From an optimization exercise on the open Yosys and OpenROAD flow, aimed at small area, a short achievable clock period and few clock cycles per item; shortcuts taken in it are not production practice.
The RTL was checked by simulation tests, not by an equivalence proof against the original design.
Some runs may be left out. An edit can pass the tests and still lose a function that they never use.

## flow/design.v in outline (module list and top-level ports)
// module PixelSolver: 8193 lines
module PixelSolver (
  input               io_cmd_valid,
  output              io_cmd_ready,
  input      [27:0]   io_cmd_payload_x,
  input      [27:0]   io_cmd_payload_y,
  output              io_rsp_valid,
  input               io_rsp_ready,
  output     [5:0]    io_rsp_payload_iteration,
  input               clk,
  input               reset
);
  // ...
==> flow/flow/run.sh <==
#!/bin/bash
set -euo pipefail
RES="$PWD/orfs/results/sky130hd/PixelSolver/base"
bash standard.sh synth > standard_synth.log 2>&1
cp "$RES/1_2_yosys.v" "$RES/1_2_yosys.std.v"
python3 flow/polarity.py "$RES/1_2_yosys.std.v" "$RES/1_2_yosys.pol.v" > polarity.log 2>&1
sleep 1
cp "$RES/1_2_yosys.pol.v" "$RES/1_2_yosys.v"
touch "$RES/1_2_yosys.v"
bash standard.sh SETUP_SLACK_MARGIN=6 finish > standard_flow.log 2>&1
==> flow/flow/polarity.py <==
#!/usr/bin/env python3
"""Remove inverters around full adders in a Yosys gate netlist.

A full adder is self-dual: FA(~a, ~b, ~c) = ~FA(a, b, c) for both SUM and
COUT. Every sky130 fa cell may therefore be "flipped": its inputs are fed
the complements and its outputs then carry the complements. This script
collapses the netlist's inverters into (signal, phase) pairs, picks a flip
for every full adder that needs the fewest inverters (greedy passes), and
writes the netlist back with one inverter per signal that is still needed
in the opposite phase. The logic function of every register input and
output port is unchanged; no register is touched.

usage: polarity.py in.v out.v
"""
import re
import sys

OUTPINS = {'X', 'Y', 'Q', 'Q_N', 'SUM', 'COUT', 'HI', 'LO'}
INV_RE = re.compile(r'sky130_fd_sc_hd__(inv|clkinv)_\d+$')
FA_RE = re.compile(r'sky130_fd_sc_hd__fa_\d+$')
SWAP = {'sky130_fd_sc_hd__and2_1': ('sky130_fd_sc_hd__nand2_1', 2.5),
        'sky130_fd_sc_hd__or2_1': ('sky130_fd_sc_hd__nor2_1', 2.5),
        'sky130_fd_sc_hd__xor2_1': ('sky130_fd_sc_hd__xnor2_1', 0.0),
        'sky130_fd_sc_hd__xnor2_1': ('sky130_fd_sc_hd__xor2_1', 0.0),
        'sky130_fd_sc_hd__nand2_1': ('sky130_fd_sc_hd__and2_1', -2.5),
        'sky130_fd_sc_hd__nor2_1': ('sky130_fd_sc_hd__or2_1', -2.5)}
INV_AREA = 3.75

src = open(sys.argv[1]).read()
m = re.search(r'\bmodule\s+(\w+)\s*\((.*?)\);', src, re.S)
mod_start = m.end()
end_idx = src.rindex('endmodule')
body = src[mod_start:end_idx]

# ports
ports = set()
for d in re.finditer(r'^\s*(input|output|inout)\s+(\[[^\]]*\]\s*)?([^;]+);', body, re.M):
    for n in d.group(3).split(','):
        ports.add(n.strip())


def net_is_port(n):
    base = n.split('[')[0].strip().lstrip('\\').strip()
    return base in ports or n.strip() in ports


cell_re = re.compile(r'(\(\*[^*]*\*\)\s*)?(sky130_fd_sc_hd__\w+)\s+(\S+)\s*\((.*?)\);', re.S)
pin_re = re.compile(r'\.(\w+)\(\s*(.*?)\s*\)\s*(?:,|$)', re.S)

cells = []   # dict(type, name, pins{pin:net}, span)
for cm in cell_re.finditer(body):
    pins = {}
    for pm in pin_re.finditer(cm.group(4)):
        pins[pm.group(1)] = pm.group(2).strip()
    cells.append({'type': cm.group(2), 'name': cm.group(3), 'pins': pins,
                  'span': (cm.start(), cm.end())})


def norm(n):
    return n.strip()


def is_const(n):
    return re.fullmatch(r"1'[bh][01]", n) is not None


driver = {}
for i, c in enumerate(cells):
    for p, n in c['pins'].items():
        if p in OUTPINS:
            driver[norm(n)] = (i, p)

# collapsible inverters: output not a port
collapse = set()
for i, c in enumerate(cells):
    if INV_RE.match(c['type']) and not net_is_port(c['pins']['Y']):
        collapse.add(i)

memo = {}


def base_of(n):
    n = norm(n)
    if n in memo:
        return memo[n]
    d = driver.get(n)
    if d is not None and d[0] in collapse:
        b, p = base_of(cells[d[0]]['pins']['A'])
        r = (b, p ^ 1)
    else:
        r = (n, 0)
    memo[n] = r
    return r


fa = [i for i, c in enumerate(cells) if FA_RE.match(c['type'])]
fa_idx = {i: k for k, i in enumerate(fa)}
flip = [0] * len(fa)

# loads: (cell index, pin, base, parity)
loads = []
loads_of_base = {}
for i, c in enumerate(cells):
    if i in collapse:
        continue
    for p, n in c['pins'].items():
        if p in OUTPINS or is_const(n):
            continue
        b, par = base_of(n)
        k = len(loads)
        loads.append((i, p, b, par))
        loads_of_base.setdefault(b, []).append(k)
# port nets driven through collapsed inverters: the port itself is a load
# (only if a port net is driven by a collapsible inverter, which we excluded)

fa_out_bases = {}
for k, i in enumerate(fa):
    outs = []
    for p in ('SUM', 'COUT'):
        n = cells[i]['pins'].get(p)
        if n is not None:
            outs.append(norm(n))
    fa_out_bases[k] = outs
base_driver_fa = {}
for k, outs in fa_out_bases.items():
    for b in outs:
        base_driver_fa[b] = k
def outpin(c):
    return 'X' if 'X' in c['pins'] else 'Y'


sw = [i for i, c in enumerate(cells) if c['type'] in SWAP]
gain = [SWAP[cells[i]['type']][1] for i in sw]
gsw = [1 if g > 0 else 0 for g in gain]
base_driver_sw = {}
for k, i in enumerate(sw):
    base_driver_sw[norm(cells[i]['pins'][outpin(cells[i])])] = k


def produced(b):
    if b in base_driver_fa:
        return flip[base_driver_fa[b]]
    if b in base_driver_sw:
        return gsw[base_driver_sw[b]]
    return 0


def need(b):
    """does base b need an inverter under the current flips?"""
    prod = produced(b)
    for k in loads_of_base.get(b, ()):
        i, p, _, par = loads[k]
        f = flip[fa_idx[i]] if i in fa_idx else 0
        if par ^ f ^ prod:
            return True
    return False


def touched(k):
    i = fa[k]
    s = set(fa_out_bases[k])
    for p, n in cells[i]['pins'].items():
        if p not in OUTPINS and not is_const(n):
            s.add(base_of(n)[0])
    return s


def cost_all():
    return sum(1 for b in loads_of_base if need(b)) * INV_AREA - sum(g for g, s in zip(gain, gsw) if s)


before = cost_all()
for it in range(20):
    changed = 0
    for k in range(len(fa)):
        t = touched(k)
        c0 = sum(need(b) for b in t)
        flip[k] ^= 1
        c1 = sum(need(b) for b in t)
        if c1 < c0:
            changed += 1
        else:
            flip[k] ^= 1
    for k in range(len(sw)):
        b = norm(cells[sw[k]]['pins'][outpin(cells[sw[k]])])
        c0 = need(b) * INV_AREA - gsw[k] * gain[k]
        gsw[k] ^= 1
        c1 = need(b) * INV_AREA - gsw[k] * gain[k]
        if c1 < c0:
            changed += 1
        else:
            gsw[k] ^= 1
    if not changed:
        break
after = cost_all()
orig_inv = len(collapse)
print('inverters: %d collapsible in netlist; cost (um2) before %.0f, after %.0f; %d adders flipped, %d gates swapped for their complement'
      % (orig_inv, before, after, sum(flip), sum(gsw)), file=sys.stderr)

# rebuild
newinv = {}
extra_decl = []
extra_cells = []


def inv_net(b):
    if b not in newinv:
        nm = 'polinv_%d' % len(newinv)
        newinv[b] = nm
        extra_decl.append('  wire %s;' % nm)
        extra_cells.append('  sky130_fd_sc_hd__inv_1 %s_c (\n    .A(%s ),\n    .Y(%s )\n  );' % (nm, b, nm))
    return newinv[b]


newpins = {}
for k_, (i, p, b, par) in enumerate(loads):
    prod = produced(b)
    f = flip[fa_idx[i]] if i in fa_idx else 0
    r = par ^ f ^ prod
    newpins.setdefault(i, {})[p] = inv_net(b) if r else b
# constants on flipped adders
for k, i in enumerate(fa):
    if flip[k]:
        for p, n in cells[i]['pins'].items():
            if p not in OUTPINS and is_const(n):
                newpins.setdefault(i, {})[p] = "1'h1" if n.endswith('0') else "1'h0"

sw_idx = {i: k for k, i in enumerate(sw)}
out = []
pos = 0
for i, c in enumerate(cells):
    s, e = c['span']
    out.append(body[pos:s])
    pos = e
    if i in collapse:
        continue
    pins = dict(c['pins'])
    pins.update(newpins.get(i, {}))
    typ = c['type']
    if i in sw_idx and gsw[sw_idx[i]]:
        typ = SWAP[typ][0]
        o = outpin(c)
        pins = {(('Y' if o == 'X' else 'X') if p == o else p): n for p, n in pins.items()}
    txt = '%s %s (\n%s\n  );' % (typ, c['name'],
                                 ',\n'.join('    .%s(%s )' % (p, n) for p, n in pins.items()))
    out.append(txt)
out.append(body[pos:])
newbody = ''.join(out)
# declarations first, then cells
newsrc = src[:mod_start] + '\n' + '\n'.join(extra_decl) + newbody + '\n'.join(extra_cells) + '\n' + src[end_idx:]
open(sys.argv[2], 'w').write(newsrc)
==> flow/standard.sh <==
#!/bin/bash
# synth_recipe.tcl (not shown) runs the flow's synth.tcl, then flattens the netlist and writes it again
# the make line also repeats each setting of config.mk as NAME=value (left out here)
make -C /OpenROAD-flow-scripts/flow DESIGN_CONFIG=/design/flow/config.mk WORK_HOME=/design/flow/orfs CLKGATE_MAP_FILE= SYNTH_SCRIPT=/design/flow/synth_recipe.tcl "${@:-finish}"
==> flow/config.mk <==
export PLATFORM = sky130hd
export DESIGN_NAME = PixelSolver
export DESIGN_NICKNAME = PixelSolver
export VERILOG_FILES = /design/flow/design.v
export SDC_FILE = /design/flow/constraint.sdc
export NUM_CORES = 4
export LEC_CHECK = 0
export CAP_MARGIN = 20
export CORE_MARGIN = 2
export CORE_UTILIZATION = 40
export SLEW_MARGIN = 20
==> flow/constraint.sdc <==
create_clock -name core_clock -period 12.0 [get_ports {clk}]
set_input_delay 2.4000 -clock core_clock [delete_from_list [all_inputs] [get_ports {clk}]]
set_output_delay 2.4000 -clock core_clock [all_outputs]
set_load 0.01 [all_outputs]
**Run 1: routing congestion**

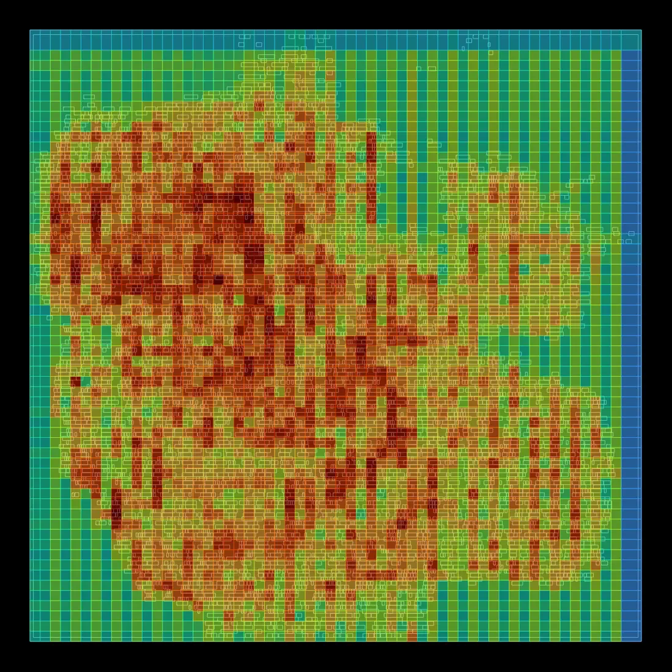
most utilized layer in the global route result: met2
GR Layer Usage met1: 32.8%
GR met2 Demand/Resource: 38.4%
Global Route met3 Usage: 5.10%
detail-routed net length per standard cell: 24.8 um

**Run 1: nets reached from selected ports**

Scale: 1.5 px per um.
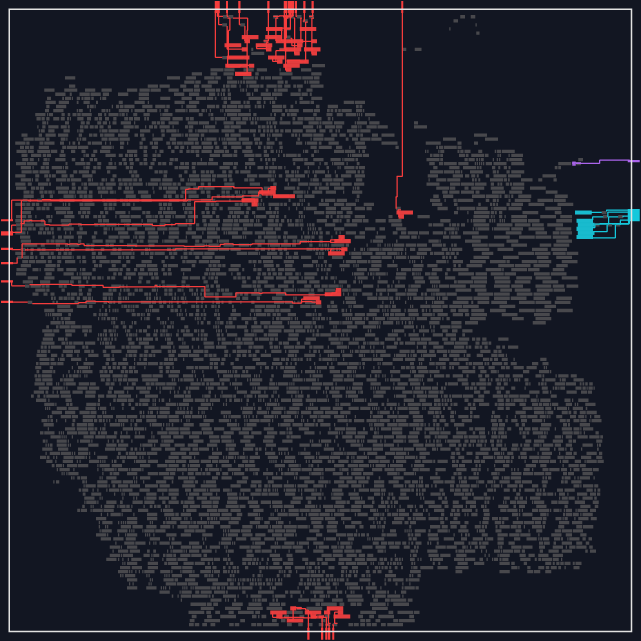
| color | port | bits | direction | end cells | buffers | wire |
|---|---|---|---|---|---|---|
| cyan | `io_rsp_payload_iteration` | 6 | output | 6 | 6 | 170 um |
| red | `io_cmd_payload_y` | 28 | input | 56 | 28 | 2450 um |
| purple | `io_rsp_ready` | 1 | input | 1 | 1 | 44.9 um |
count of input and output buffers: 67
number of primary I/O pins: 68

**Run 1: clock wires, drivers and flops**

Scale: 2 px per um.
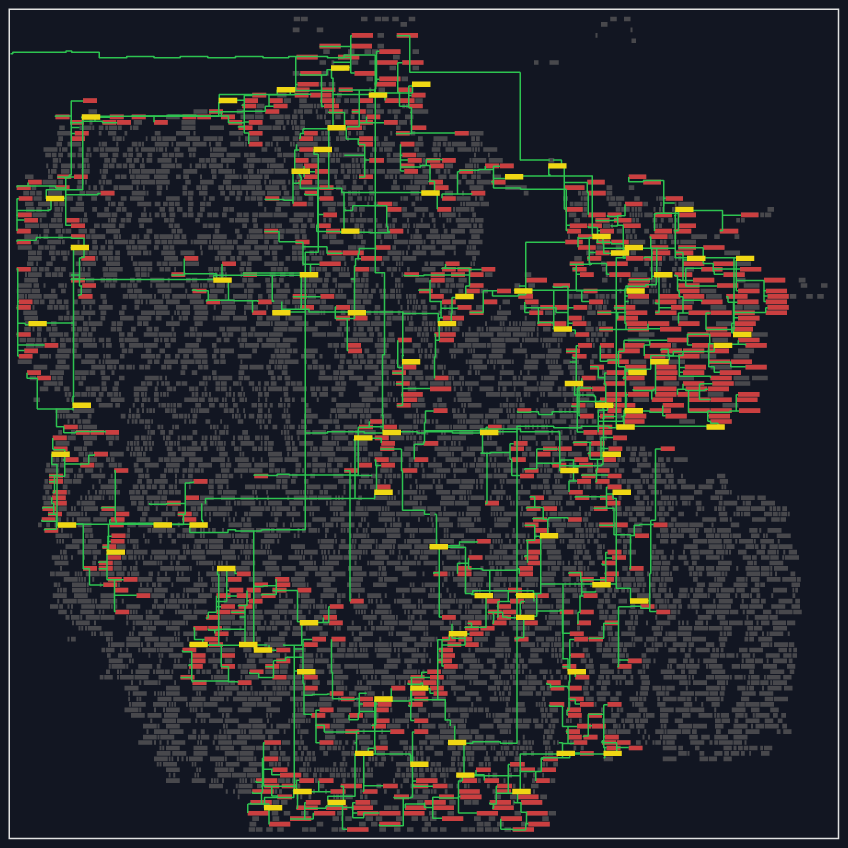
[red] flip-flops | count: 674
[yellow] clock-net drivers | count: 82
[green] clock wires | length: 10500 um
flops lie: widely spread
routed clock nets: 83
clock latency at the later pin of the worst-skew pair: 0.72 ns
worst-case clock skew: 0.0494 ns

**Run 1: signal wires on met4**

Scale: 1.5 px per um. Supply wires on this layer in gray.
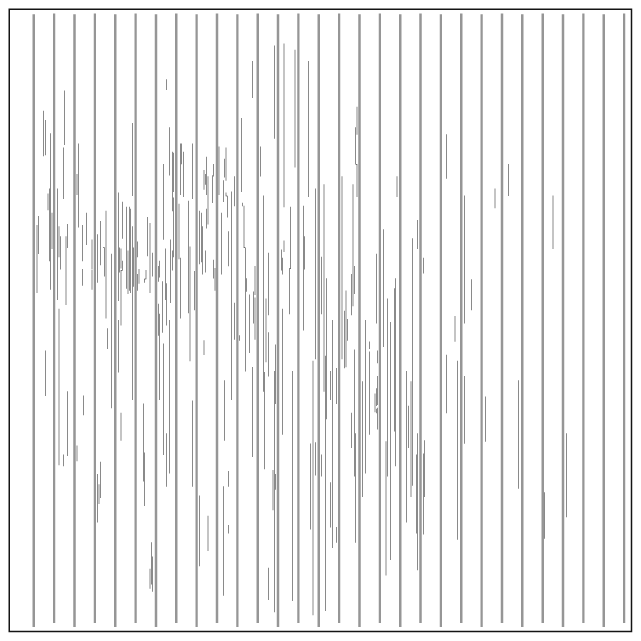
wire length on this layer: 9700 um
main direction: vertical
nets with wire on the layer: 134
share of all routed wire: 4.7%
longest straight run: 170 um
total routed wirelength: 207 mm
vias after detailed routing: 47100

==> impl_results.md, run 1 <==
* Worst setup slack for register-to-register paths at 6.34 ns
* Total global-route track usage at 24.5%
* Total of warnings raised by yosys at 1
* Layout area overhead at 8.48%
* Final Critical Period at 5.66 ns
* Clock Sink Count at 674
* Worst-path fanout max at 46
* Period Utilization, post-route at 47.2%
* Top layer reached by signal wires: met4
* Last weighted congestion value of the routability-driven placer at 0.898
* Share of cells above drive strength 1 at 6.83%
* Pin count of the biggest net entering global routing at 61
* Sequential cell area at 15300 um2
* Path length in cells of the critical path at 11
* Number of nets at the end of the flow at 7786
* Residual overflow from global routing at 0
* Gate count after technology mapping at 6258
* Kind of end point of the critical path: flip-flop
* First drt pass iteration count at 9
* Kind of cell with the highest combined delay on the critical path: adder cells
* Relative slew slack at 25.7%
* Master cell of the clock root buffer: clkbuf_16
* Die Wd at 414 um
* Total buffers and inverters traversed by the critical path at 2
* Max cap viols at 0
* List of cells traversed by the critical path: buf_4 > nand2_1 > o21ai_4 > a22oi_1 > xor2_1 > fa_1 > fa_1 > fa_1 > inv_1 > fa_1 > fa_1
* TritonCTS clock tree: done
* Vias in the first global route at 50400
* Fmax at 177 MHz
* Syn Std Cell Area at 67200 um2
* Detailed-route wire length on metal 1 at 83.9 mm
* Most common cell type on the critical path: fa_1
* Post-synthesis average cell area at 10.7 um2
* RSZ-0062 raised after global routing: false
* Maximum buffer depth of the clock tree at 3
* Path type of the worst setup path: flip-flop to flip-flop
* Antenna violations before repair at 3
* Kind of path behind the tightest hold check: flip-flop to flip-flop
* Number of antenna diodes at 0
* # fillers at 15700
* Post-synthesis net count at 7982
* Multi-input logic area at 48100 um2
* Number of cells on the worst hold path at 0
* First-pass GRT wire length at 316 mm
* TNS Setup at 0 ns
* HPWL after detailed placement at 145 mm
* Number of flip-flops in the largest register at 96
* Number of remaining DRC errors at 0
* Die outline area at 171000 um2
* Worst-path clk slew at 0.06 ns
* Remaining antenna violation count at 0
* Site row count at 150
* Initial drt markers at 4055
* Depth of the most critical reg-to-reg path at 11
* Final instance count without filler cells at 8336
* Initial Utilization at 40.2%
* Number of buffers added by the clock tree synthesis step at 82
* Endpoints failing hold at 0
* Core ar. at 167000 um2
* Height of the die at 414 um
* Finished layout cell area at 72900 um2
* Arrival time at the worst endpoint at 6.25 ns
* Cell Area, Placed at 69900 um2
* Pin slew with the least headroom to its limit at 1.11 ns
* Worst setup SP type: flip-flop
* Wire length on met2 at 93.6 mm
* Slowest Stage Delay on Critical Path at 0.91 ns
* Library cell contributing the largest single delay on the critical path: o21ai_4
* Post-DR vias/cell at 5.65
* Final setup fails at 0
* Cell Count Post-Placement at 8180
* Outcome: no timing/DRC/antenna violations
* CTS H-tree lvls at 3
* Final Max Slew Viols at 0
* Required time reported for the critical path endpoint at 12.59 ns
* WL met3 at 19.3 mm
Testbench counts for the RTL of run 1, summed over its fixed seeds: cycles 13,606, pixels 2,048.
[run 1: layout make-up]
cell class,instances,area share [%]
timing repair buffer,178,2.09
clock buffer,113,3.20
clock inverter,41,0.819
inverter,610,3.14
tap,2204,3.78
multi-input combinational,4516,66.0
sequential,674,21.0
[run 1: repair_timing]
item / CTS / global route
gates resized for setup: 2 / 3
hold endpoints to repair: 0 / 0
hold buffers: 0 / 0
endpoints found under the setup margin: 8 / 35
setup buffers: 0 / 0
[run 1: per-layer routing]
| metal | vias to the layer above | global-route usage [%] |
|---|---|---|
| li1 | 20000 | - |
| met1 | 24300 | 32.8 |
| met2 | 2327 | 38.4 |
| met3 | 491 | 5.10 |
| met4 | 0 | 10.9 |
| met5 | - | 0 |
[run 1: cells in the final DEF, fill, tap and decap left out, types with 42 or more instances in the layout]
cell type        instances
a22oi_1                320
fa_1                  1173
mux2_2                  55
ha_1                   488
clkdlybuf4s50_1         67
dfxtp_1                442
a21oi_1                176
nand2_1                728
edfxtp_1               158
buf_4                  108
and2_1                 169
nor2_1                 159
xor2_1                 252
o21ai_0                147
inv_1                  610
clkbuf_16               85
xnor2_1                237
a21o_1                  70
dfxtp_2                 42
mux2i_1                 47
[run 1: per-stage QoR]
stage | util, % | hold WS, ns | setup WS (ns)
floorplan | - | 0.329 | 6.65
global placement | 41.9 | 0.343 | 5.90
detailed placement | 41.9 | 0.337 | 5.95
CTS | 43.6 | 0.337 | 6.05
global route | 43.6 | 0.349 | 6.08
finish | 43.6 | 0.345 | 6.34
==> run 2: too many edits to list; what changed since run 1 <==
flow/design.v: 8194 -> 8196 lines; modules unchanged: 0
  PixelSolver: edited, 8193 -> 8195 lines
--- a/flow/flow/run.sh
+++ b/flow/flow/run.sh
@@ -8,3 +8,3 @@
 cp "$RES/1_2_yosys.pol.v" "$RES/1_2_yosys.v"
 touch "$RES/1_2_yosys.v"
-bash standard.sh SETUP_SLACK_MARGIN=6 finish > standard_flow.log 2>&1
+bash standard.sh SETUP_SLACK_MARGIN=7 finish > standard_flow.log 2>&1
==> impl_results.md, run 2 <==
* Outcome: no timing/DRC/antenna violations
* Total of warnings raised by yosys at 1 (unchanged)
* Layout area overhead at 8.77%
* Clock Sink Count at 702 (+4.2%)
* Residual overflow from global routing at 0 (unchanged)
* Max cap viols at 0 (unchanged)
* Core ar. at 170000 um2 (+1.6%)
* Path type of the worst setup path: flip-flop to flip-flop
* Number of buffers added by the clock tree synthesis step at 80 (-2.4%)
* TritonCTS clock tree: done
* Site row count at 151 (+0.67%)
* Final worst setup slack at 7.12 ns (+0.785 ns)
* Post-synthesis net count at 8092 (+1.4%)
* Commonest non-fill, non-tap cell in the layout: fa_1
* Post-Place Worst Slack at 6.35 ns (+0.405 ns)
* Final Max Slew Viols at 0 (unchanged)
* Cell Area, Placed at 71400 um2 (+2.1%)
* Worst-path fanout max at 40 (-13%)
* Fmax at 205 MHz (+16%)
* Highest-count cells in the layout ignoring fill and taps: fa_1, nand2_1, inv_1
* Final setup fails at 0 (unchanged)
* Number of primary I/O pins at 68 (unchanged)
* Final Critical Period at 4.88 ns (-0.785 ns)
* Total routed wirelength at 204 mm (-1.4%)
* Antenna violations before repair at 1 (-2)
* Share of cells above drive strength 1 at 7.29% (+0.46 points)
* Remaining antenna violation count at 0 (unchanged)
* Endpoints failing hold at 0 (unchanged)
* Finished layout cell area at 74500 um2 (+2.2%)
* HPWL after detailed placement at 145 mm (about the same)
* Vias in the first global route at 51800 (+2.6%)
* Count of input and output buffers at 67 (unchanged)
* Last weighted congestion value of the routability-driven placer at 0.905 (+0.73%)
* Pin slew with the least headroom to its limit at 1.01 ns (-0.0951 ns)
* Initial Utilization at 40.4% (+0.13 points)
* Number of cells on the worst hold path at 0 (unchanged)
* Gate count after technology mapping at 6368 (+1.8%)
* Depth of the most critical reg-to-reg path at 12 (+1)
* Vias after detailed routing at 47500 (+0.85%)
* Hold-fix buffer count after cts at 0 (unchanged)
* Arrival time at the worst endpoint at 5.48 ns (-0.77 ns)
* Relative slew slack at 31.3% (+5.5 points)
* Height of the die at 418 um (+0.93%)
* Master cell of the clock root buffer: clkbuf_16
* CTS H-tree lvls at 3 (unchanged)
* Number of flip-flops in the largest register at 96 (unchanged)
* Kind of end point of the critical path: flip-flop
* Worst setup slack for register-to-register paths at 7.12 ns (+0.78 ns)
* TNS Setup at 0 ns (unchanged)
* Number of remaining DRC errors at 0 (unchanged)
* Maximum buffer depth of the clock tree at 3 (unchanged)
* Clock latency at the later pin of the worst-skew pair at 0.70 ns (-0.02 ns)
Testbench counts for the RTL of run 2, summed over its fixed seeds: cycles 13,606, pixels 2,048.
-- run 2: stage by stage --
step	hold WS [ns]	util [%]	std cells
6_report	0.350	43.9	8504
5_1_grt	0.366	43.9	8502
4_1_cts	0.352	43.7	8495
3_5_place_dp	0.337	42.1	8345
3_3_place_gp	0.333	42.1	8345
2_1_floorplan	0.331	-	6368
-- run 2: layout make-up --
class | count | area [um2] | area share [%]
multi-input combinational | 4593 | 48800 | 65.6
sequential | 702 | 15800 | 21.3
tap | 2218 | 2780 | 3.73
inverter | 635 | 2380 | 3.20
clock buffer | 107 | 2270 | 3.05
timing repair buffer | 208 | 1900 | 2.55
clock inverter | 39 | 463 | 0.622
antenna | 2 | 5.00 | 0.00672
-- run 2: routing by layer --
| metal | wire [um] | share of wire [%] | vias up | global-route usage (%) |
|---|---|---|---|---|
| met5 | 0 | 0 | - | 0 |
| met4 | 7540 | 3.7 | 0 | 8.81 |
| met3 | 14900 | 7.3 | 397 | 3.66 |
| met2 | 96800 | 48 | 1962 | 39.0 |
| met1 | 84300 | 41 | 24600 | 31.6 |
| li1 | - | - | 20600 | - |
-- run 2: worst max-delay path, stage by stage (launching register included) --
cell     delay (ns)
dfxtp_4        0.68
buf_8          0.41
nor2_1         0.14
a21oi_4        0.16
buf_4          0.43
o22ai_1        0.18
xnor2_1        0.19
fa_1           0.59
fa_1           0.45
fa_1           0.54
fa_1           0.43
fa_1           0.51
inv_1          0.03
-- run 2: timing repair --
item,in CTS,in global routing
gates cloned,2,0
setup endpoints to repair,217,152
resized for setup,21,39
setup buffers,2,7
pin swaps,2,1
**Run 2: nets reached from selected ports**

Scale: 1.5 px per um.
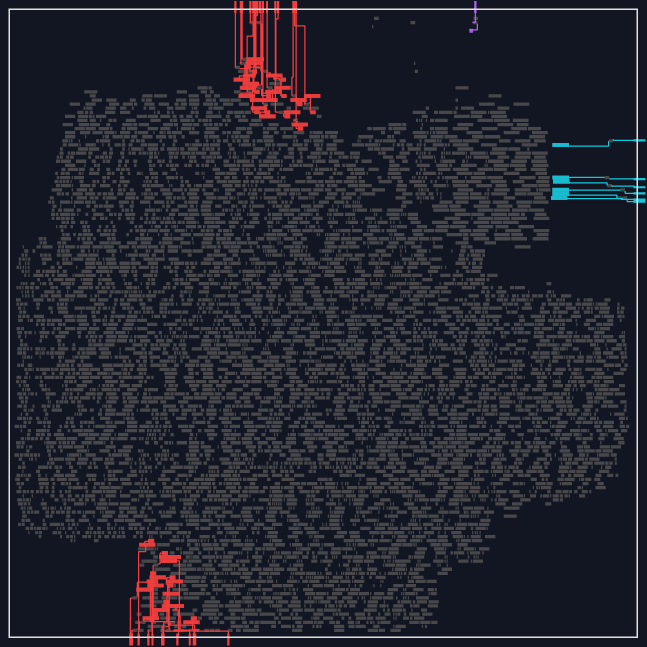
| color | port | bits | direction | end cells | buffers | wire |
|---|---|---|---|---|---|---|
| cyan | `io_rsp_payload_iteration` | 6 | output | 6 | 6 | 264 um |
| red | `io_cmd_payload_y` | 28 | input | 56 | 28 | 1680 um |
| purple | `io_rsp_ready` | 1 | input | 1 | 1 | 19.3 um |

**Run 2: routing congestion**

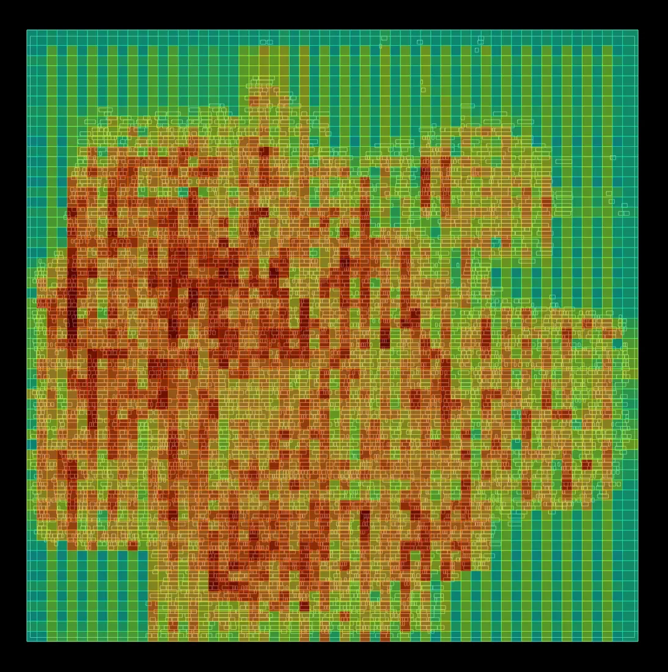
detail-routed net length per standard cell: 23.9 um
GR met2 Demand/Resource: 39.0%
Global Route met3 Usage: 3.66%
GR Layer Usage met1: 31.6%

## Run 3: what changed since run 2
--- a/flow/config.mk
+++ b/flow/config.mk
@@ -8,4 +8,4 @@
 export CAP_MARGIN = 20
 export CORE_MARGIN = 2
-export CORE_UTILIZATION = 40
+export CORE_UTILIZATION = 55
 export SLEW_MARGIN = 20
==> impl_results.md, run 3 <==
* Outcome: no timing/DRC/antenna violations
* Number of flip-flops in the largest register at 96 (unchanged)
* Final setup fails at 0 (unchanged)
* Clock latency at the later pin of the worst-skew pair at 0.70 ns (about the same)
* Post-synthesis average cell area at 10.8 um2
* Remaining antenna violation count at 0 (unchanged)
* Last weighted congestion value of the routability-driven placer at 0.909 (+0.48%)
* Antenna violations before repair at 4 (+3)
* Post-synthesis net count at 8092 (unchanged)
* Cell Count Post-Placement at 7745 (-7.2%)
* CTS H-tree lvls at 3 (unchanged)
* Die outline area at 127000 um2
* RSZ-0062 raised after global routing: true
* Relative slew slack at 23.9% (-7.4 points)
* Gate count after technology mapping at 6368 (unchanged)
* Total routed wirelength at 206 mm (+1.3%)
* Vias after detailed routing at 47700 (+0.44%)
* Cell Area, Placed at 70500 um2 (-1.2%)
* Endpoints failing hold at 0 (unchanged)
* Count of input and output buffers at 67 (unchanged)
* Path type of the worst setup path: flip-flop to flip-flop
* Total global-route track usage at 33.0%
* Master cell of the clock root buffer: clkbuf_16
* Post-DR vias/cell at 6.03
* # fillers at 10500
* Vias in the first global route at 50800 (-1.9%)
* Global Route met3 Usage at 5.54% (+1.9 points)
* Fraction of the core area covered by cells at the end of the flow at 59.7% (+16 points)
* Hold_ws at 0.346 ns (-0.00319 ns)
* Pin slew with the least headroom to its limit at 1.14 ns (+0.128 ns)
* Number of buffers added by the clock tree synthesis step at 83 (+3.8%)
* Core ar. at 124000 um2 (-27%)
* Final worst setup slack at 7.10 ns (-0.0232 ns)
* Initial drt markers at 4086
* GR Layer Usage met1 at 44.9% (+13 points)
* TritonCTS clock tree: done
* HPWL after detailed placement at 145 mm (about the same)
* Detail-routed net length per standard cell at 26.0 um (+8.7%)
* Kind of end point of the critical path: flip-flop
* Most utilized layer in the global route result: met2
* TNS Setup at 0 ns (unchanged)
* Worst setup slack for register-to-register paths at 7.10 ns (-0.02 ns)
* Hold-fix buffer count after cts at 0 (unchanged)
* Maximum buffer depth of the clock tree at 3 (unchanged)
* Number of remaining DRC errors at 0 (unchanged)
* Share of cells above drive strength 1 at 7.45% (+0.16 points)
* Height of the die at 357 um (-15%)
* Fmax at 204 MHz (-0.47%)
* Number of nets at the end of the flow at 7937
* Initial Utilization at 55.4% (+15 points)
* Depth of the most critical reg-to-reg path at 14 (+2)
* Post-Place Worst Slack at 6.22 ns (-0.135 ns)
* Clock Sink Count at 702 (unchanged)
* Worst setup SP type: flip-flop
* Worst-path fanout max at 34 (-15%)
* Max cap viols at 0 (unchanged)
* Final Max Slew Viols at 0 (unchanged)
* Final Critical Period at 4.90 ns (+0.0232 ns)
* Required time reported for the critical path endpoint at 12.58 ns
* Layout area overhead at 7.89%
* Highest-count cells in the layout ignoring fill and taps: fa_1, nand2_1, inv_1
* Arrival time at the worst endpoint at 5.48 ns (about the same)
* GR met2 Demand/Resource at 53.4% (+14 points)
* Site row count at 129 (-15%)
* Finished layout cell area at 73900 um2 (-0.81%)
* Total of warnings raised by yosys at 1 (unchanged)
* Residual overflow from global routing at 0 (unchanged)
* Number of primary I/O pins at 68 (unchanged)
* Number of cells on the worst hold path at 0 (unchanged)
-- run 3: timing repair --
action | 4_1_cts | 5_1_grt
setup buffers | 4 | 10
gates resized for setup | 32 | 30
pin swaps | 3 | 3
cloned | 4 | 2
setup endpoints to repair | 222 | 204
-- run 3: area by class of cell --
| class | instances | area [um2] | share of cell area [%] |
|---|---|---|---|
| multi-input combinational | 4595 | 48800 | 66.1 |
| sequential | 702 | 15900 | 21.5 |
| clock buffer | 115 | 2390 | 3.24 |
| inverter | 635 | 2390 | 3.24 |
| tap | 1637 | 2050 | 2.77 |
| timing repair buffer | 195 | 1840 | 2.49 |
| clock inverter | 38 | 478 | 0.647 |
| timing repair inverter | 1 | 7.51 | 0.0102 |
| antenna | 2 | 5.00 | 0.00678 |
-- run 3: layer usage --
layer  vias up  part of all wire (%)  wire length [um]
met3       416                   7.9             16300
met1     24700                    41             85100
li1      20600                     -                 -
met2      2021                    47             96800
met5         -                0.0053                11
met4         2                   3.8              7930
-- run 3: critical path, stage by stage (launching register included) --
cell,delay [ns]
dfxtp_2,0.33
buf_6,0.29
buf_12,0.33
nor2_1,0.12
a21oi_2,0.14
buf_6,0.30
o22ai_1,0.16
xnor2_1,0.18
fa_1,0.43
fa_1,0.48
fa_1,0.55
fa_1,0.41
fa_1,0.45
fa_1,0.52
inv_1,0.04
**Run 3: logic cells by family**

Scale: 1.5 px per um.
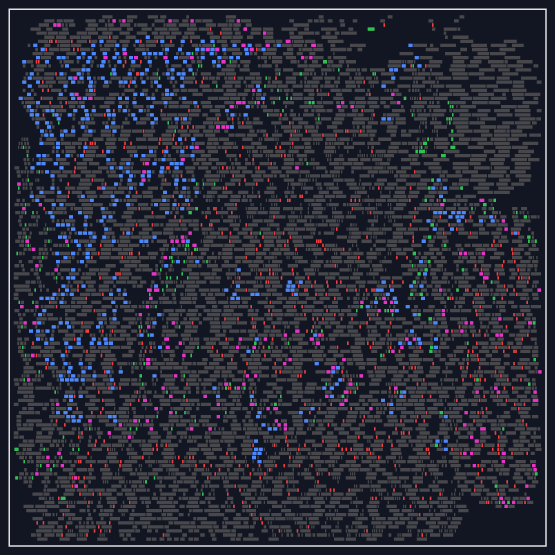
| color | family | cells |
|---|---|---|
| red | inv cells | 636 |
| magenta | non-inverting ao/oa cells | 197 |
| blue | xor and xnor cells | 487 |
| green | nor cells | 225 |
fraction of area in multi-input gates: 66.1%
final instance count without filler cells: 7920
commonest non-fill, non-tap cell in the layout: fa_1

**Run 3: clock wires, drivers and flops**

Scale: 2 px per um.
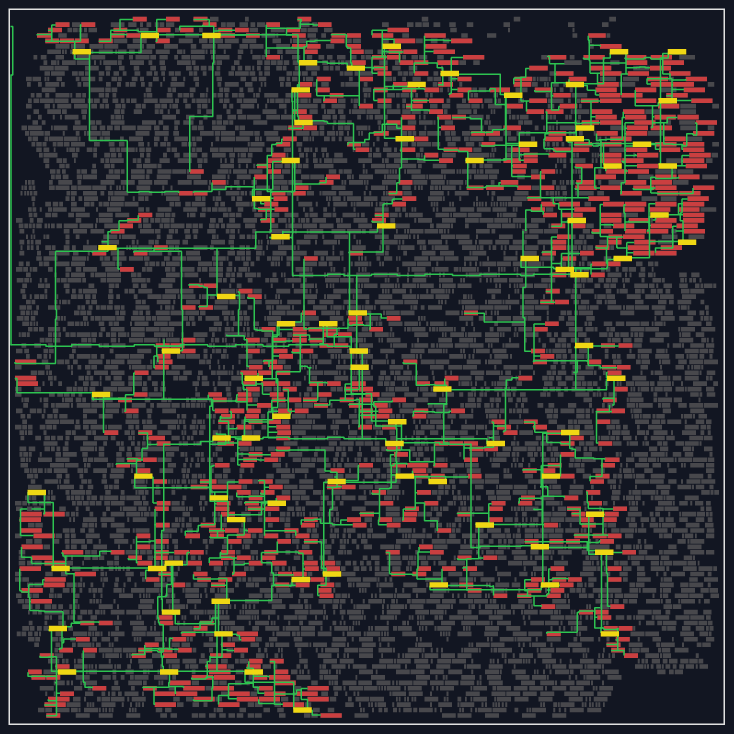
[red] flip-flops | count: 702
[yellow] clock-net drivers | count: 83
[green] clock wires | length: 10400 um
routed clock nets: 84
worst-case clock skew: 0.0368 ns

## Run 4: what changed since run 3
--- a/flow/flow/run.sh
+++ b/flow/flow/run.sh
@@ -8,3 +8,3 @@
 cp "$RES/1_2_yosys.pol.v" "$RES/1_2_yosys.v"
 touch "$RES/1_2_yosys.v"
-bash standard.sh SETUP_SLACK_MARGIN=7 finish > standard_flow.log 2>&1
+bash standard.sh SETUP_SLACK_MARGIN=7.5 finish > standard_flow.log 2>&1
--- a/flow/config.mk
+++ b/flow/config.mk
@@ -8,4 +8,4 @@
 export CAP_MARGIN = 20
 export CORE_MARGIN = 2
-export CORE_UTILIZATION = 55
+export CORE_UTILIZATION = 40
 export SLEW_MARGIN = 20
==> impl_results.md, run 4 <==
* Outcome: no timing/DRC/antenna violations
* Remaining antenna violation count at 0 (unchanged)
* Vias after detailed routing at 48700 (+2.0%)
* Number of primary I/O pins at 68 (unchanged)
* Worst-path clk slew at 0.06 ns
* Sequential cell area at 15900 um2 (+0.24%)
* Antenna violations before repair at 4 (unchanged)
* Highest-count cells in the layout ignoring fill and taps: fa_1, nand2_1, inv_1
* Post-DR vias/cell at 5.64 (-6.4%)
* Most common cell type on the critical path: fa_1
* Post-synthesis average cell area at 10.8 um2 (unchanged)
* Height of the die at 418 um (+17%)
* Fraction of the core area covered by cells at the end of the flow at 45.4% (-14 points)
* Die Wd at 418 um
* Total global-route track usage at 24.4% (-8.6 points)
* Wire length on met2 at 100 mm (+3.7%)
* Multi-input logic area at 49400 um2 (+1.2%)
* Endpoints failing hold at 0 (unchanged)
* Worst setup SP type: flip-flop
* Hold_ws at 0.352 ns (+0.00565 ns)
* Last weighted congestion value of the routability-driven placer at 0.897 (-1.4%)
* HPWL after detailed placement at 145 mm (about the same)
* Layout area overhead at 12.4%
* Number of flip-flops in the largest register at 96 (unchanged)
* Number of cells on the worst hold path at 0 (unchanged)
* Depth of the most critical reg-to-reg path at 12 (-2)
* Commonest non-fill, non-tap cell in the layout: fa_1
* Pin count of the biggest net entering global routing at 70
* Initial drt markers at 4005 (-2.0%)
* Number of remaining DRC errors at 0 (unchanged)
* Share of cells above drive strength 1 at 11.0% (+3.5 points)
* Number of buffers added by the clock tree synthesis step at 82 (-1.2%)
* Count of input and output buffers at 67 (unchanged)
* First-pass GRT wire length at 322 mm
* Kind of path behind the tightest hold check: flip-flop to flip-flop
* Initial Utilization at 40.4% (-15 points)
* Master cell of the clock root buffer: clkbuf_16
* Total of warnings raised by yosys at 1 (unchanged)
* Final setup fails at 0 (unchanged)
* Worst setup slack for register-to-register paths at 7.52 ns (+0.42 ns)
* Top layer reached by signal wires: met4
* # fillers at 15600 (+49%)
* Site row count at 151 (+17%)
* Max cap viols at 0 (unchanged)
* Number of nets at the end of the flow at 8070 (+1.7%)
* Hold-fix buffer count after cts at 0 (unchanged)
* Detailed-route wire length on metal 1 at 85.0 mm (-0.11%)
* Post-synthesis net count at 8092 (unchanged)
* Total routed wirelength at 212 mm (+3.0%)
* Final Critical Period at 4.48 ns (-0.418 ns)
* Relative slew slack at 30.9% (+7.1 points)
* Detail-routed net length per standard cell at 24.6 um (-5.5%)
* First drt pass iteration count at 6
* Path type of the worst setup path: flip-flop to flip-flop
* Pin slew with the least headroom to its limit at 1.04 ns (-0.106 ns)
* Final Max Slew Viols at 0 (unchanged)
* Worst-path fanout max at 31 (-8.8%)
* Core ar. at 170000 um2 (+37%)
* Gate count after technology mapping at 6368 (unchanged)
* RSZ-0062 raised after global routing: true
* Library cell contributing the largest single delay on the critical path: fa_1
* Period Utilization, post-route at 37.4%
* WL met3 at 18.2 mm (+11%)
* Worst-case clock skew at 0.0230 ns (-0.0138 ns)
* CTS H-tree lvls at 3 (unchanged)
* Required time reported for the critical path endpoint at 12.59 ns (about the same)
* List of cells traversed by the critical path: clkbuf_8 > ha_1 > inv_1 > clkbuf_8 > o22ai_1 > xnor2_1 > fa_1 > fa_1 > fa_1 > fa_1 > fa_1 > inv_1
* Slowest Stage Delay on Critical Path at 0.59 ns (+0.04 ns)
* Clock Sink Count at 702 (unchanged)
* TNS Setup at 0 ns (unchanged)
* Syn Std Cell Area at 68500 um2
* TritonCTS clock tree: done
* Die outline area at 174000 um2 (+37%)
* Arrival time at the worst endpoint at 5.07 ns (-0.41 ns)
* Vias in the first global route at 52400 (+3.1%)
* Kind of end point of the critical path: flip-flop
* Fmax at 223 MHz (+9.3%)
* Residual overflow from global routing at 0 (unchanged)
* Maximum buffer depth of the clock tree at 3 (unchanged)
-- run 4: per-stage QoR --
| stage | setup slack (ns) | instances | instance area [um2] |
|---|---|---|---|
| 2_1_floorplan | 7.52 | 6368 | 68500 |
| 3_3_place_gp | 6.40 | 8339 | 71300 |
| 3_5_place_dp | 6.27 | 8339 | 71300 |
| 4_1_cts | 7.46 | 8552 | 75500 |
| 5_1_grt | 7.38 | 8632 | 77000 |
| 6_report | 7.52 | 8633 | 77000 |
-- run 4: area by class of cell --
type                            instances  share of cell area [%]
Antenna cell                            1                 0.00325
Clock inverter                         36                   0.541
Timing Repair Buffer                  331                    4.82
Sequential cell                       702                    20.6
Inverter                              635                    3.10
Tap cell                             2218                    3.60
Clock buffer                          116                    3.05
Multi-Input combinational cell       4594                    64.2
-- run 4: timing repair --
action / 4_1_cts / 5_1_grt
gates cloned: 14 / 9
pin swaps: 17 / 78
gates resized for setup: 148 / 165
setup buffers: 47 / 71
endpoints found under the hold margin: 0 / 0
setup endpoints to repair: 269 / 162
-- run 4: routing by layer --
metal | global-route usage, % | vias to the layer above
li1 | - | 20900
met1 | 31.9 | 25200
met2 | 39.9 | 2142
met3 | 4.74 | 469
met4 | 9.34 | 0
met5 | 0 | -
-- run 4: worst max-delay path: cells and delay by family (launching register included) --
kind	cells	cell delay [ns]
flip-flops	1	0.33
adder cells (fa/ha/maj)	6	2.88
XOR/XNOR	1	0.19
AO/OA/AOI/OAI	1	0.16
buffers and inverters	4	0.76
**Run 4: nets reached from selected ports**

Scale: 1.5 px per um.
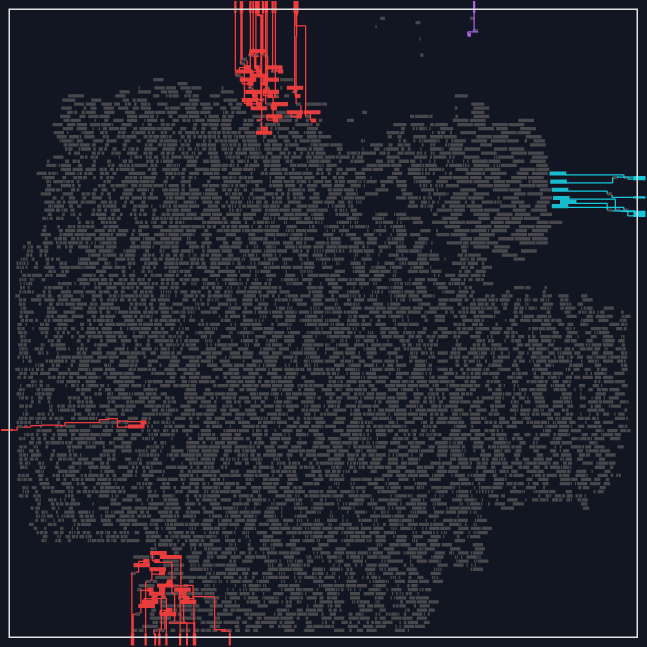
| color | port | bits | direction | end cells | buffers | wire |
|---|---|---|---|---|---|---|
| red | `io_cmd_payload_y` | 28 | input | 56 | 28 | 1740 um |
| cyan | `io_rsp_payload_iteration` | 6 | output | 6 | 6 | 277 um |
| purple | `io_rsp_ready` | 1 | input | 1 | 1 | 22.8 um |

**Run 4: clock wires, drivers and flops**

Scale: 2 px per um.
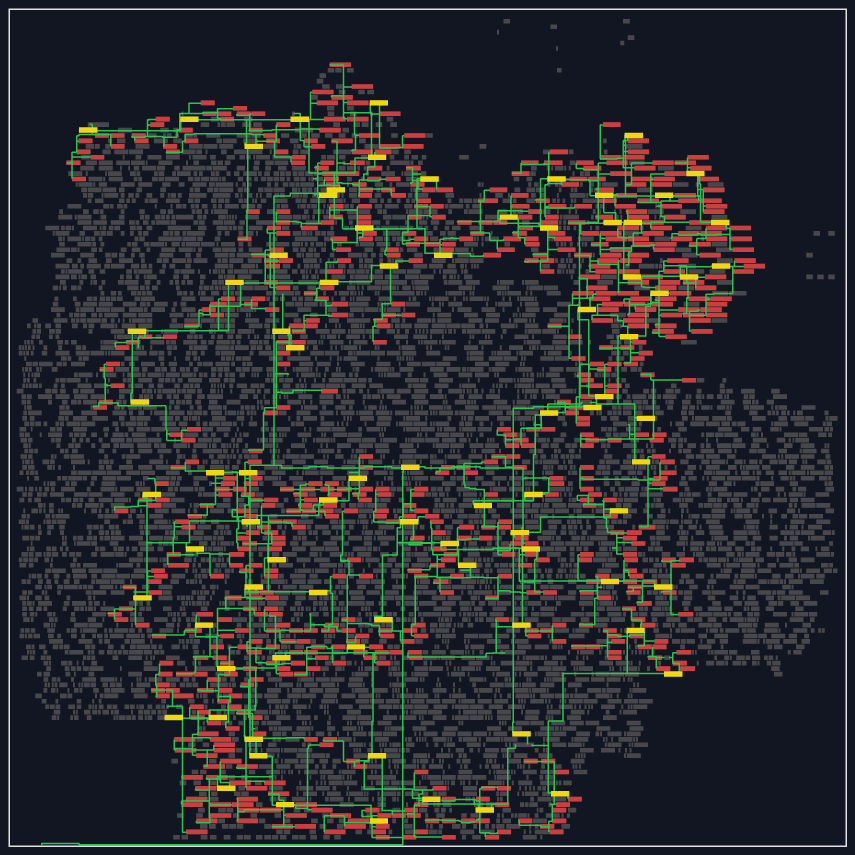
[red] flip-flops | count: 702
[yellow] clock-net drivers | count: 82
[green] clock wires | length: 10200 um
routed clock nets: 83
clock latency at the later pin of the worst-skew pair: 0.70 ns

## Run 5: what changed since run 4
--- a/flow/flow/run.sh
+++ b/flow/flow/run.sh
@@ -8,3 +8,3 @@
 cp "$RES/1_2_yosys.pol.v" "$RES/1_2_yosys.v"
 touch "$RES/1_2_yosys.v"
-bash standard.sh SETUP_SLACK_MARGIN=7.5 finish > standard_flow.log 2>&1
+bash standard.sh SETUP_SLACK_MARGIN=8 finish > standard_flow.log 2>&1
==> impl_results.md, run 5 <==
* Outcome: no timing/DRC/antenna violations
* Antenna violations before repair at 6 (+2)
* Required time reported for the critical path endpoint at 12.57 ns (-0.02 ns)
* Fmax at 226 MHz (+1.4%)
* # fillers at 14700 (-5.8%)
* Kind of path behind the tightest hold check: flip-flop to flip-flop
* Endpoints failing hold at 0 (unchanged)
* Gate count after technology mapping at 6368 (unchanged)
* RSZ-0062 raised after global routing: true
* Layout area overhead at 22.5%
* Period Utilization, post-route at 36.9% (-0.50 points)
* CTS H-tree lvls at 3 (unchanged)
* First-pass GRT wire length at 345 mm (+7.4%)
* Detail-routed net length per standard cell at 26.1 um (+6.0%)
* Vias in the first global route at 54500 (+4.1%)
* Pin count of the biggest net entering global routing at 57 (-19%)
* Clock latency at the later pin of the worst-skew pair at 0.72 ns (+0.02 ns)
* Number of flip-flops in the largest register at 96 (unchanged)
* Site row count at 151 (unchanged)
* Arrival time at the worst endpoint at 5.00 ns (-0.07 ns)
* Syn Std Cell Area at 68500 um2 (unchanged)
* Pin slew with the least headroom to its limit at 0.992 ns (-0.0442 ns)
* Share of cells above drive strength 1 at 21.3% (+10 points)
* Worst-path clk slew at 0.06 ns (about the same)
* Remaining antenna violation count at 0 (unchanged)
* Die outline area at 174000 um2 (unchanged)
* Height of the die at 418 um (unchanged)
* Final setup fails at 0 (unchanged)
* Count of input and output buffers at 67 (unchanged)
* Commonest non-fill, non-tap cell in the layout: fa_1
* Post-synthesis average cell area at 10.8 um2 (unchanged)
* Path type of the worst setup path: flip-flop to flip-flop
* Last weighted congestion value of the routability-driven placer at 0.890 (-0.71%)
* Relative slew slack at 32.8% (+1.9 points)
* Final Critical Period at 4.42 ns (-0.0600 ns)
* Number of cells on the worst hold path at 0 (unchanged)
* First drt pass iteration count at 7 (+1)
* Initial Utilization at 40.4% (unchanged)
* Clock Sink Count at 702 (unchanged)
* Worst setup SP type: flip-flop
* Residual overflow from global routing at 0 (unchanged)
* Worst-path fanout max at 5 (-84%)
* TNS Setup at 0 ns (unchanged)
* Master cell of the clock root buffer: clkbuf_16
* Total of warnings raised by yosys at 1 (unchanged)
* Number of primary I/O pins at 68 (unchanged)
* Number of nets at the end of the flow at 8331 (+3.2%)
* Final Max Slew Viols at 0 (unchanged)
* Worst-case clock skew at 0.0509 ns (+0.0278 ns)
* Die Wd at 418 um (unchanged)
* Number of buffers added by the clock tree synthesis step at 84 (+2.4%)
* Final instance count without filler cells at 8898 (+3.1%)
* TritonCTS clock tree: done
* Post-DR vias/cell at 5.77 (+2.3%)
* Post-synthesis net count at 8092 (unchanged)
* Max cap viols at 0 (unchanged)
* Depth of the most critical reg-to-reg path at 15 (+3)
* Highest-count cells in the layout ignoring fill and taps: fa_1, nand2_1, inv_1
* Core ar. at 170000 um2 (unchanged)
* Maximum buffer depth of the clock tree at 3 (unchanged)
* HPWL after detailed placement at 145 mm (+0.32%)
* Cell Count Post-Placement at 8335 (-0.048%)
* Hold-fix buffer count after cts at 0 (unchanged)
* Initial drt markers at 4885 (+22%)
* Number of remaining DRC errors at 0 (unchanged)
* Kind of end point of the critical path: flip-flop
* Worst setup slack for register-to-register paths at 7.58 ns (+0.06 ns)
==> run 5: layer usage <==
layer,routed length (um),GRT usage (%),vias up
met5,40,0,-
met4,14800,13.4,6
met2,106000,42.2,2768
met3,22000,5.40,832
li1,-,-,21400
met1,89300,33.8,26300
==> run 5: stage by stage <==
step           hold WS [ns]  utilization [%]  area (um2)  setup WS, ns
2_1_floorplan         0.331                -       68900          7.92
6_report              0.349             49.4       83900          7.58
4_1_cts               0.355             47.8       81200          7.55
3_5_place_dp          0.342             42.1       71400          6.48
3_3_place_gp          0.335             42.1       71400          6.56
5_1_grt               0.363             49.4       83900          7.40
==> run 5: final cells by class <==
| type | count | area [um2] | share of cell area (%) |
|---|---|---|---|
| Clock buffer | 113 | 2380 | 2.84 |
| Timing Repair Buffer | 578 | 7410 | 8.83 |
| Inverter | 635 | 2460 | 2.93 |
| Multi-Input combinational cell | 4606 | 52100 | 62.1 |
| Clock inverter | 43 | 718 | 0.856 |
| Antenna cell | 3 | 7.51 | 0.00895 |
| Sequential cell | 702 | 16000 | 19.1 |
| Tap cell | 2218 | 2780 | 3.31 |
==> run 5: critical path, stage by stage, from the launching register on <==
cell	delay, ns
dfxtp_1	0.39
inv_1	0.08
fa_1	0.40
fa_1	0.52
fa_1	0.53
ha_1	0.37
nand3_1	0.18
nor2_1	0.08
a21oi_1	0.13
a21bo_2	0.28
a311o_1	0.36
a31o_2	0.29
a21oi_4	0.18
xor2_2	0.09
buf_6	0.14
mux2_2	0.26
==> run 5: repair_timing <==
action	in CTS	in global routing
hold endpoints to repair	0	0
pin swaps	249	238
setup buffers	234	97
gates resized for setup	703	389
setup endpoints to repair	328	258
cloned	69	4
**Run 5: routing congestion**

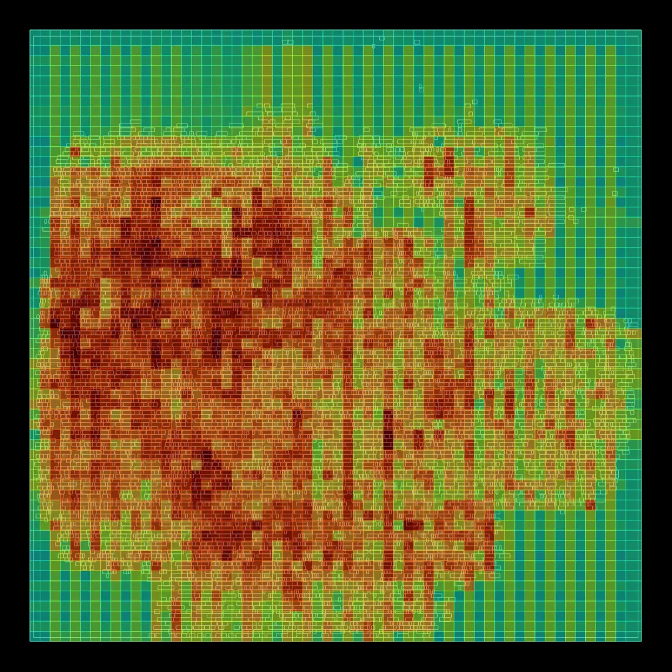
fraction of the core area covered by cells at the end of the flow: 49.4%
GR met2 Demand/Resource: 42.2%
total global-route track usage: 26.3%

**Run 5: signal wires on met4**

Scale: 1.5 px per um. Supply wires on this layer in gray.
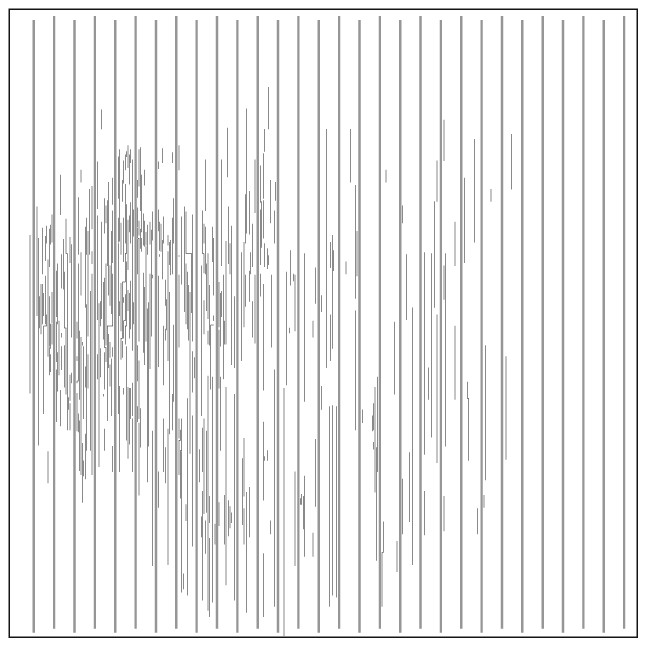
longest straight run: 171 um
wire length on this layer: 14800 um
vias after detailed routing: 51300
total routed wirelength: 232 mm

## Run 6: large edit since run 5, in outline
flow/design.v: 8196 -> 9506 lines; modules unchanged: 0
  PixelSolver: edited, 8195 -> 9505 lines
--- a/flow/flow/run.sh
+++ b/flow/flow/run.sh
@@ -8,3 +8,3 @@
 cp "$RES/1_2_yosys.pol.v" "$RES/1_2_yosys.v"
 touch "$RES/1_2_yosys.v"
-bash standard.sh SETUP_SLACK_MARGIN=8 finish > standard_flow.log 2>&1
+bash standard.sh SETUP_SLACK_MARGIN=7.5 finish > standard_flow.log 2>&1
==> impl_results.md, run 6 <==
* Outcome: no timing/DRC/antenna violations
* Die outline area at 173000 um2 (-0.61%)
* Count of input and output buffers at 67 (unchanged)
* # fillers at 15500 (+5.7%)
* Post-synthesis net count at 8130 (+0.47%)
* Depth of the most critical reg-to-reg path at 18 (+3)
* Hold-fix buffer count after cts at 0 (unchanged)
* Detail-routed net length per standard cell at 24.8 um (-4.8%)
* Kind of path behind the tightest hold check: flip-flop to flip-flop
* Number of antenna diodes at 0 (-3)
* Number of primary I/O pins at 68 (unchanged)
* TritonCTS clock tree: done
* Endpoints failing hold at 0 (unchanged)
* Total global-route track usage at 24.9% (-1.5 points)
* Arrival time at the worst endpoint at 5.09 ns (+0.09 ns)
* Commonest non-fill, non-tap cell in the layout: fa_1
* Vias in the first global route at 52300 (-4.1%)
* Post-DR vias/cell at 5.65 (-2.1%)
* Gate count after technology mapping at 6455 (+1.4%)
* Layout area overhead at 11.3%
* Period Utilization, post-route at 37.5% (+0.67 points)
* Number of nets at the end of the flow at 8038 (-3.5%)
* CTS H-tree lvls at 3 (unchanged)
* Final Max Slew Viols at 0 (unchanged)
* Initial Utilization at 40.2% (-0.11 points)
* Worst setup SP type: flip-flop
* Post-synthesis average cell area at 10.5 um2 (-2.0%)
* Kind of end point of the critical path: flip-flop
* Final Critical Period at 4.50 ns (+0.0804 ns)
* Maximum buffer depth of the clock tree at 3 (unchanged)
* Antenna violations before repair at 1 (-5)
* First-pass GRT wire length at 327 mm (-5.3%)
* Remaining antenna violation count at 0 (unchanged)
* Height of the die at 416 um (-0.31%)
* Pin slew with the least headroom to its limit at 1.18 ns (+0.186 ns)
* Number of buffers added by the clock tree synthesis step at 83 (-1.2%)
* Library cell contributing the largest single delay on the critical path: fa_1
* Core ar. at 169000 um2 (-0.33%)
* Worst-path fanout max at 22 (+17)
* Initial drt markers at 4437 (-9.2%)
* Syn Std Cell Area at 68000 um2 (-0.62%)
* RSZ-0062 raised after global routing: true
* Relative slew slack at 20.9% (-12 points)
* Required time reported for the critical path endpoint at 12.59 ns (+0.02 ns)
* Clock Sink Count at 702 (unchanged)
* Highest-count cells in the layout ignoring fill and taps: fa_1, nand2_1, inv_1
* Final worst setup slack at 7.50 ns (-0.0804 ns)
* Number of flip-flops in the largest register at 96 (unchanged)
* Worst-path clk slew at 0.06 ns (about the same)
* Total of warnings raised by yosys at 1 (unchanged)
* Share of cells above drive strength 1 at 9.21% (-12 points)
* Slowest Stage Delay on Critical Path at 0.55 ns (+0.02 ns)
* Number of cells on the worst hold path at 0 (unchanged)
* Number of remaining DRC errors at 0 (unchanged)
* Pin count of the biggest net entering global routing at 85 (+49%)
* TNS Setup at 0 ns (unchanged)
* List of cells traversed by the critical path: inv_1 > fa_1 > inv_1 > fa_1 > inv_1 > ha_1 > or4_4 > nor2_1 > nand2_1 > and4b_2 > buf_4 > a21boi_4 > a41oi_4 > a31oi_4 > inv_2 > buf_12 > or3_4 > o21a_1
* Last weighted congestion value of the routability-driven placer at 0.895 (+0.56%)
* Master cell of the clock root buffer: clkbuf_16
* Most common cell type on the critical path: inv_1
* First drt pass iteration count at 6 (-1)
* Worst setup slack for register-to-register paths at 7.50 ns (-0.08 ns)
Testbench counts for the RTL of run 6, summed over its fixed seeds: cycles 13,606, pixels 2,048.
## run 6: timing repair
item                                    in CTS  in global routing
setup buffers                               39                 21
gates cloned                                11                  7
pin swaps                                   24                 42
endpoints found under the setup margin     274                202
gates resized for setup                    129                152
## run 6: through the flow
step | area (um2) | util (%) | hold WS (ns) | instances
after CTS | 74900 | 44.3 | 0.355 | 8620
after global routing | 75700 | 44.8 | 0.374 | 8648
after detailed placement | 70800 | 41.9 | 0.335 | 8418
after global placement | 70800 | 41.9 | 0.342 | 8418
after floorplan | 68000 | - | 0.329 | 6455
final | 75700 | 44.8 | 0.361 | 8648
## run 6: layout make-up
type | count | area, um2 | area share [%]
multi-input combinational | 4643 | 48800 | 64.4
clock inverter | 40 | 464 | 0.613
sequential | 702 | 15900 | 21.0
inverter | 676 | 2550 | 3.37
timing repair buffer | 255 | 2920 | 3.85
clock buffer | 112 | 2370 | 3.13
timing repair inverter | 2 | 12.5 | 0.0165
tap | 2218 | 2780 | 3.66
## run 6: critical path, delay by kind of cell (launching register included)
kind / cells / cell delay (ns)
AO/OA/AOI/OAI: 4 / 0.69
adder cells (fa/ha/maj): 3 / 1.31
buffers and inverters: 6 / 0.60
flip-flops: 1 / 0.35
AND/OR/NAND/NOR: 5 / 1.42
## run 6: routing by layer
layer	up-vias	wire [um]	track usage, %
met5	-	0	0
met4	0	9020	9.92
met3	485	20500	5.76
met2	2311	98400	39.4
met1	25200	86600	32.9
li1	20900	-	-
**Run 6: signal wires on met4**

Scale: 1.5 px per um. Supply wires on this layer in gray.
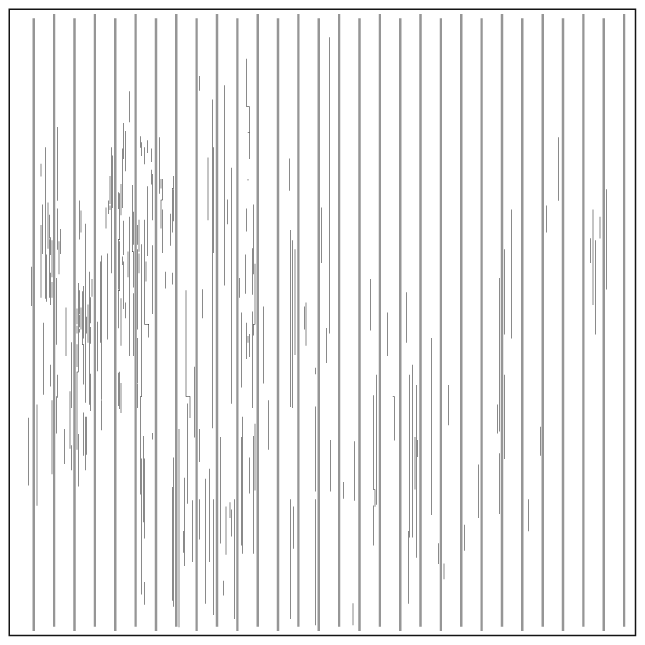
longest straight run: 219 um
nets with wire on the layer: 151
vias after detailed routing: 48900
total routed wirelength: 215 mm

**Run 6: clock wires, drivers and flops**

Scale: 2 px per um.
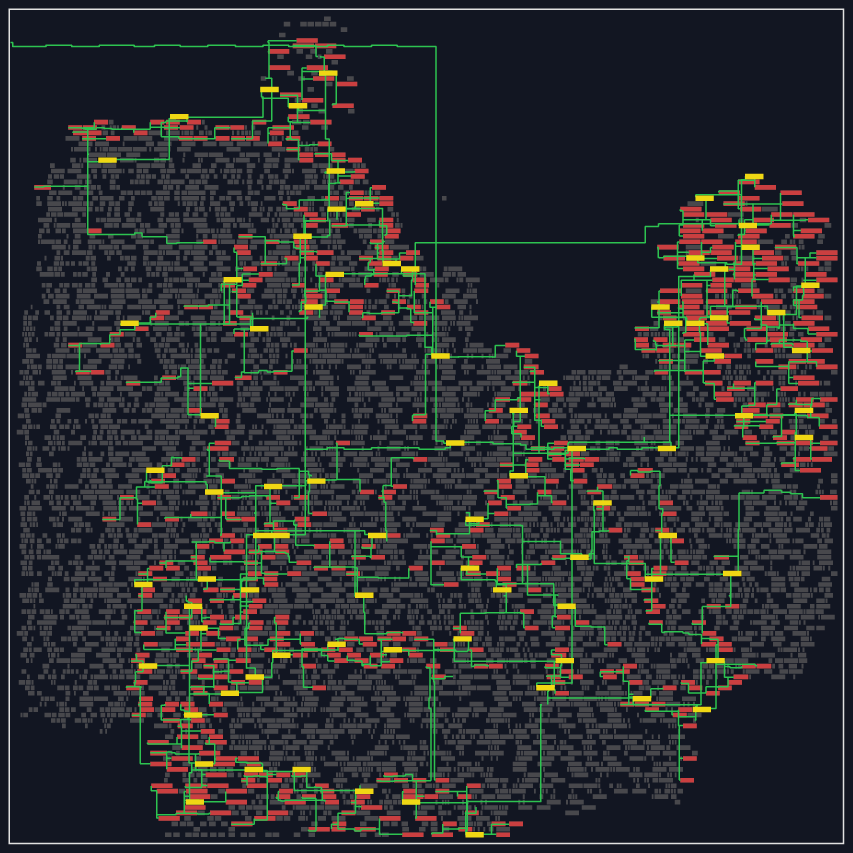
[green] clock wires | length: 10700 um
[red] flip-flops | count: 702
[yellow] clock-net drivers | count: 83
routed clock nets: 84
flops lie: widely spread
worst-case clock skew: 0.0389 ns
clock latency at the later pin of the worst-skew pair: 0.71 ns

## Run 7: what changed since run 6
--- a/flow/flow/run.sh
+++ b/flow/flow/run.sh
@@ -8,3 +8,3 @@
 cp "$RES/1_2_yosys.pol.v" "$RES/1_2_yosys.v"
 touch "$RES/1_2_yosys.v"
-bash standard.sh SETUP_SLACK_MARGIN=7.5 finish > standard_flow.log 2>&1
+bash standard.sh SETUP_SLACK_MARGIN=7.75 finish > standard_flow.log 2>&1
==> impl_results.md, run 7 <==
* Outcome: no timing/DRC/antenna violations
* Number of primary I/O pins at 68 (unchanged)
* Number of flip-flops in the largest register at 96 (unchanged)
* Post-synthesis average cell area at 10.5 um2 (unchanged)
* Number of remaining DRC errors at 0 (unchanged)
* Number of cells on the worst hold path at 0 (unchanged)
* Kind of end point of the critical path: flip-flop
* TritonCTS clock tree: done
* Core ar. at 169000 um2 (unchanged)
* Pin slew with the least headroom to its limit at 1.14 ns (-0.0418 ns)
* Total of warnings raised by yosys at 1 (unchanged)
* Vias in the first global route at 52900 (+1.2%)
* Cell Count Post-Placement at 8421 (+0.036%)
* Master cell of the clock root buffer: clkbuf_16
* Endpoints failing hold at 0 (unchanged)
* Post-synthesis net count at 8130 (unchanged)
* Post-DR vias/cell at 5.66 (+0.18%)
* List of cells traversed by the critical path: inv_1 > fa_1 > inv_1 > fa_1 > inv_1 > ha_1 > or4_4 > nor2_1 > nand2_1 > and4b_2 > buf_4 > a21boi_2 > a41oi_2 > a31oi_4 > buf_12 > clkinvlp_4 > buf_12 > buf_12 > or3_4 > o21a_1
* Arrival time at the worst endpoint at 5.10 ns (about the same)
* CTS H-tree lvls at 3 (unchanged)
* Last weighted congestion value of the routability-driven placer at 0.929 (+3.8%)
* Worst setup slack for register-to-register paths at 7.50 ns (about the same)
* Final Critical Period at 4.50 ns (+0.000120 ns)
* Gate count after technology mapping at 6455 (unchanged)
* Share of cells above drive strength 1 at 13.4% (+4.2 points)
* Highest-count cells in the layout ignoring fill and taps: fa_1, nand2_1, inv_1
* Detail-routed net length per standard cell at 25.3 um (+2.1%)
* Die outline area at 173000 um2 (unchanged)
* Library cell contributing the largest single delay on the critical path: fa_1
* Maximum buffer depth of the clock tree at 3 (unchanged)
* Commonest non-fill, non-tap cell in the layout: fa_1
* Kind of path behind the tightest hold check: flip-flop to flip-flop
* Final instance count without filler cells at 8823 (+2.0%)
* Worst setup SP type: flip-flop
* Worst-case clock skew at 0.0801 ns (+0.0412 ns)
* Depth of the most critical reg-to-reg path at 20 (+2)
* Antenna violations before repair at 12 (+11)
* Worst-path fanout max at 3 (-86%)
* Number of buffers added by the clock tree synthesis step at 81 (-2.4%)
-- run 7: cell type report --
type	count	area [um2]
Fill cell	15300	90100
Multi-Input combinational cell	4647	49600
Sequential cell	702	15900
Timing Repair Buffer	426	5360
Tap cell	2218	2780
Inverter	676	2600
Clock buffer	103	2250
Clock inverter	48	520
Timing Repair inverter	1	8.76
Antenna cell	2	5.00
-- run 7: worst max-delay path: cells and delay by family (launching register included) --
family	cells	cell delay, ns
buffers and inverters	8	0.89
AOI/OAI and AO/OA	4	0.56
adders and majority gates	3	1.28
and+or+nand+nor	5	1.31
DFF	1	0.36
-- run 7: what timing repair did --
item | CTS | global route
gates cloned | 23 | 33
endpoints found under the setup margin | 310 | 228
pin swaps | 42 | 113
setup buffers | 88 | 104
hold endpoints to repair | 0 | 0
gates resized for setup | 292 | 273
-- run 7: through the flow --
stage / util, % / cell area (um2) / hold WS (ns) / setup WS [ns]
CTS: 45.1 / 76300 / 0.353 / 7.57
detailed placement: 41.9 / 70900 / 0.337 / 6.49
global route: 46.7 / 79000 / 0.351 / 7.34
floorplan: - / 68100 / 0.329 / 7.76
global placement: 41.9 / 70800 / 0.338 / 6.58
finish: 46.7 / 79000 / 0.350 / 7.50
-- run 7: layer usage --
layer | vias to the layer above | GRT usage [%] | share of wire [%]
met3 | 589 | 5.65 | 9.6
met4 | 4 | 10.1 | 5.0
met5 | - | 0 | 0.011
met2 | 2475 | 40.9 | 46
met1 | 25600 | 32.5 | 39
li1 | 21300 | - | -
**Run 7: nets reached from selected ports**

Scale: 1.5 px per um.
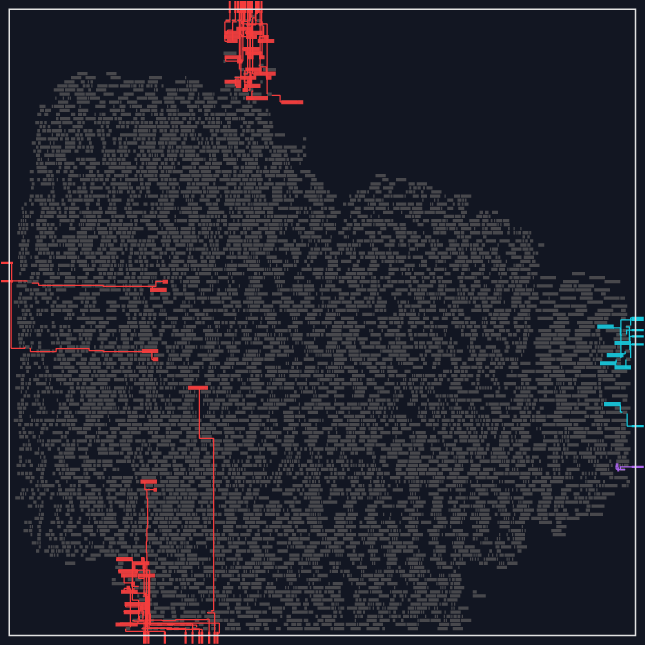
| color | port | bits | direction | end cells | buffers | wire |
|---|---|---|---|---|---|---|
| cyan | `io_rsp_payload_iteration` | 6 | output | 6 | 6 | 128 um |
| red | `io_cmd_payload_y` | 28 | input | 56 | 28 | 2020 um |
| purple | `io_rsp_ready` | 1 | input | 2 | 1 | 19.4 um |

**Run 7: signal wires on met4**

Scale: 1.5 px per um. Supply wires on this layer in gray.
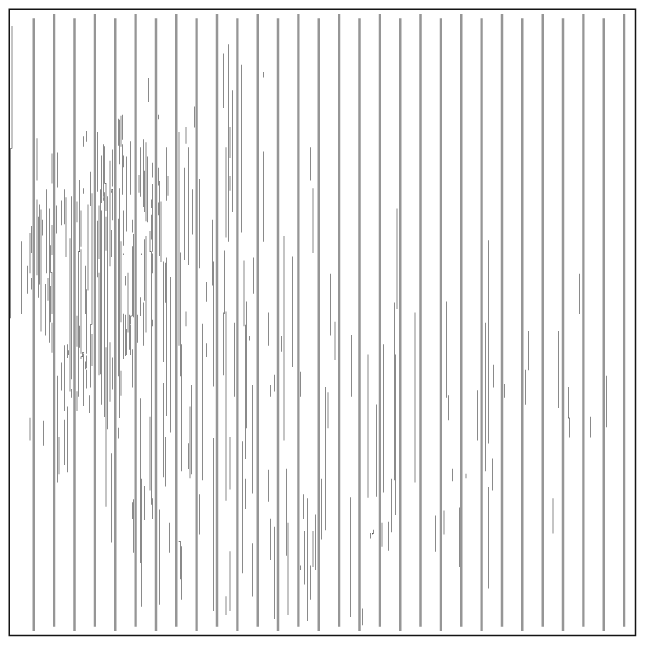
longest straight run: 169 um
share of all routed wire: 5.0%
nets with wire on the layer: 174
wire length on this layer: 11100 um
main direction: vertical
total routed wirelength: 223 mm
vias after detailed routing: 49900

## Run 8: what changed since run 7
--- a/flow/flow/run.sh
+++ b/flow/flow/run.sh
@@ -8,3 +8,3 @@
 cp "$RES/1_2_yosys.pol.v" "$RES/1_2_yosys.v"
 touch "$RES/1_2_yosys.v"
-bash standard.sh SETUP_SLACK_MARGIN=7.75 finish > standard_flow.log 2>&1
+bash standard.sh SETUP_SLACK_MARGIN=7.4 finish > standard_flow.log 2>&1
==> impl_results.md, run 8 <==
* Last weighted congestion value of the routability-driven placer at 0.927 (-0.22%)
* Post-synthesis net count at 8130 (unchanged)
* Arrival time at the worst endpoint at 5.13 ns (+0.03 ns)
* Library cell contributing the largest single delay on the critical path: fa_1
* Worst setup SP type: flip-flop
* Endpoints failing hold at 0 (unchanged)
* Die Wd at 416 um
* Remaining antenna violation count at 0
* Number of primary I/O pins at 68 (unchanged)
* Die outline area at 173000 um2 (unchanged)
* Relative slew slack at 16.5%
* Path type of the worst setup path: flip-flop to flip-flop
* Gate count after technology mapping at 6455 (unchanged)
* Cell Area, Placed at 70800 um2 (about the same)
* Height of the die at 416 um
* Final Critical Period at 4.53 ns (+0.0243 ns)
* Number of buffers added by the clock tree synthesis step at 85 (+4.9%)
* Final worst setup slack at 7.47 ns (-0.0243 ns)
* # fillers at 15700 (+2.5%)
* Post-DR vias/cell at 5.64 (-0.34%)
* Worst setup slack for register-to-register paths at 7.47 ns (-0.02 ns)
* Hold_ws at 0.362 ns (+0.0119 ns)
* Share of cells above drive strength 1 at 8.59% (-4.8 points)
* Worst-path fanout max at 47 (+44)
* Finished layout cell area at 75500 um2 (-4.5%)
* Number of cells on the worst hold path at 0 (unchanged)
* CTS H-tree lvls at 3 (unchanged)
* Number of flip-flops in the largest register at 96 (unchanged)
* Required time reported for the critical path endpoint at 12.60 ns
* Total of warnings raised by yosys at 1 (unchanged)
* Antenna violations before repair at 6 (-6)
* Post-synthesis average cell area at 10.5 um2 (unchanged)
* Total global-route track usage at 24.7%
* Number of remaining DRC errors at 0 (unchanged)
* Vias in the first global route at 51900 (-2.0%)
* Count of input and output buffers at 67
* Post-Place Worst Slack at 6.18 ns (-0.307 ns)
* TritonCTS clock tree: done
* Worst-path clk slew at 0.07 ns
* Total routed wirelength at 215 mm (-3.7%)
* Number of antenna diodes at 0 (-2)
* Master cell of the clock root buffer: clkbuf_16
* Kind of path behind the tightest hold check: flip-flop to flip-flop
* Fmax at 221 MHz
* Number of nets at the end of the flow at 8038
* List of cells traversed by the critical path: buf_16 > ha_1 > inv_1 > buf_12 > o22ai_1 > xnor2_1 > fa_1 > fa_1 > fa_1 > fa_1 > fa_1 > inv_1
* Core ar. at 169000 um2 (unchanged)
* Clock Sink Count at 702
* Outcome: no timing/DRC/antenna violations
* Commonest non-fill, non-tap cell in the layout: fa_1
* Pin slew with the least headroom to its limit at 1.24 ns (+0.107 ns)
* Kind of end point of the critical path: flip-flop
* Detail-routed net length per standard cell at 24.9 um (-1.8%)
* Depth of the most critical reg-to-reg path at 12 (-40%)
* Highest-count cells in the layout ignoring fill and taps: fa_1, nand2_1, inv_1
* Vias after detailed routing at 48800 (-2.3%)
* Residual overflow from global routing at 0
* RSZ-0062 raised after global routing: true
* Maximum buffer depth of the clock tree at 3 (unchanged)
==> run 8: worst max-delay path, delay by kind of cell, from the launching register on <==
family | cells | cell delay, ns
AOI/OAI and AO/OA | 1 | 0.14
xor gates and xnor gates | 1 | 0.19
buffers and inverters | 4 | 0.70
DFF | 1 | 0.40
adders and majority gates | 6 | 2.91
==> run 8: per-stage QoR <==
step                cells  utilization, %
floorplan            6455               -
global placement     8416            41.9
detailed placement   8416            41.9
CTS                  8622            44.2
global route         8652            44.6
finish               8652            44.6
==> run 8: what timing repair did <==
action,in CTS,in global routing
pin swaps,17,25
cloned,13,7
setup endpoints to repair,278,228
setup buffers,35,22
resized for setup,88,110
==> run 8: routing by layer <==
| layer | up-vias | part of all wire (%) | global-route usage [%] |
|---|---|---|---|
| met5 | - | 0.0084 | 0 |
| met4 | 2 | 3.8 | 8.67 |
| met3 | 428 | 8.6 | 4.85 |
| met2 | 2245 | 46 | 39.6 |
| met1 | 25200 | 41 | 33.4 |
| li1 | 20900 | - | - |
==> run 8: cell type report <==
class	count	area [um2]	area share, %
Multi-Input combinational cell	4643	48600	64.3
Sequential cell	702	15900	21.0
Timing Repair Buffer	254	2840	3.76
Tap cell	2218	2780	3.68
Inverter	676	2560	3.39
Clock buffer	106	2340	3.10
Clock inverter	52	534	0.708
Timing Repair inverter	1	5.00	0.00663
**Run 8: nets reached from selected ports**

Scale: 1.5 px per um.
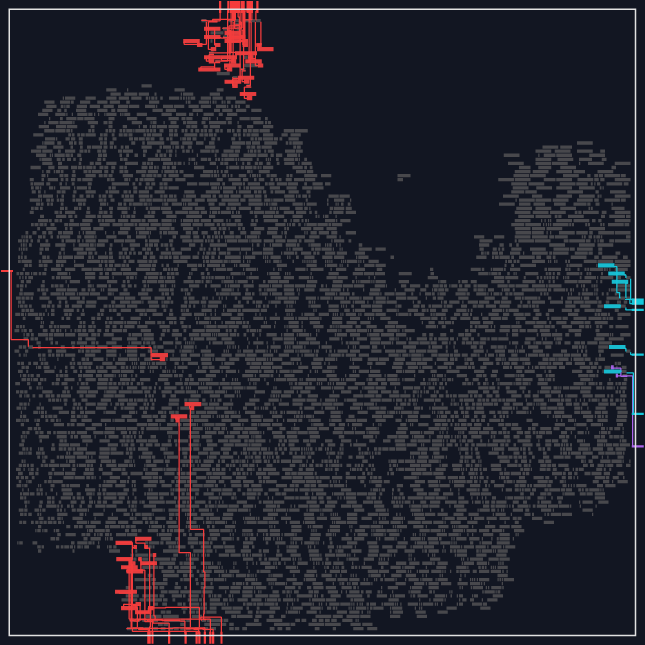
| color | port | bits | direction | end cells | buffers | wire |
|---|---|---|---|---|---|---|
| cyan | `io_rsp_payload_iteration` | 6 | output | 6 | 6 | 116 um |
| purple | `io_rsp_ready` | 1 | input | 2 | 1 | 74.1 um |
| red | `io_cmd_payload_y` | 28 | input | 56 | 28 | 2080 um |

**Run 8: clock wires, drivers and flops**

Scale: 2 px per um.
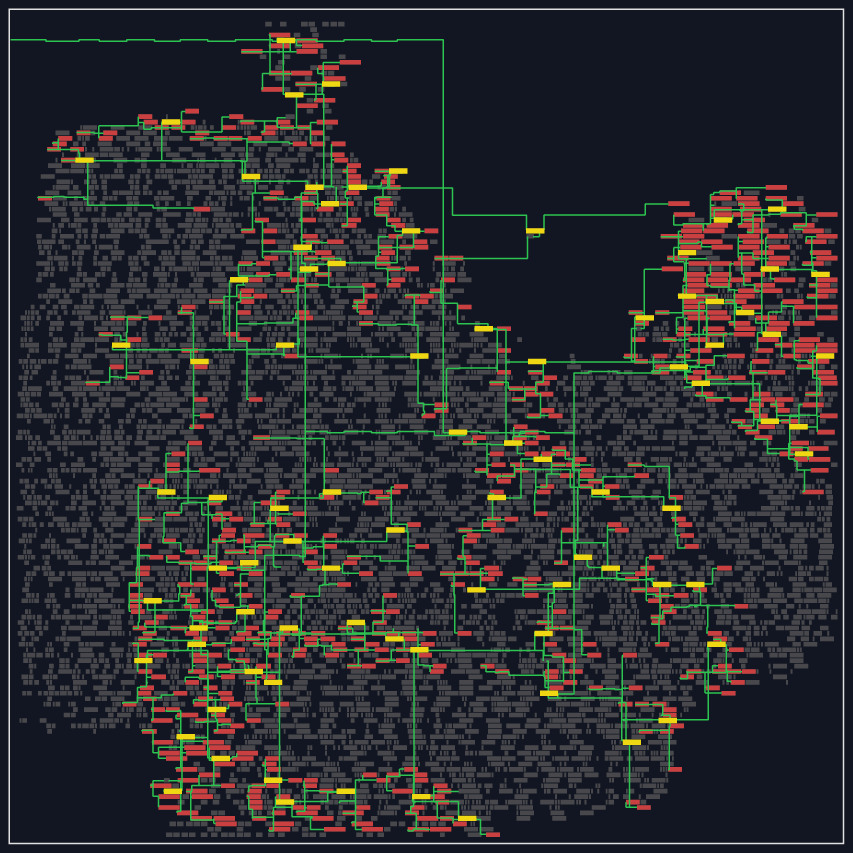
[green] clock wires | length: 10800 um
[yellow] clock-net drivers | count: 85
[red] flip-flops | count: 702
routed clock nets: 86
flops lie: widely spread
worst-case clock skew: 0.0367 ns

## Run 9: large edit since run 8, in outline
flow/design.v: 9506 -> 8171 lines; modules unchanged: 0
  PixelSolver: edited, 9505 -> 8170 lines
--- a/flow/flow/run.sh
+++ b/flow/flow/run.sh
@@ -8,3 +8,3 @@
 cp "$RES/1_2_yosys.pol.v" "$RES/1_2_yosys.v"
 touch "$RES/1_2_yosys.v"
-bash standard.sh SETUP_SLACK_MARGIN=7.4 finish > standard_flow.log 2>&1
+bash standard.sh SETUP_SLACK_MARGIN=7.5 finish > standard_flow.log 2>&1
==> impl_results.md, run 9 <==
* Outcome: no timing/DRC/antenna violations
* Total of warnings raised by yosys at 1 (unchanged)
* Number of flip-flops in the largest register at 96 (unchanged)
* Total buffers and inverters traversed by the critical path at 5 (+1)
* Max cap viols at 0
* Vias after detailed routing at 46400 (-5.0%)
* Kind of end point of the critical path: flip-flop
* Total global-route track usage at 23.4% (-1.3 points)
* Fmax at 185 MHz (-16%)
* TritonCTS clock tree: done
* Master cell of the clock root buffer: clkbuf_16
* Worst setup slack for register-to-register paths at 6.59 ns (-0.88 ns)
* Arrival time at the worst endpoint at 6.03 ns (+0.90 ns)
* HPWL after detailed placement at 137 mm
* Share of cells above drive strength 1 at 10.0% (+1.4 points)
* Pin slew with the least headroom to its limit at 1.13 ns (-0.113 ns)
* Post-Place Worst Slack at 5.88 ns (-0.294 ns)
* Kind of cell with the highest combined delay on the critical path: compound AO/OA/AOI/OAI gates
* Core ar. at 167000 um2 (-1.2%)
* Maximum buffer depth of the clock tree at 3 (unchanged)
* Remaining antenna violation count at 0 (unchanged)
* Period Utilization, post-route at 45.1%
* Hold-fix buffer count after cts at 0
* Final Max Slew Viols at 0
* Final setup fails at 0
* Number of cells on the worst hold path at 0 (unchanged)
* Clock Sink Count at 729 (+3.8%)
* Gate count after technology mapping at 6115 (-5.3%)
* Relative slew slack at 24.7% (+8.2 points)
* Post-DR vias/cell at 5.54 (-1.7%)
* Path length in cells of the critical path at 28 (+16)
* Library cell contributing the largest single delay on the critical path: a221o_1
* CTS H-tree lvls at 3 (unchanged)
* Number of nets at the end of the flow at 7785 (-3.1%)
* Final Critical Period at 5.41 ns (+0.879 ns)
* RSZ-0062 raised after global routing: true
* Die outline area at 171000 um2 (-1.1%)
* Worst-path clk slew at 0.06 ns (about the same)
* First-pass GRT wire length at 308 mm
* Path type of the worst setup path: flip-flop to flip-flop
* Vias in the first global route at 50200 (-3.3%)
* Endpoints failing hold at 0 (unchanged)
* Number of primary I/O pins at 68 (unchanged)
* Slowest Stage Delay on Critical Path at 0.39 ns
* Fraction of the core area covered by cells at the end of the flow at 44.9% (+0.25 points)
* Initial drt markers at 3905
* Number of remaining DRC errors at 0 (unchanged)
* Height of the die at 414 um (-0.57%)
* Residual overflow from global routing at 0 (unchanged)
* Site row count at 150
* Post-synthesis average cell area at 11.0 um2 (+4.4%)
* Cell Count Post-Placement at 8115 (-3.6%)
* Antenna violations before repair at 5 (-1)
* Final worst setup slack at 6.59 ns (-0.879 ns)
* Layout area overhead at 11.5%
* Total routed wirelength at 200 mm (-6.9%)
* Syn Std Cell Area at 67300 um2
* TNS Setup at 0 ns
* Required time reported for the critical path endpoint at 12.62 ns (+0.02 ns)
* Die Wd at 414 um (-0.57%)
* Last weighted congestion value of the routability-driven placer at 0.893 (-3.6%)
* Depth of the most critical reg-to-reg path at 28 (+16)
* Count of input and output buffers at 67 (unchanged)
* Final instance count without filler cells at 8360 (-3.4%)
* Kind of path behind the tightest hold check: flip-flop to flip-flop
* Worst setup SP type: flip-flop
* Worst-path fanout max at 7 (-85%)
* Number of buffers added by the clock tree synthesis step at 86 (+1.2%)
* Commonest non-fill, non-tap cell in the layout: fa_1
* Most common cell type on the critical path: a21o_1
* First drt pass iteration count at 6
* Pin count of the biggest net entering global routing at 68
* Post-synthesis net count at 7827 (-3.7%)
* Highest-count cells in the layout ignoring fill and taps: fa_1, nand2_1, inv_1
* Initial Utilization at 40.3%
Testbench counts for the RTL of run 9, summed over its fixed seeds: cycles 13,606, pixels 2,048.
==> run 9: routing by layer <==
layer	track usage (%)	up-vias	wire length [um]
met1	30.9	24000	81500
met4	10.3	2	9420
li1	-	19800	-
met5	0.278	-	69
met3	4.16	485	15900
met2	37.7	2028	93600
==> run 9: metrics by stage <==
step / area (um2) / hold WS (ns)
after floorplan: 67400 / 0.329
after global placement: 70200 / 0.338
after detailed placement: 70200 / 0.340
after CTS: 74300 / 0.354
after global routing: 75000 / 0.355
final: 75000 / 0.355
==> run 9: worst register-to-register path: cells and delay by family (launching register included) <==
kind / cells / cell delay [ns]
DFF: 1 / 0.33
AOI/OAI and AO/OA: 16 / 2.88
muxes: 1 / 0.26
buffers and inverters: 5 / 0.84
and+or+nand+nor: 4 / 0.48
adders and majority gates: 2 / 0.53
==> run 9: cell type report <==
| cell class | count | area, um2 |
|---|---|---|
| sequential | 729 | 16400 |
| clock inverter | 46 | 586 |
| timing repair inverter | 1 | 5.00 |
| fill | 15500 | 92100 |
| antenna | 9 | 22.5 |
| timing repair buffer | 238 | 2360 |
| tap | 2204 | 2760 |
| multi-input combinational | 4364 | 47900 |
| clock buffer | 116 | 2490 |
| inverter | 653 | 2470 |
==> run 9: timing repair <==
item,CTS,global route
setup endpoints to repair,242,243
gates resized for setup,132,89
endpoints found under the hold margin,0,0
setup buffers,35,23
cloned,7,9
pin swaps,43,21
**Run 9: clock wires, drivers and flops**

Scale: 2 px per um.
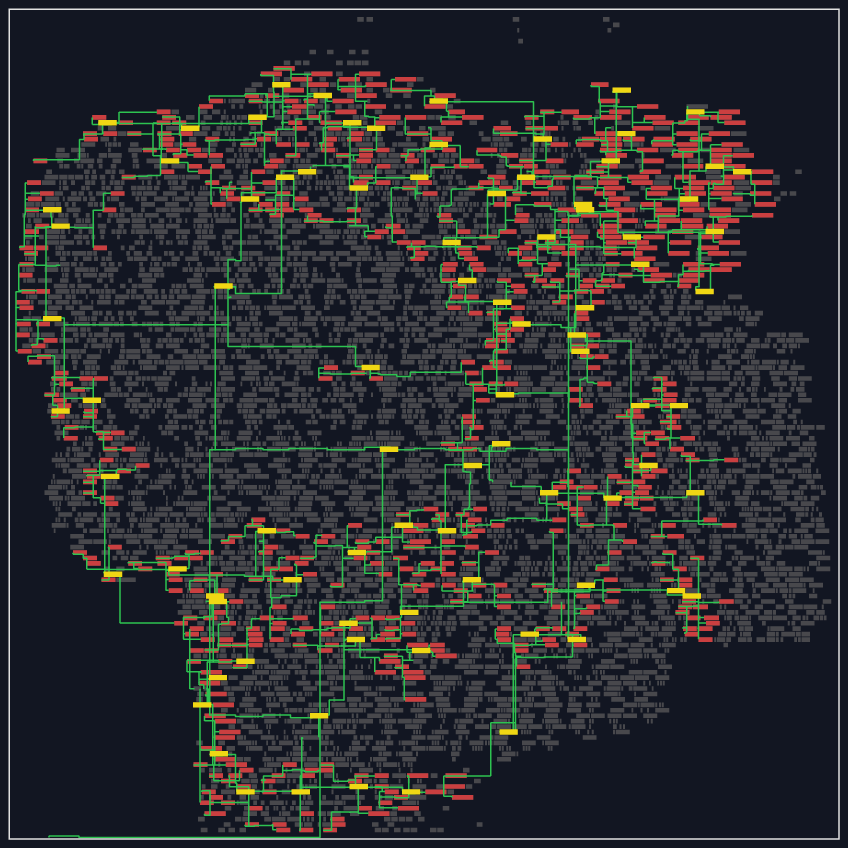
[yellow] clock-net drivers | count: 86
[red] flip-flops | count: 729
[green] clock wires | length: 10600 um
flops lie: widely spread
routed clock nets: 87
clock latency at the later pin of the worst-skew pair: 0.76 ns
worst-case clock skew: 0.0763 ns

**Run 9: routing congestion**

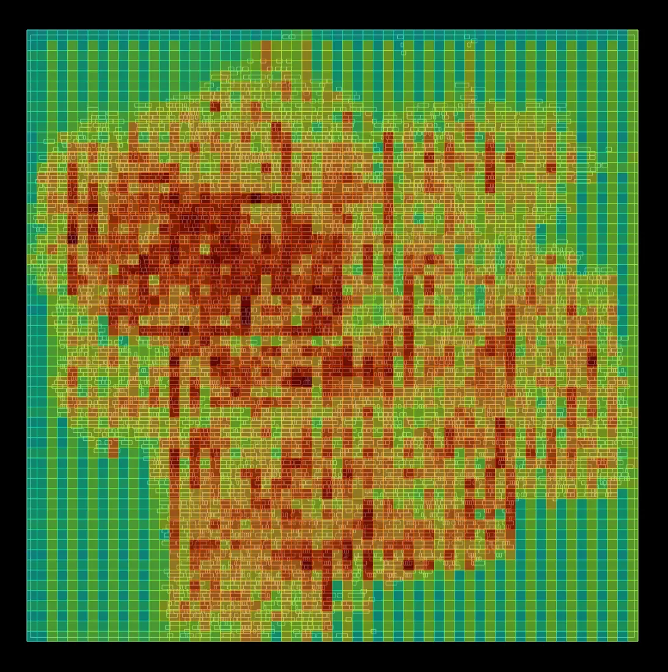
Global Route met3 Usage: 4.16%
detail-routed net length per standard cell: 24.0 um


==> screenshots <==
Nets reached from selected ports.
(a)
Scale: 2 px per um.
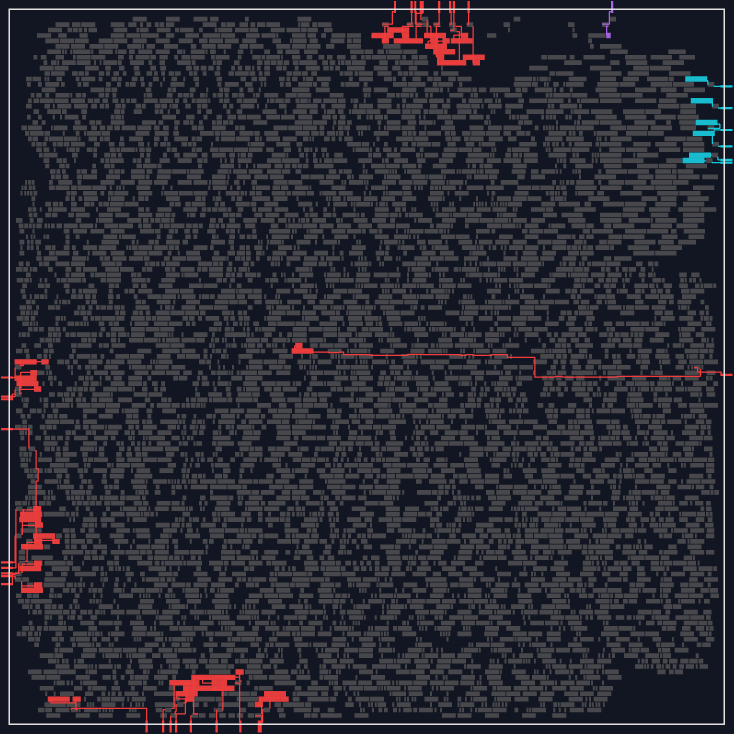
(b)
Scale: 1.5 px per um.
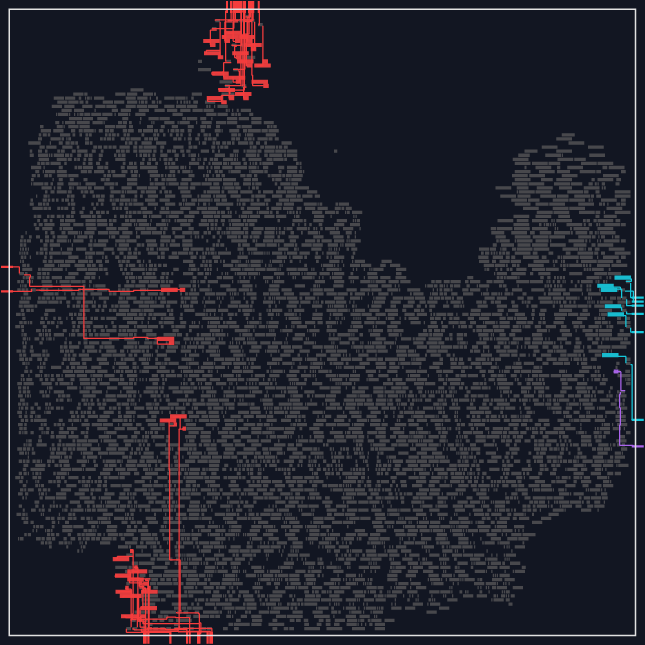
(c)
Scale: 1.5 px per um.
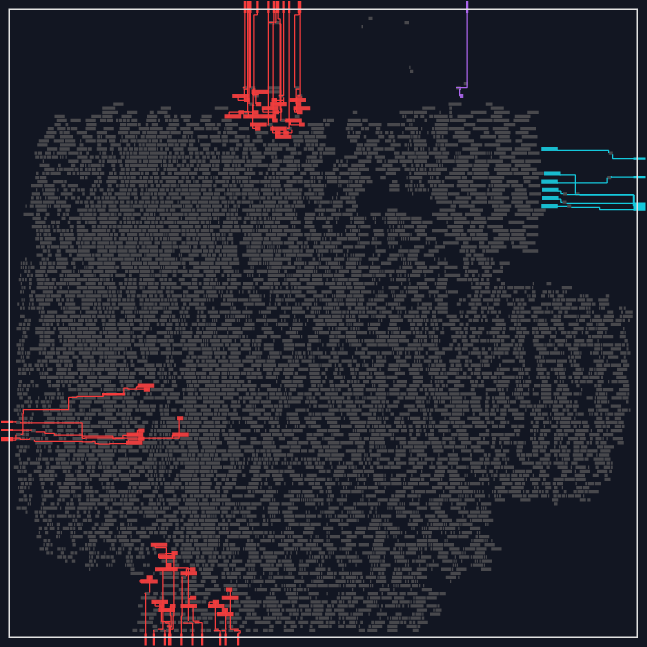
(d)
Scale: 1.5 px per um.
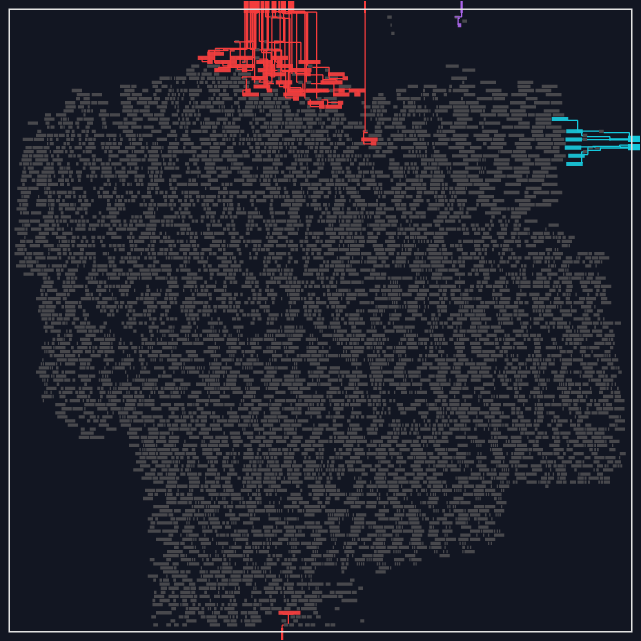
Of these, smallest die: (a)
| picture | from |
|---|---|
| (c) | run 5 |
| (d) | run 9 |
| (a) | run 3 |
| (b) | run 6 |


==> layout pictures side by side <==
Clock wires, drivers and flops.
Scale: 2 px per um.
Plate I
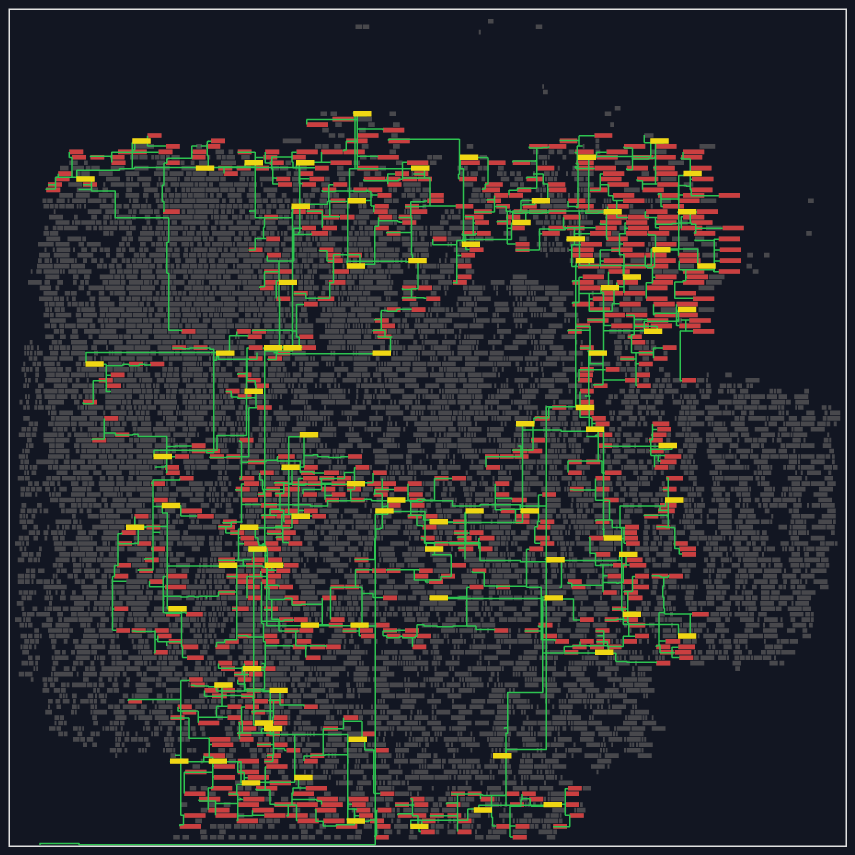
Plate II
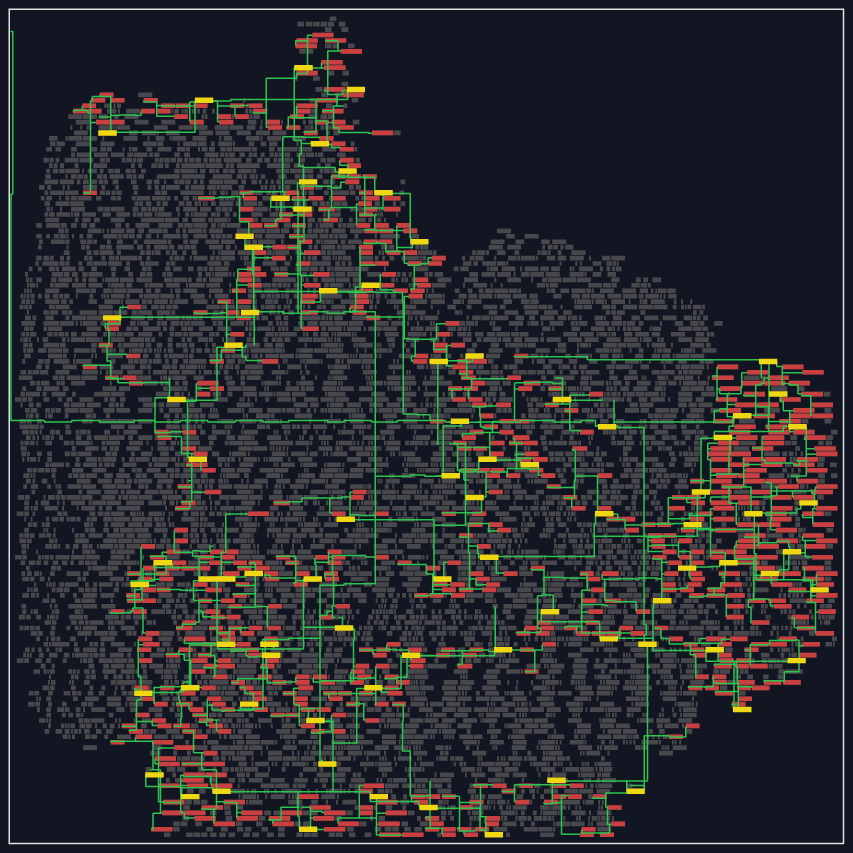
Run 7 is Plate II.
Run 5 is Plate I.

Key to Plate II:
[red] flip-flops | count: 702
[green] clock wires | length: 10600 um
[yellow] clock-net drivers | count: 81
routed clock nets: 82
flops lie: widely spread

## static timing again, ports no longer ideal
How much do the figures lean on ideal ports? The routed layouts below were timed once more, with nothing changed but the port constraints.
Step 1: set_driving_cell puts a clkbuf_16 on clk and a buf_2 on each other input, an assumption about the parent block.
Step 2 also shifts input and output timing later by t, the mid clock arrival at the registers, as if the neighbouring blocks saw the same clock.
a / b / c = ideal ports / drivers / drivers and shift; a / b = the first two.
run | shift t [ns] | slack for setup (ns) | worst hold slack (ns) | clock arrival spread, ns | pins driven straight from the clock port
run 1 | 0.778 | 6.337 / 6.337 / 6.337 | 0.345 / 0.345 / 0.345 | 0.050 / 0.050 | 1
run 2 | 0.754 | 7.122 / 7.122 / 7.122 | 0.350 / 0.350 / 0.350 | 0.042 / 0.041 | 1
run 3 | 0.755 | 7.098 / 7.098 / 7.098 | 0.346 / 0.346 / 0.346 | 0.039 / 0.038 | 1
run 4 | 0.762 | 7.516 / 7.516 / 7.492 | 0.352 / 0.352 / 0.352 | 0.027 / 0.027 | 1
run 5 | 0.768 | 7.576 / 7.576 / 7.454 | 0.349 / 0.349 / 0.349 | 0.051 / 0.051 | 1
run 6 | 0.768 | 7.495 / 7.495 / 7.161 | 0.361 / 0.361 / 0.361 | 0.039 / 0.039 | 1
run 7 | 0.754 | 7.495 / 7.495 / 7.495 | 0.350 / 0.350 / 0.350 | 0.080 / 0.080 | 1
run 8 | 0.770 | 7.471 / 7.432 / 7.081 | 0.362 / 0.362 / 0.362 | 0.039 / 0.039 | 1
run 9 | 0.796 | 6.592 / 6.592 / 6.592 | 0.355 / 0.355 / 0.355 | 0.077 / 0.077 | 1
After both steps setup and hold are still met in every run listed. For run 8, which loses most, drivers alone change the setup slack by -0.039 ns; drivers and shift together by -0.390 ns.
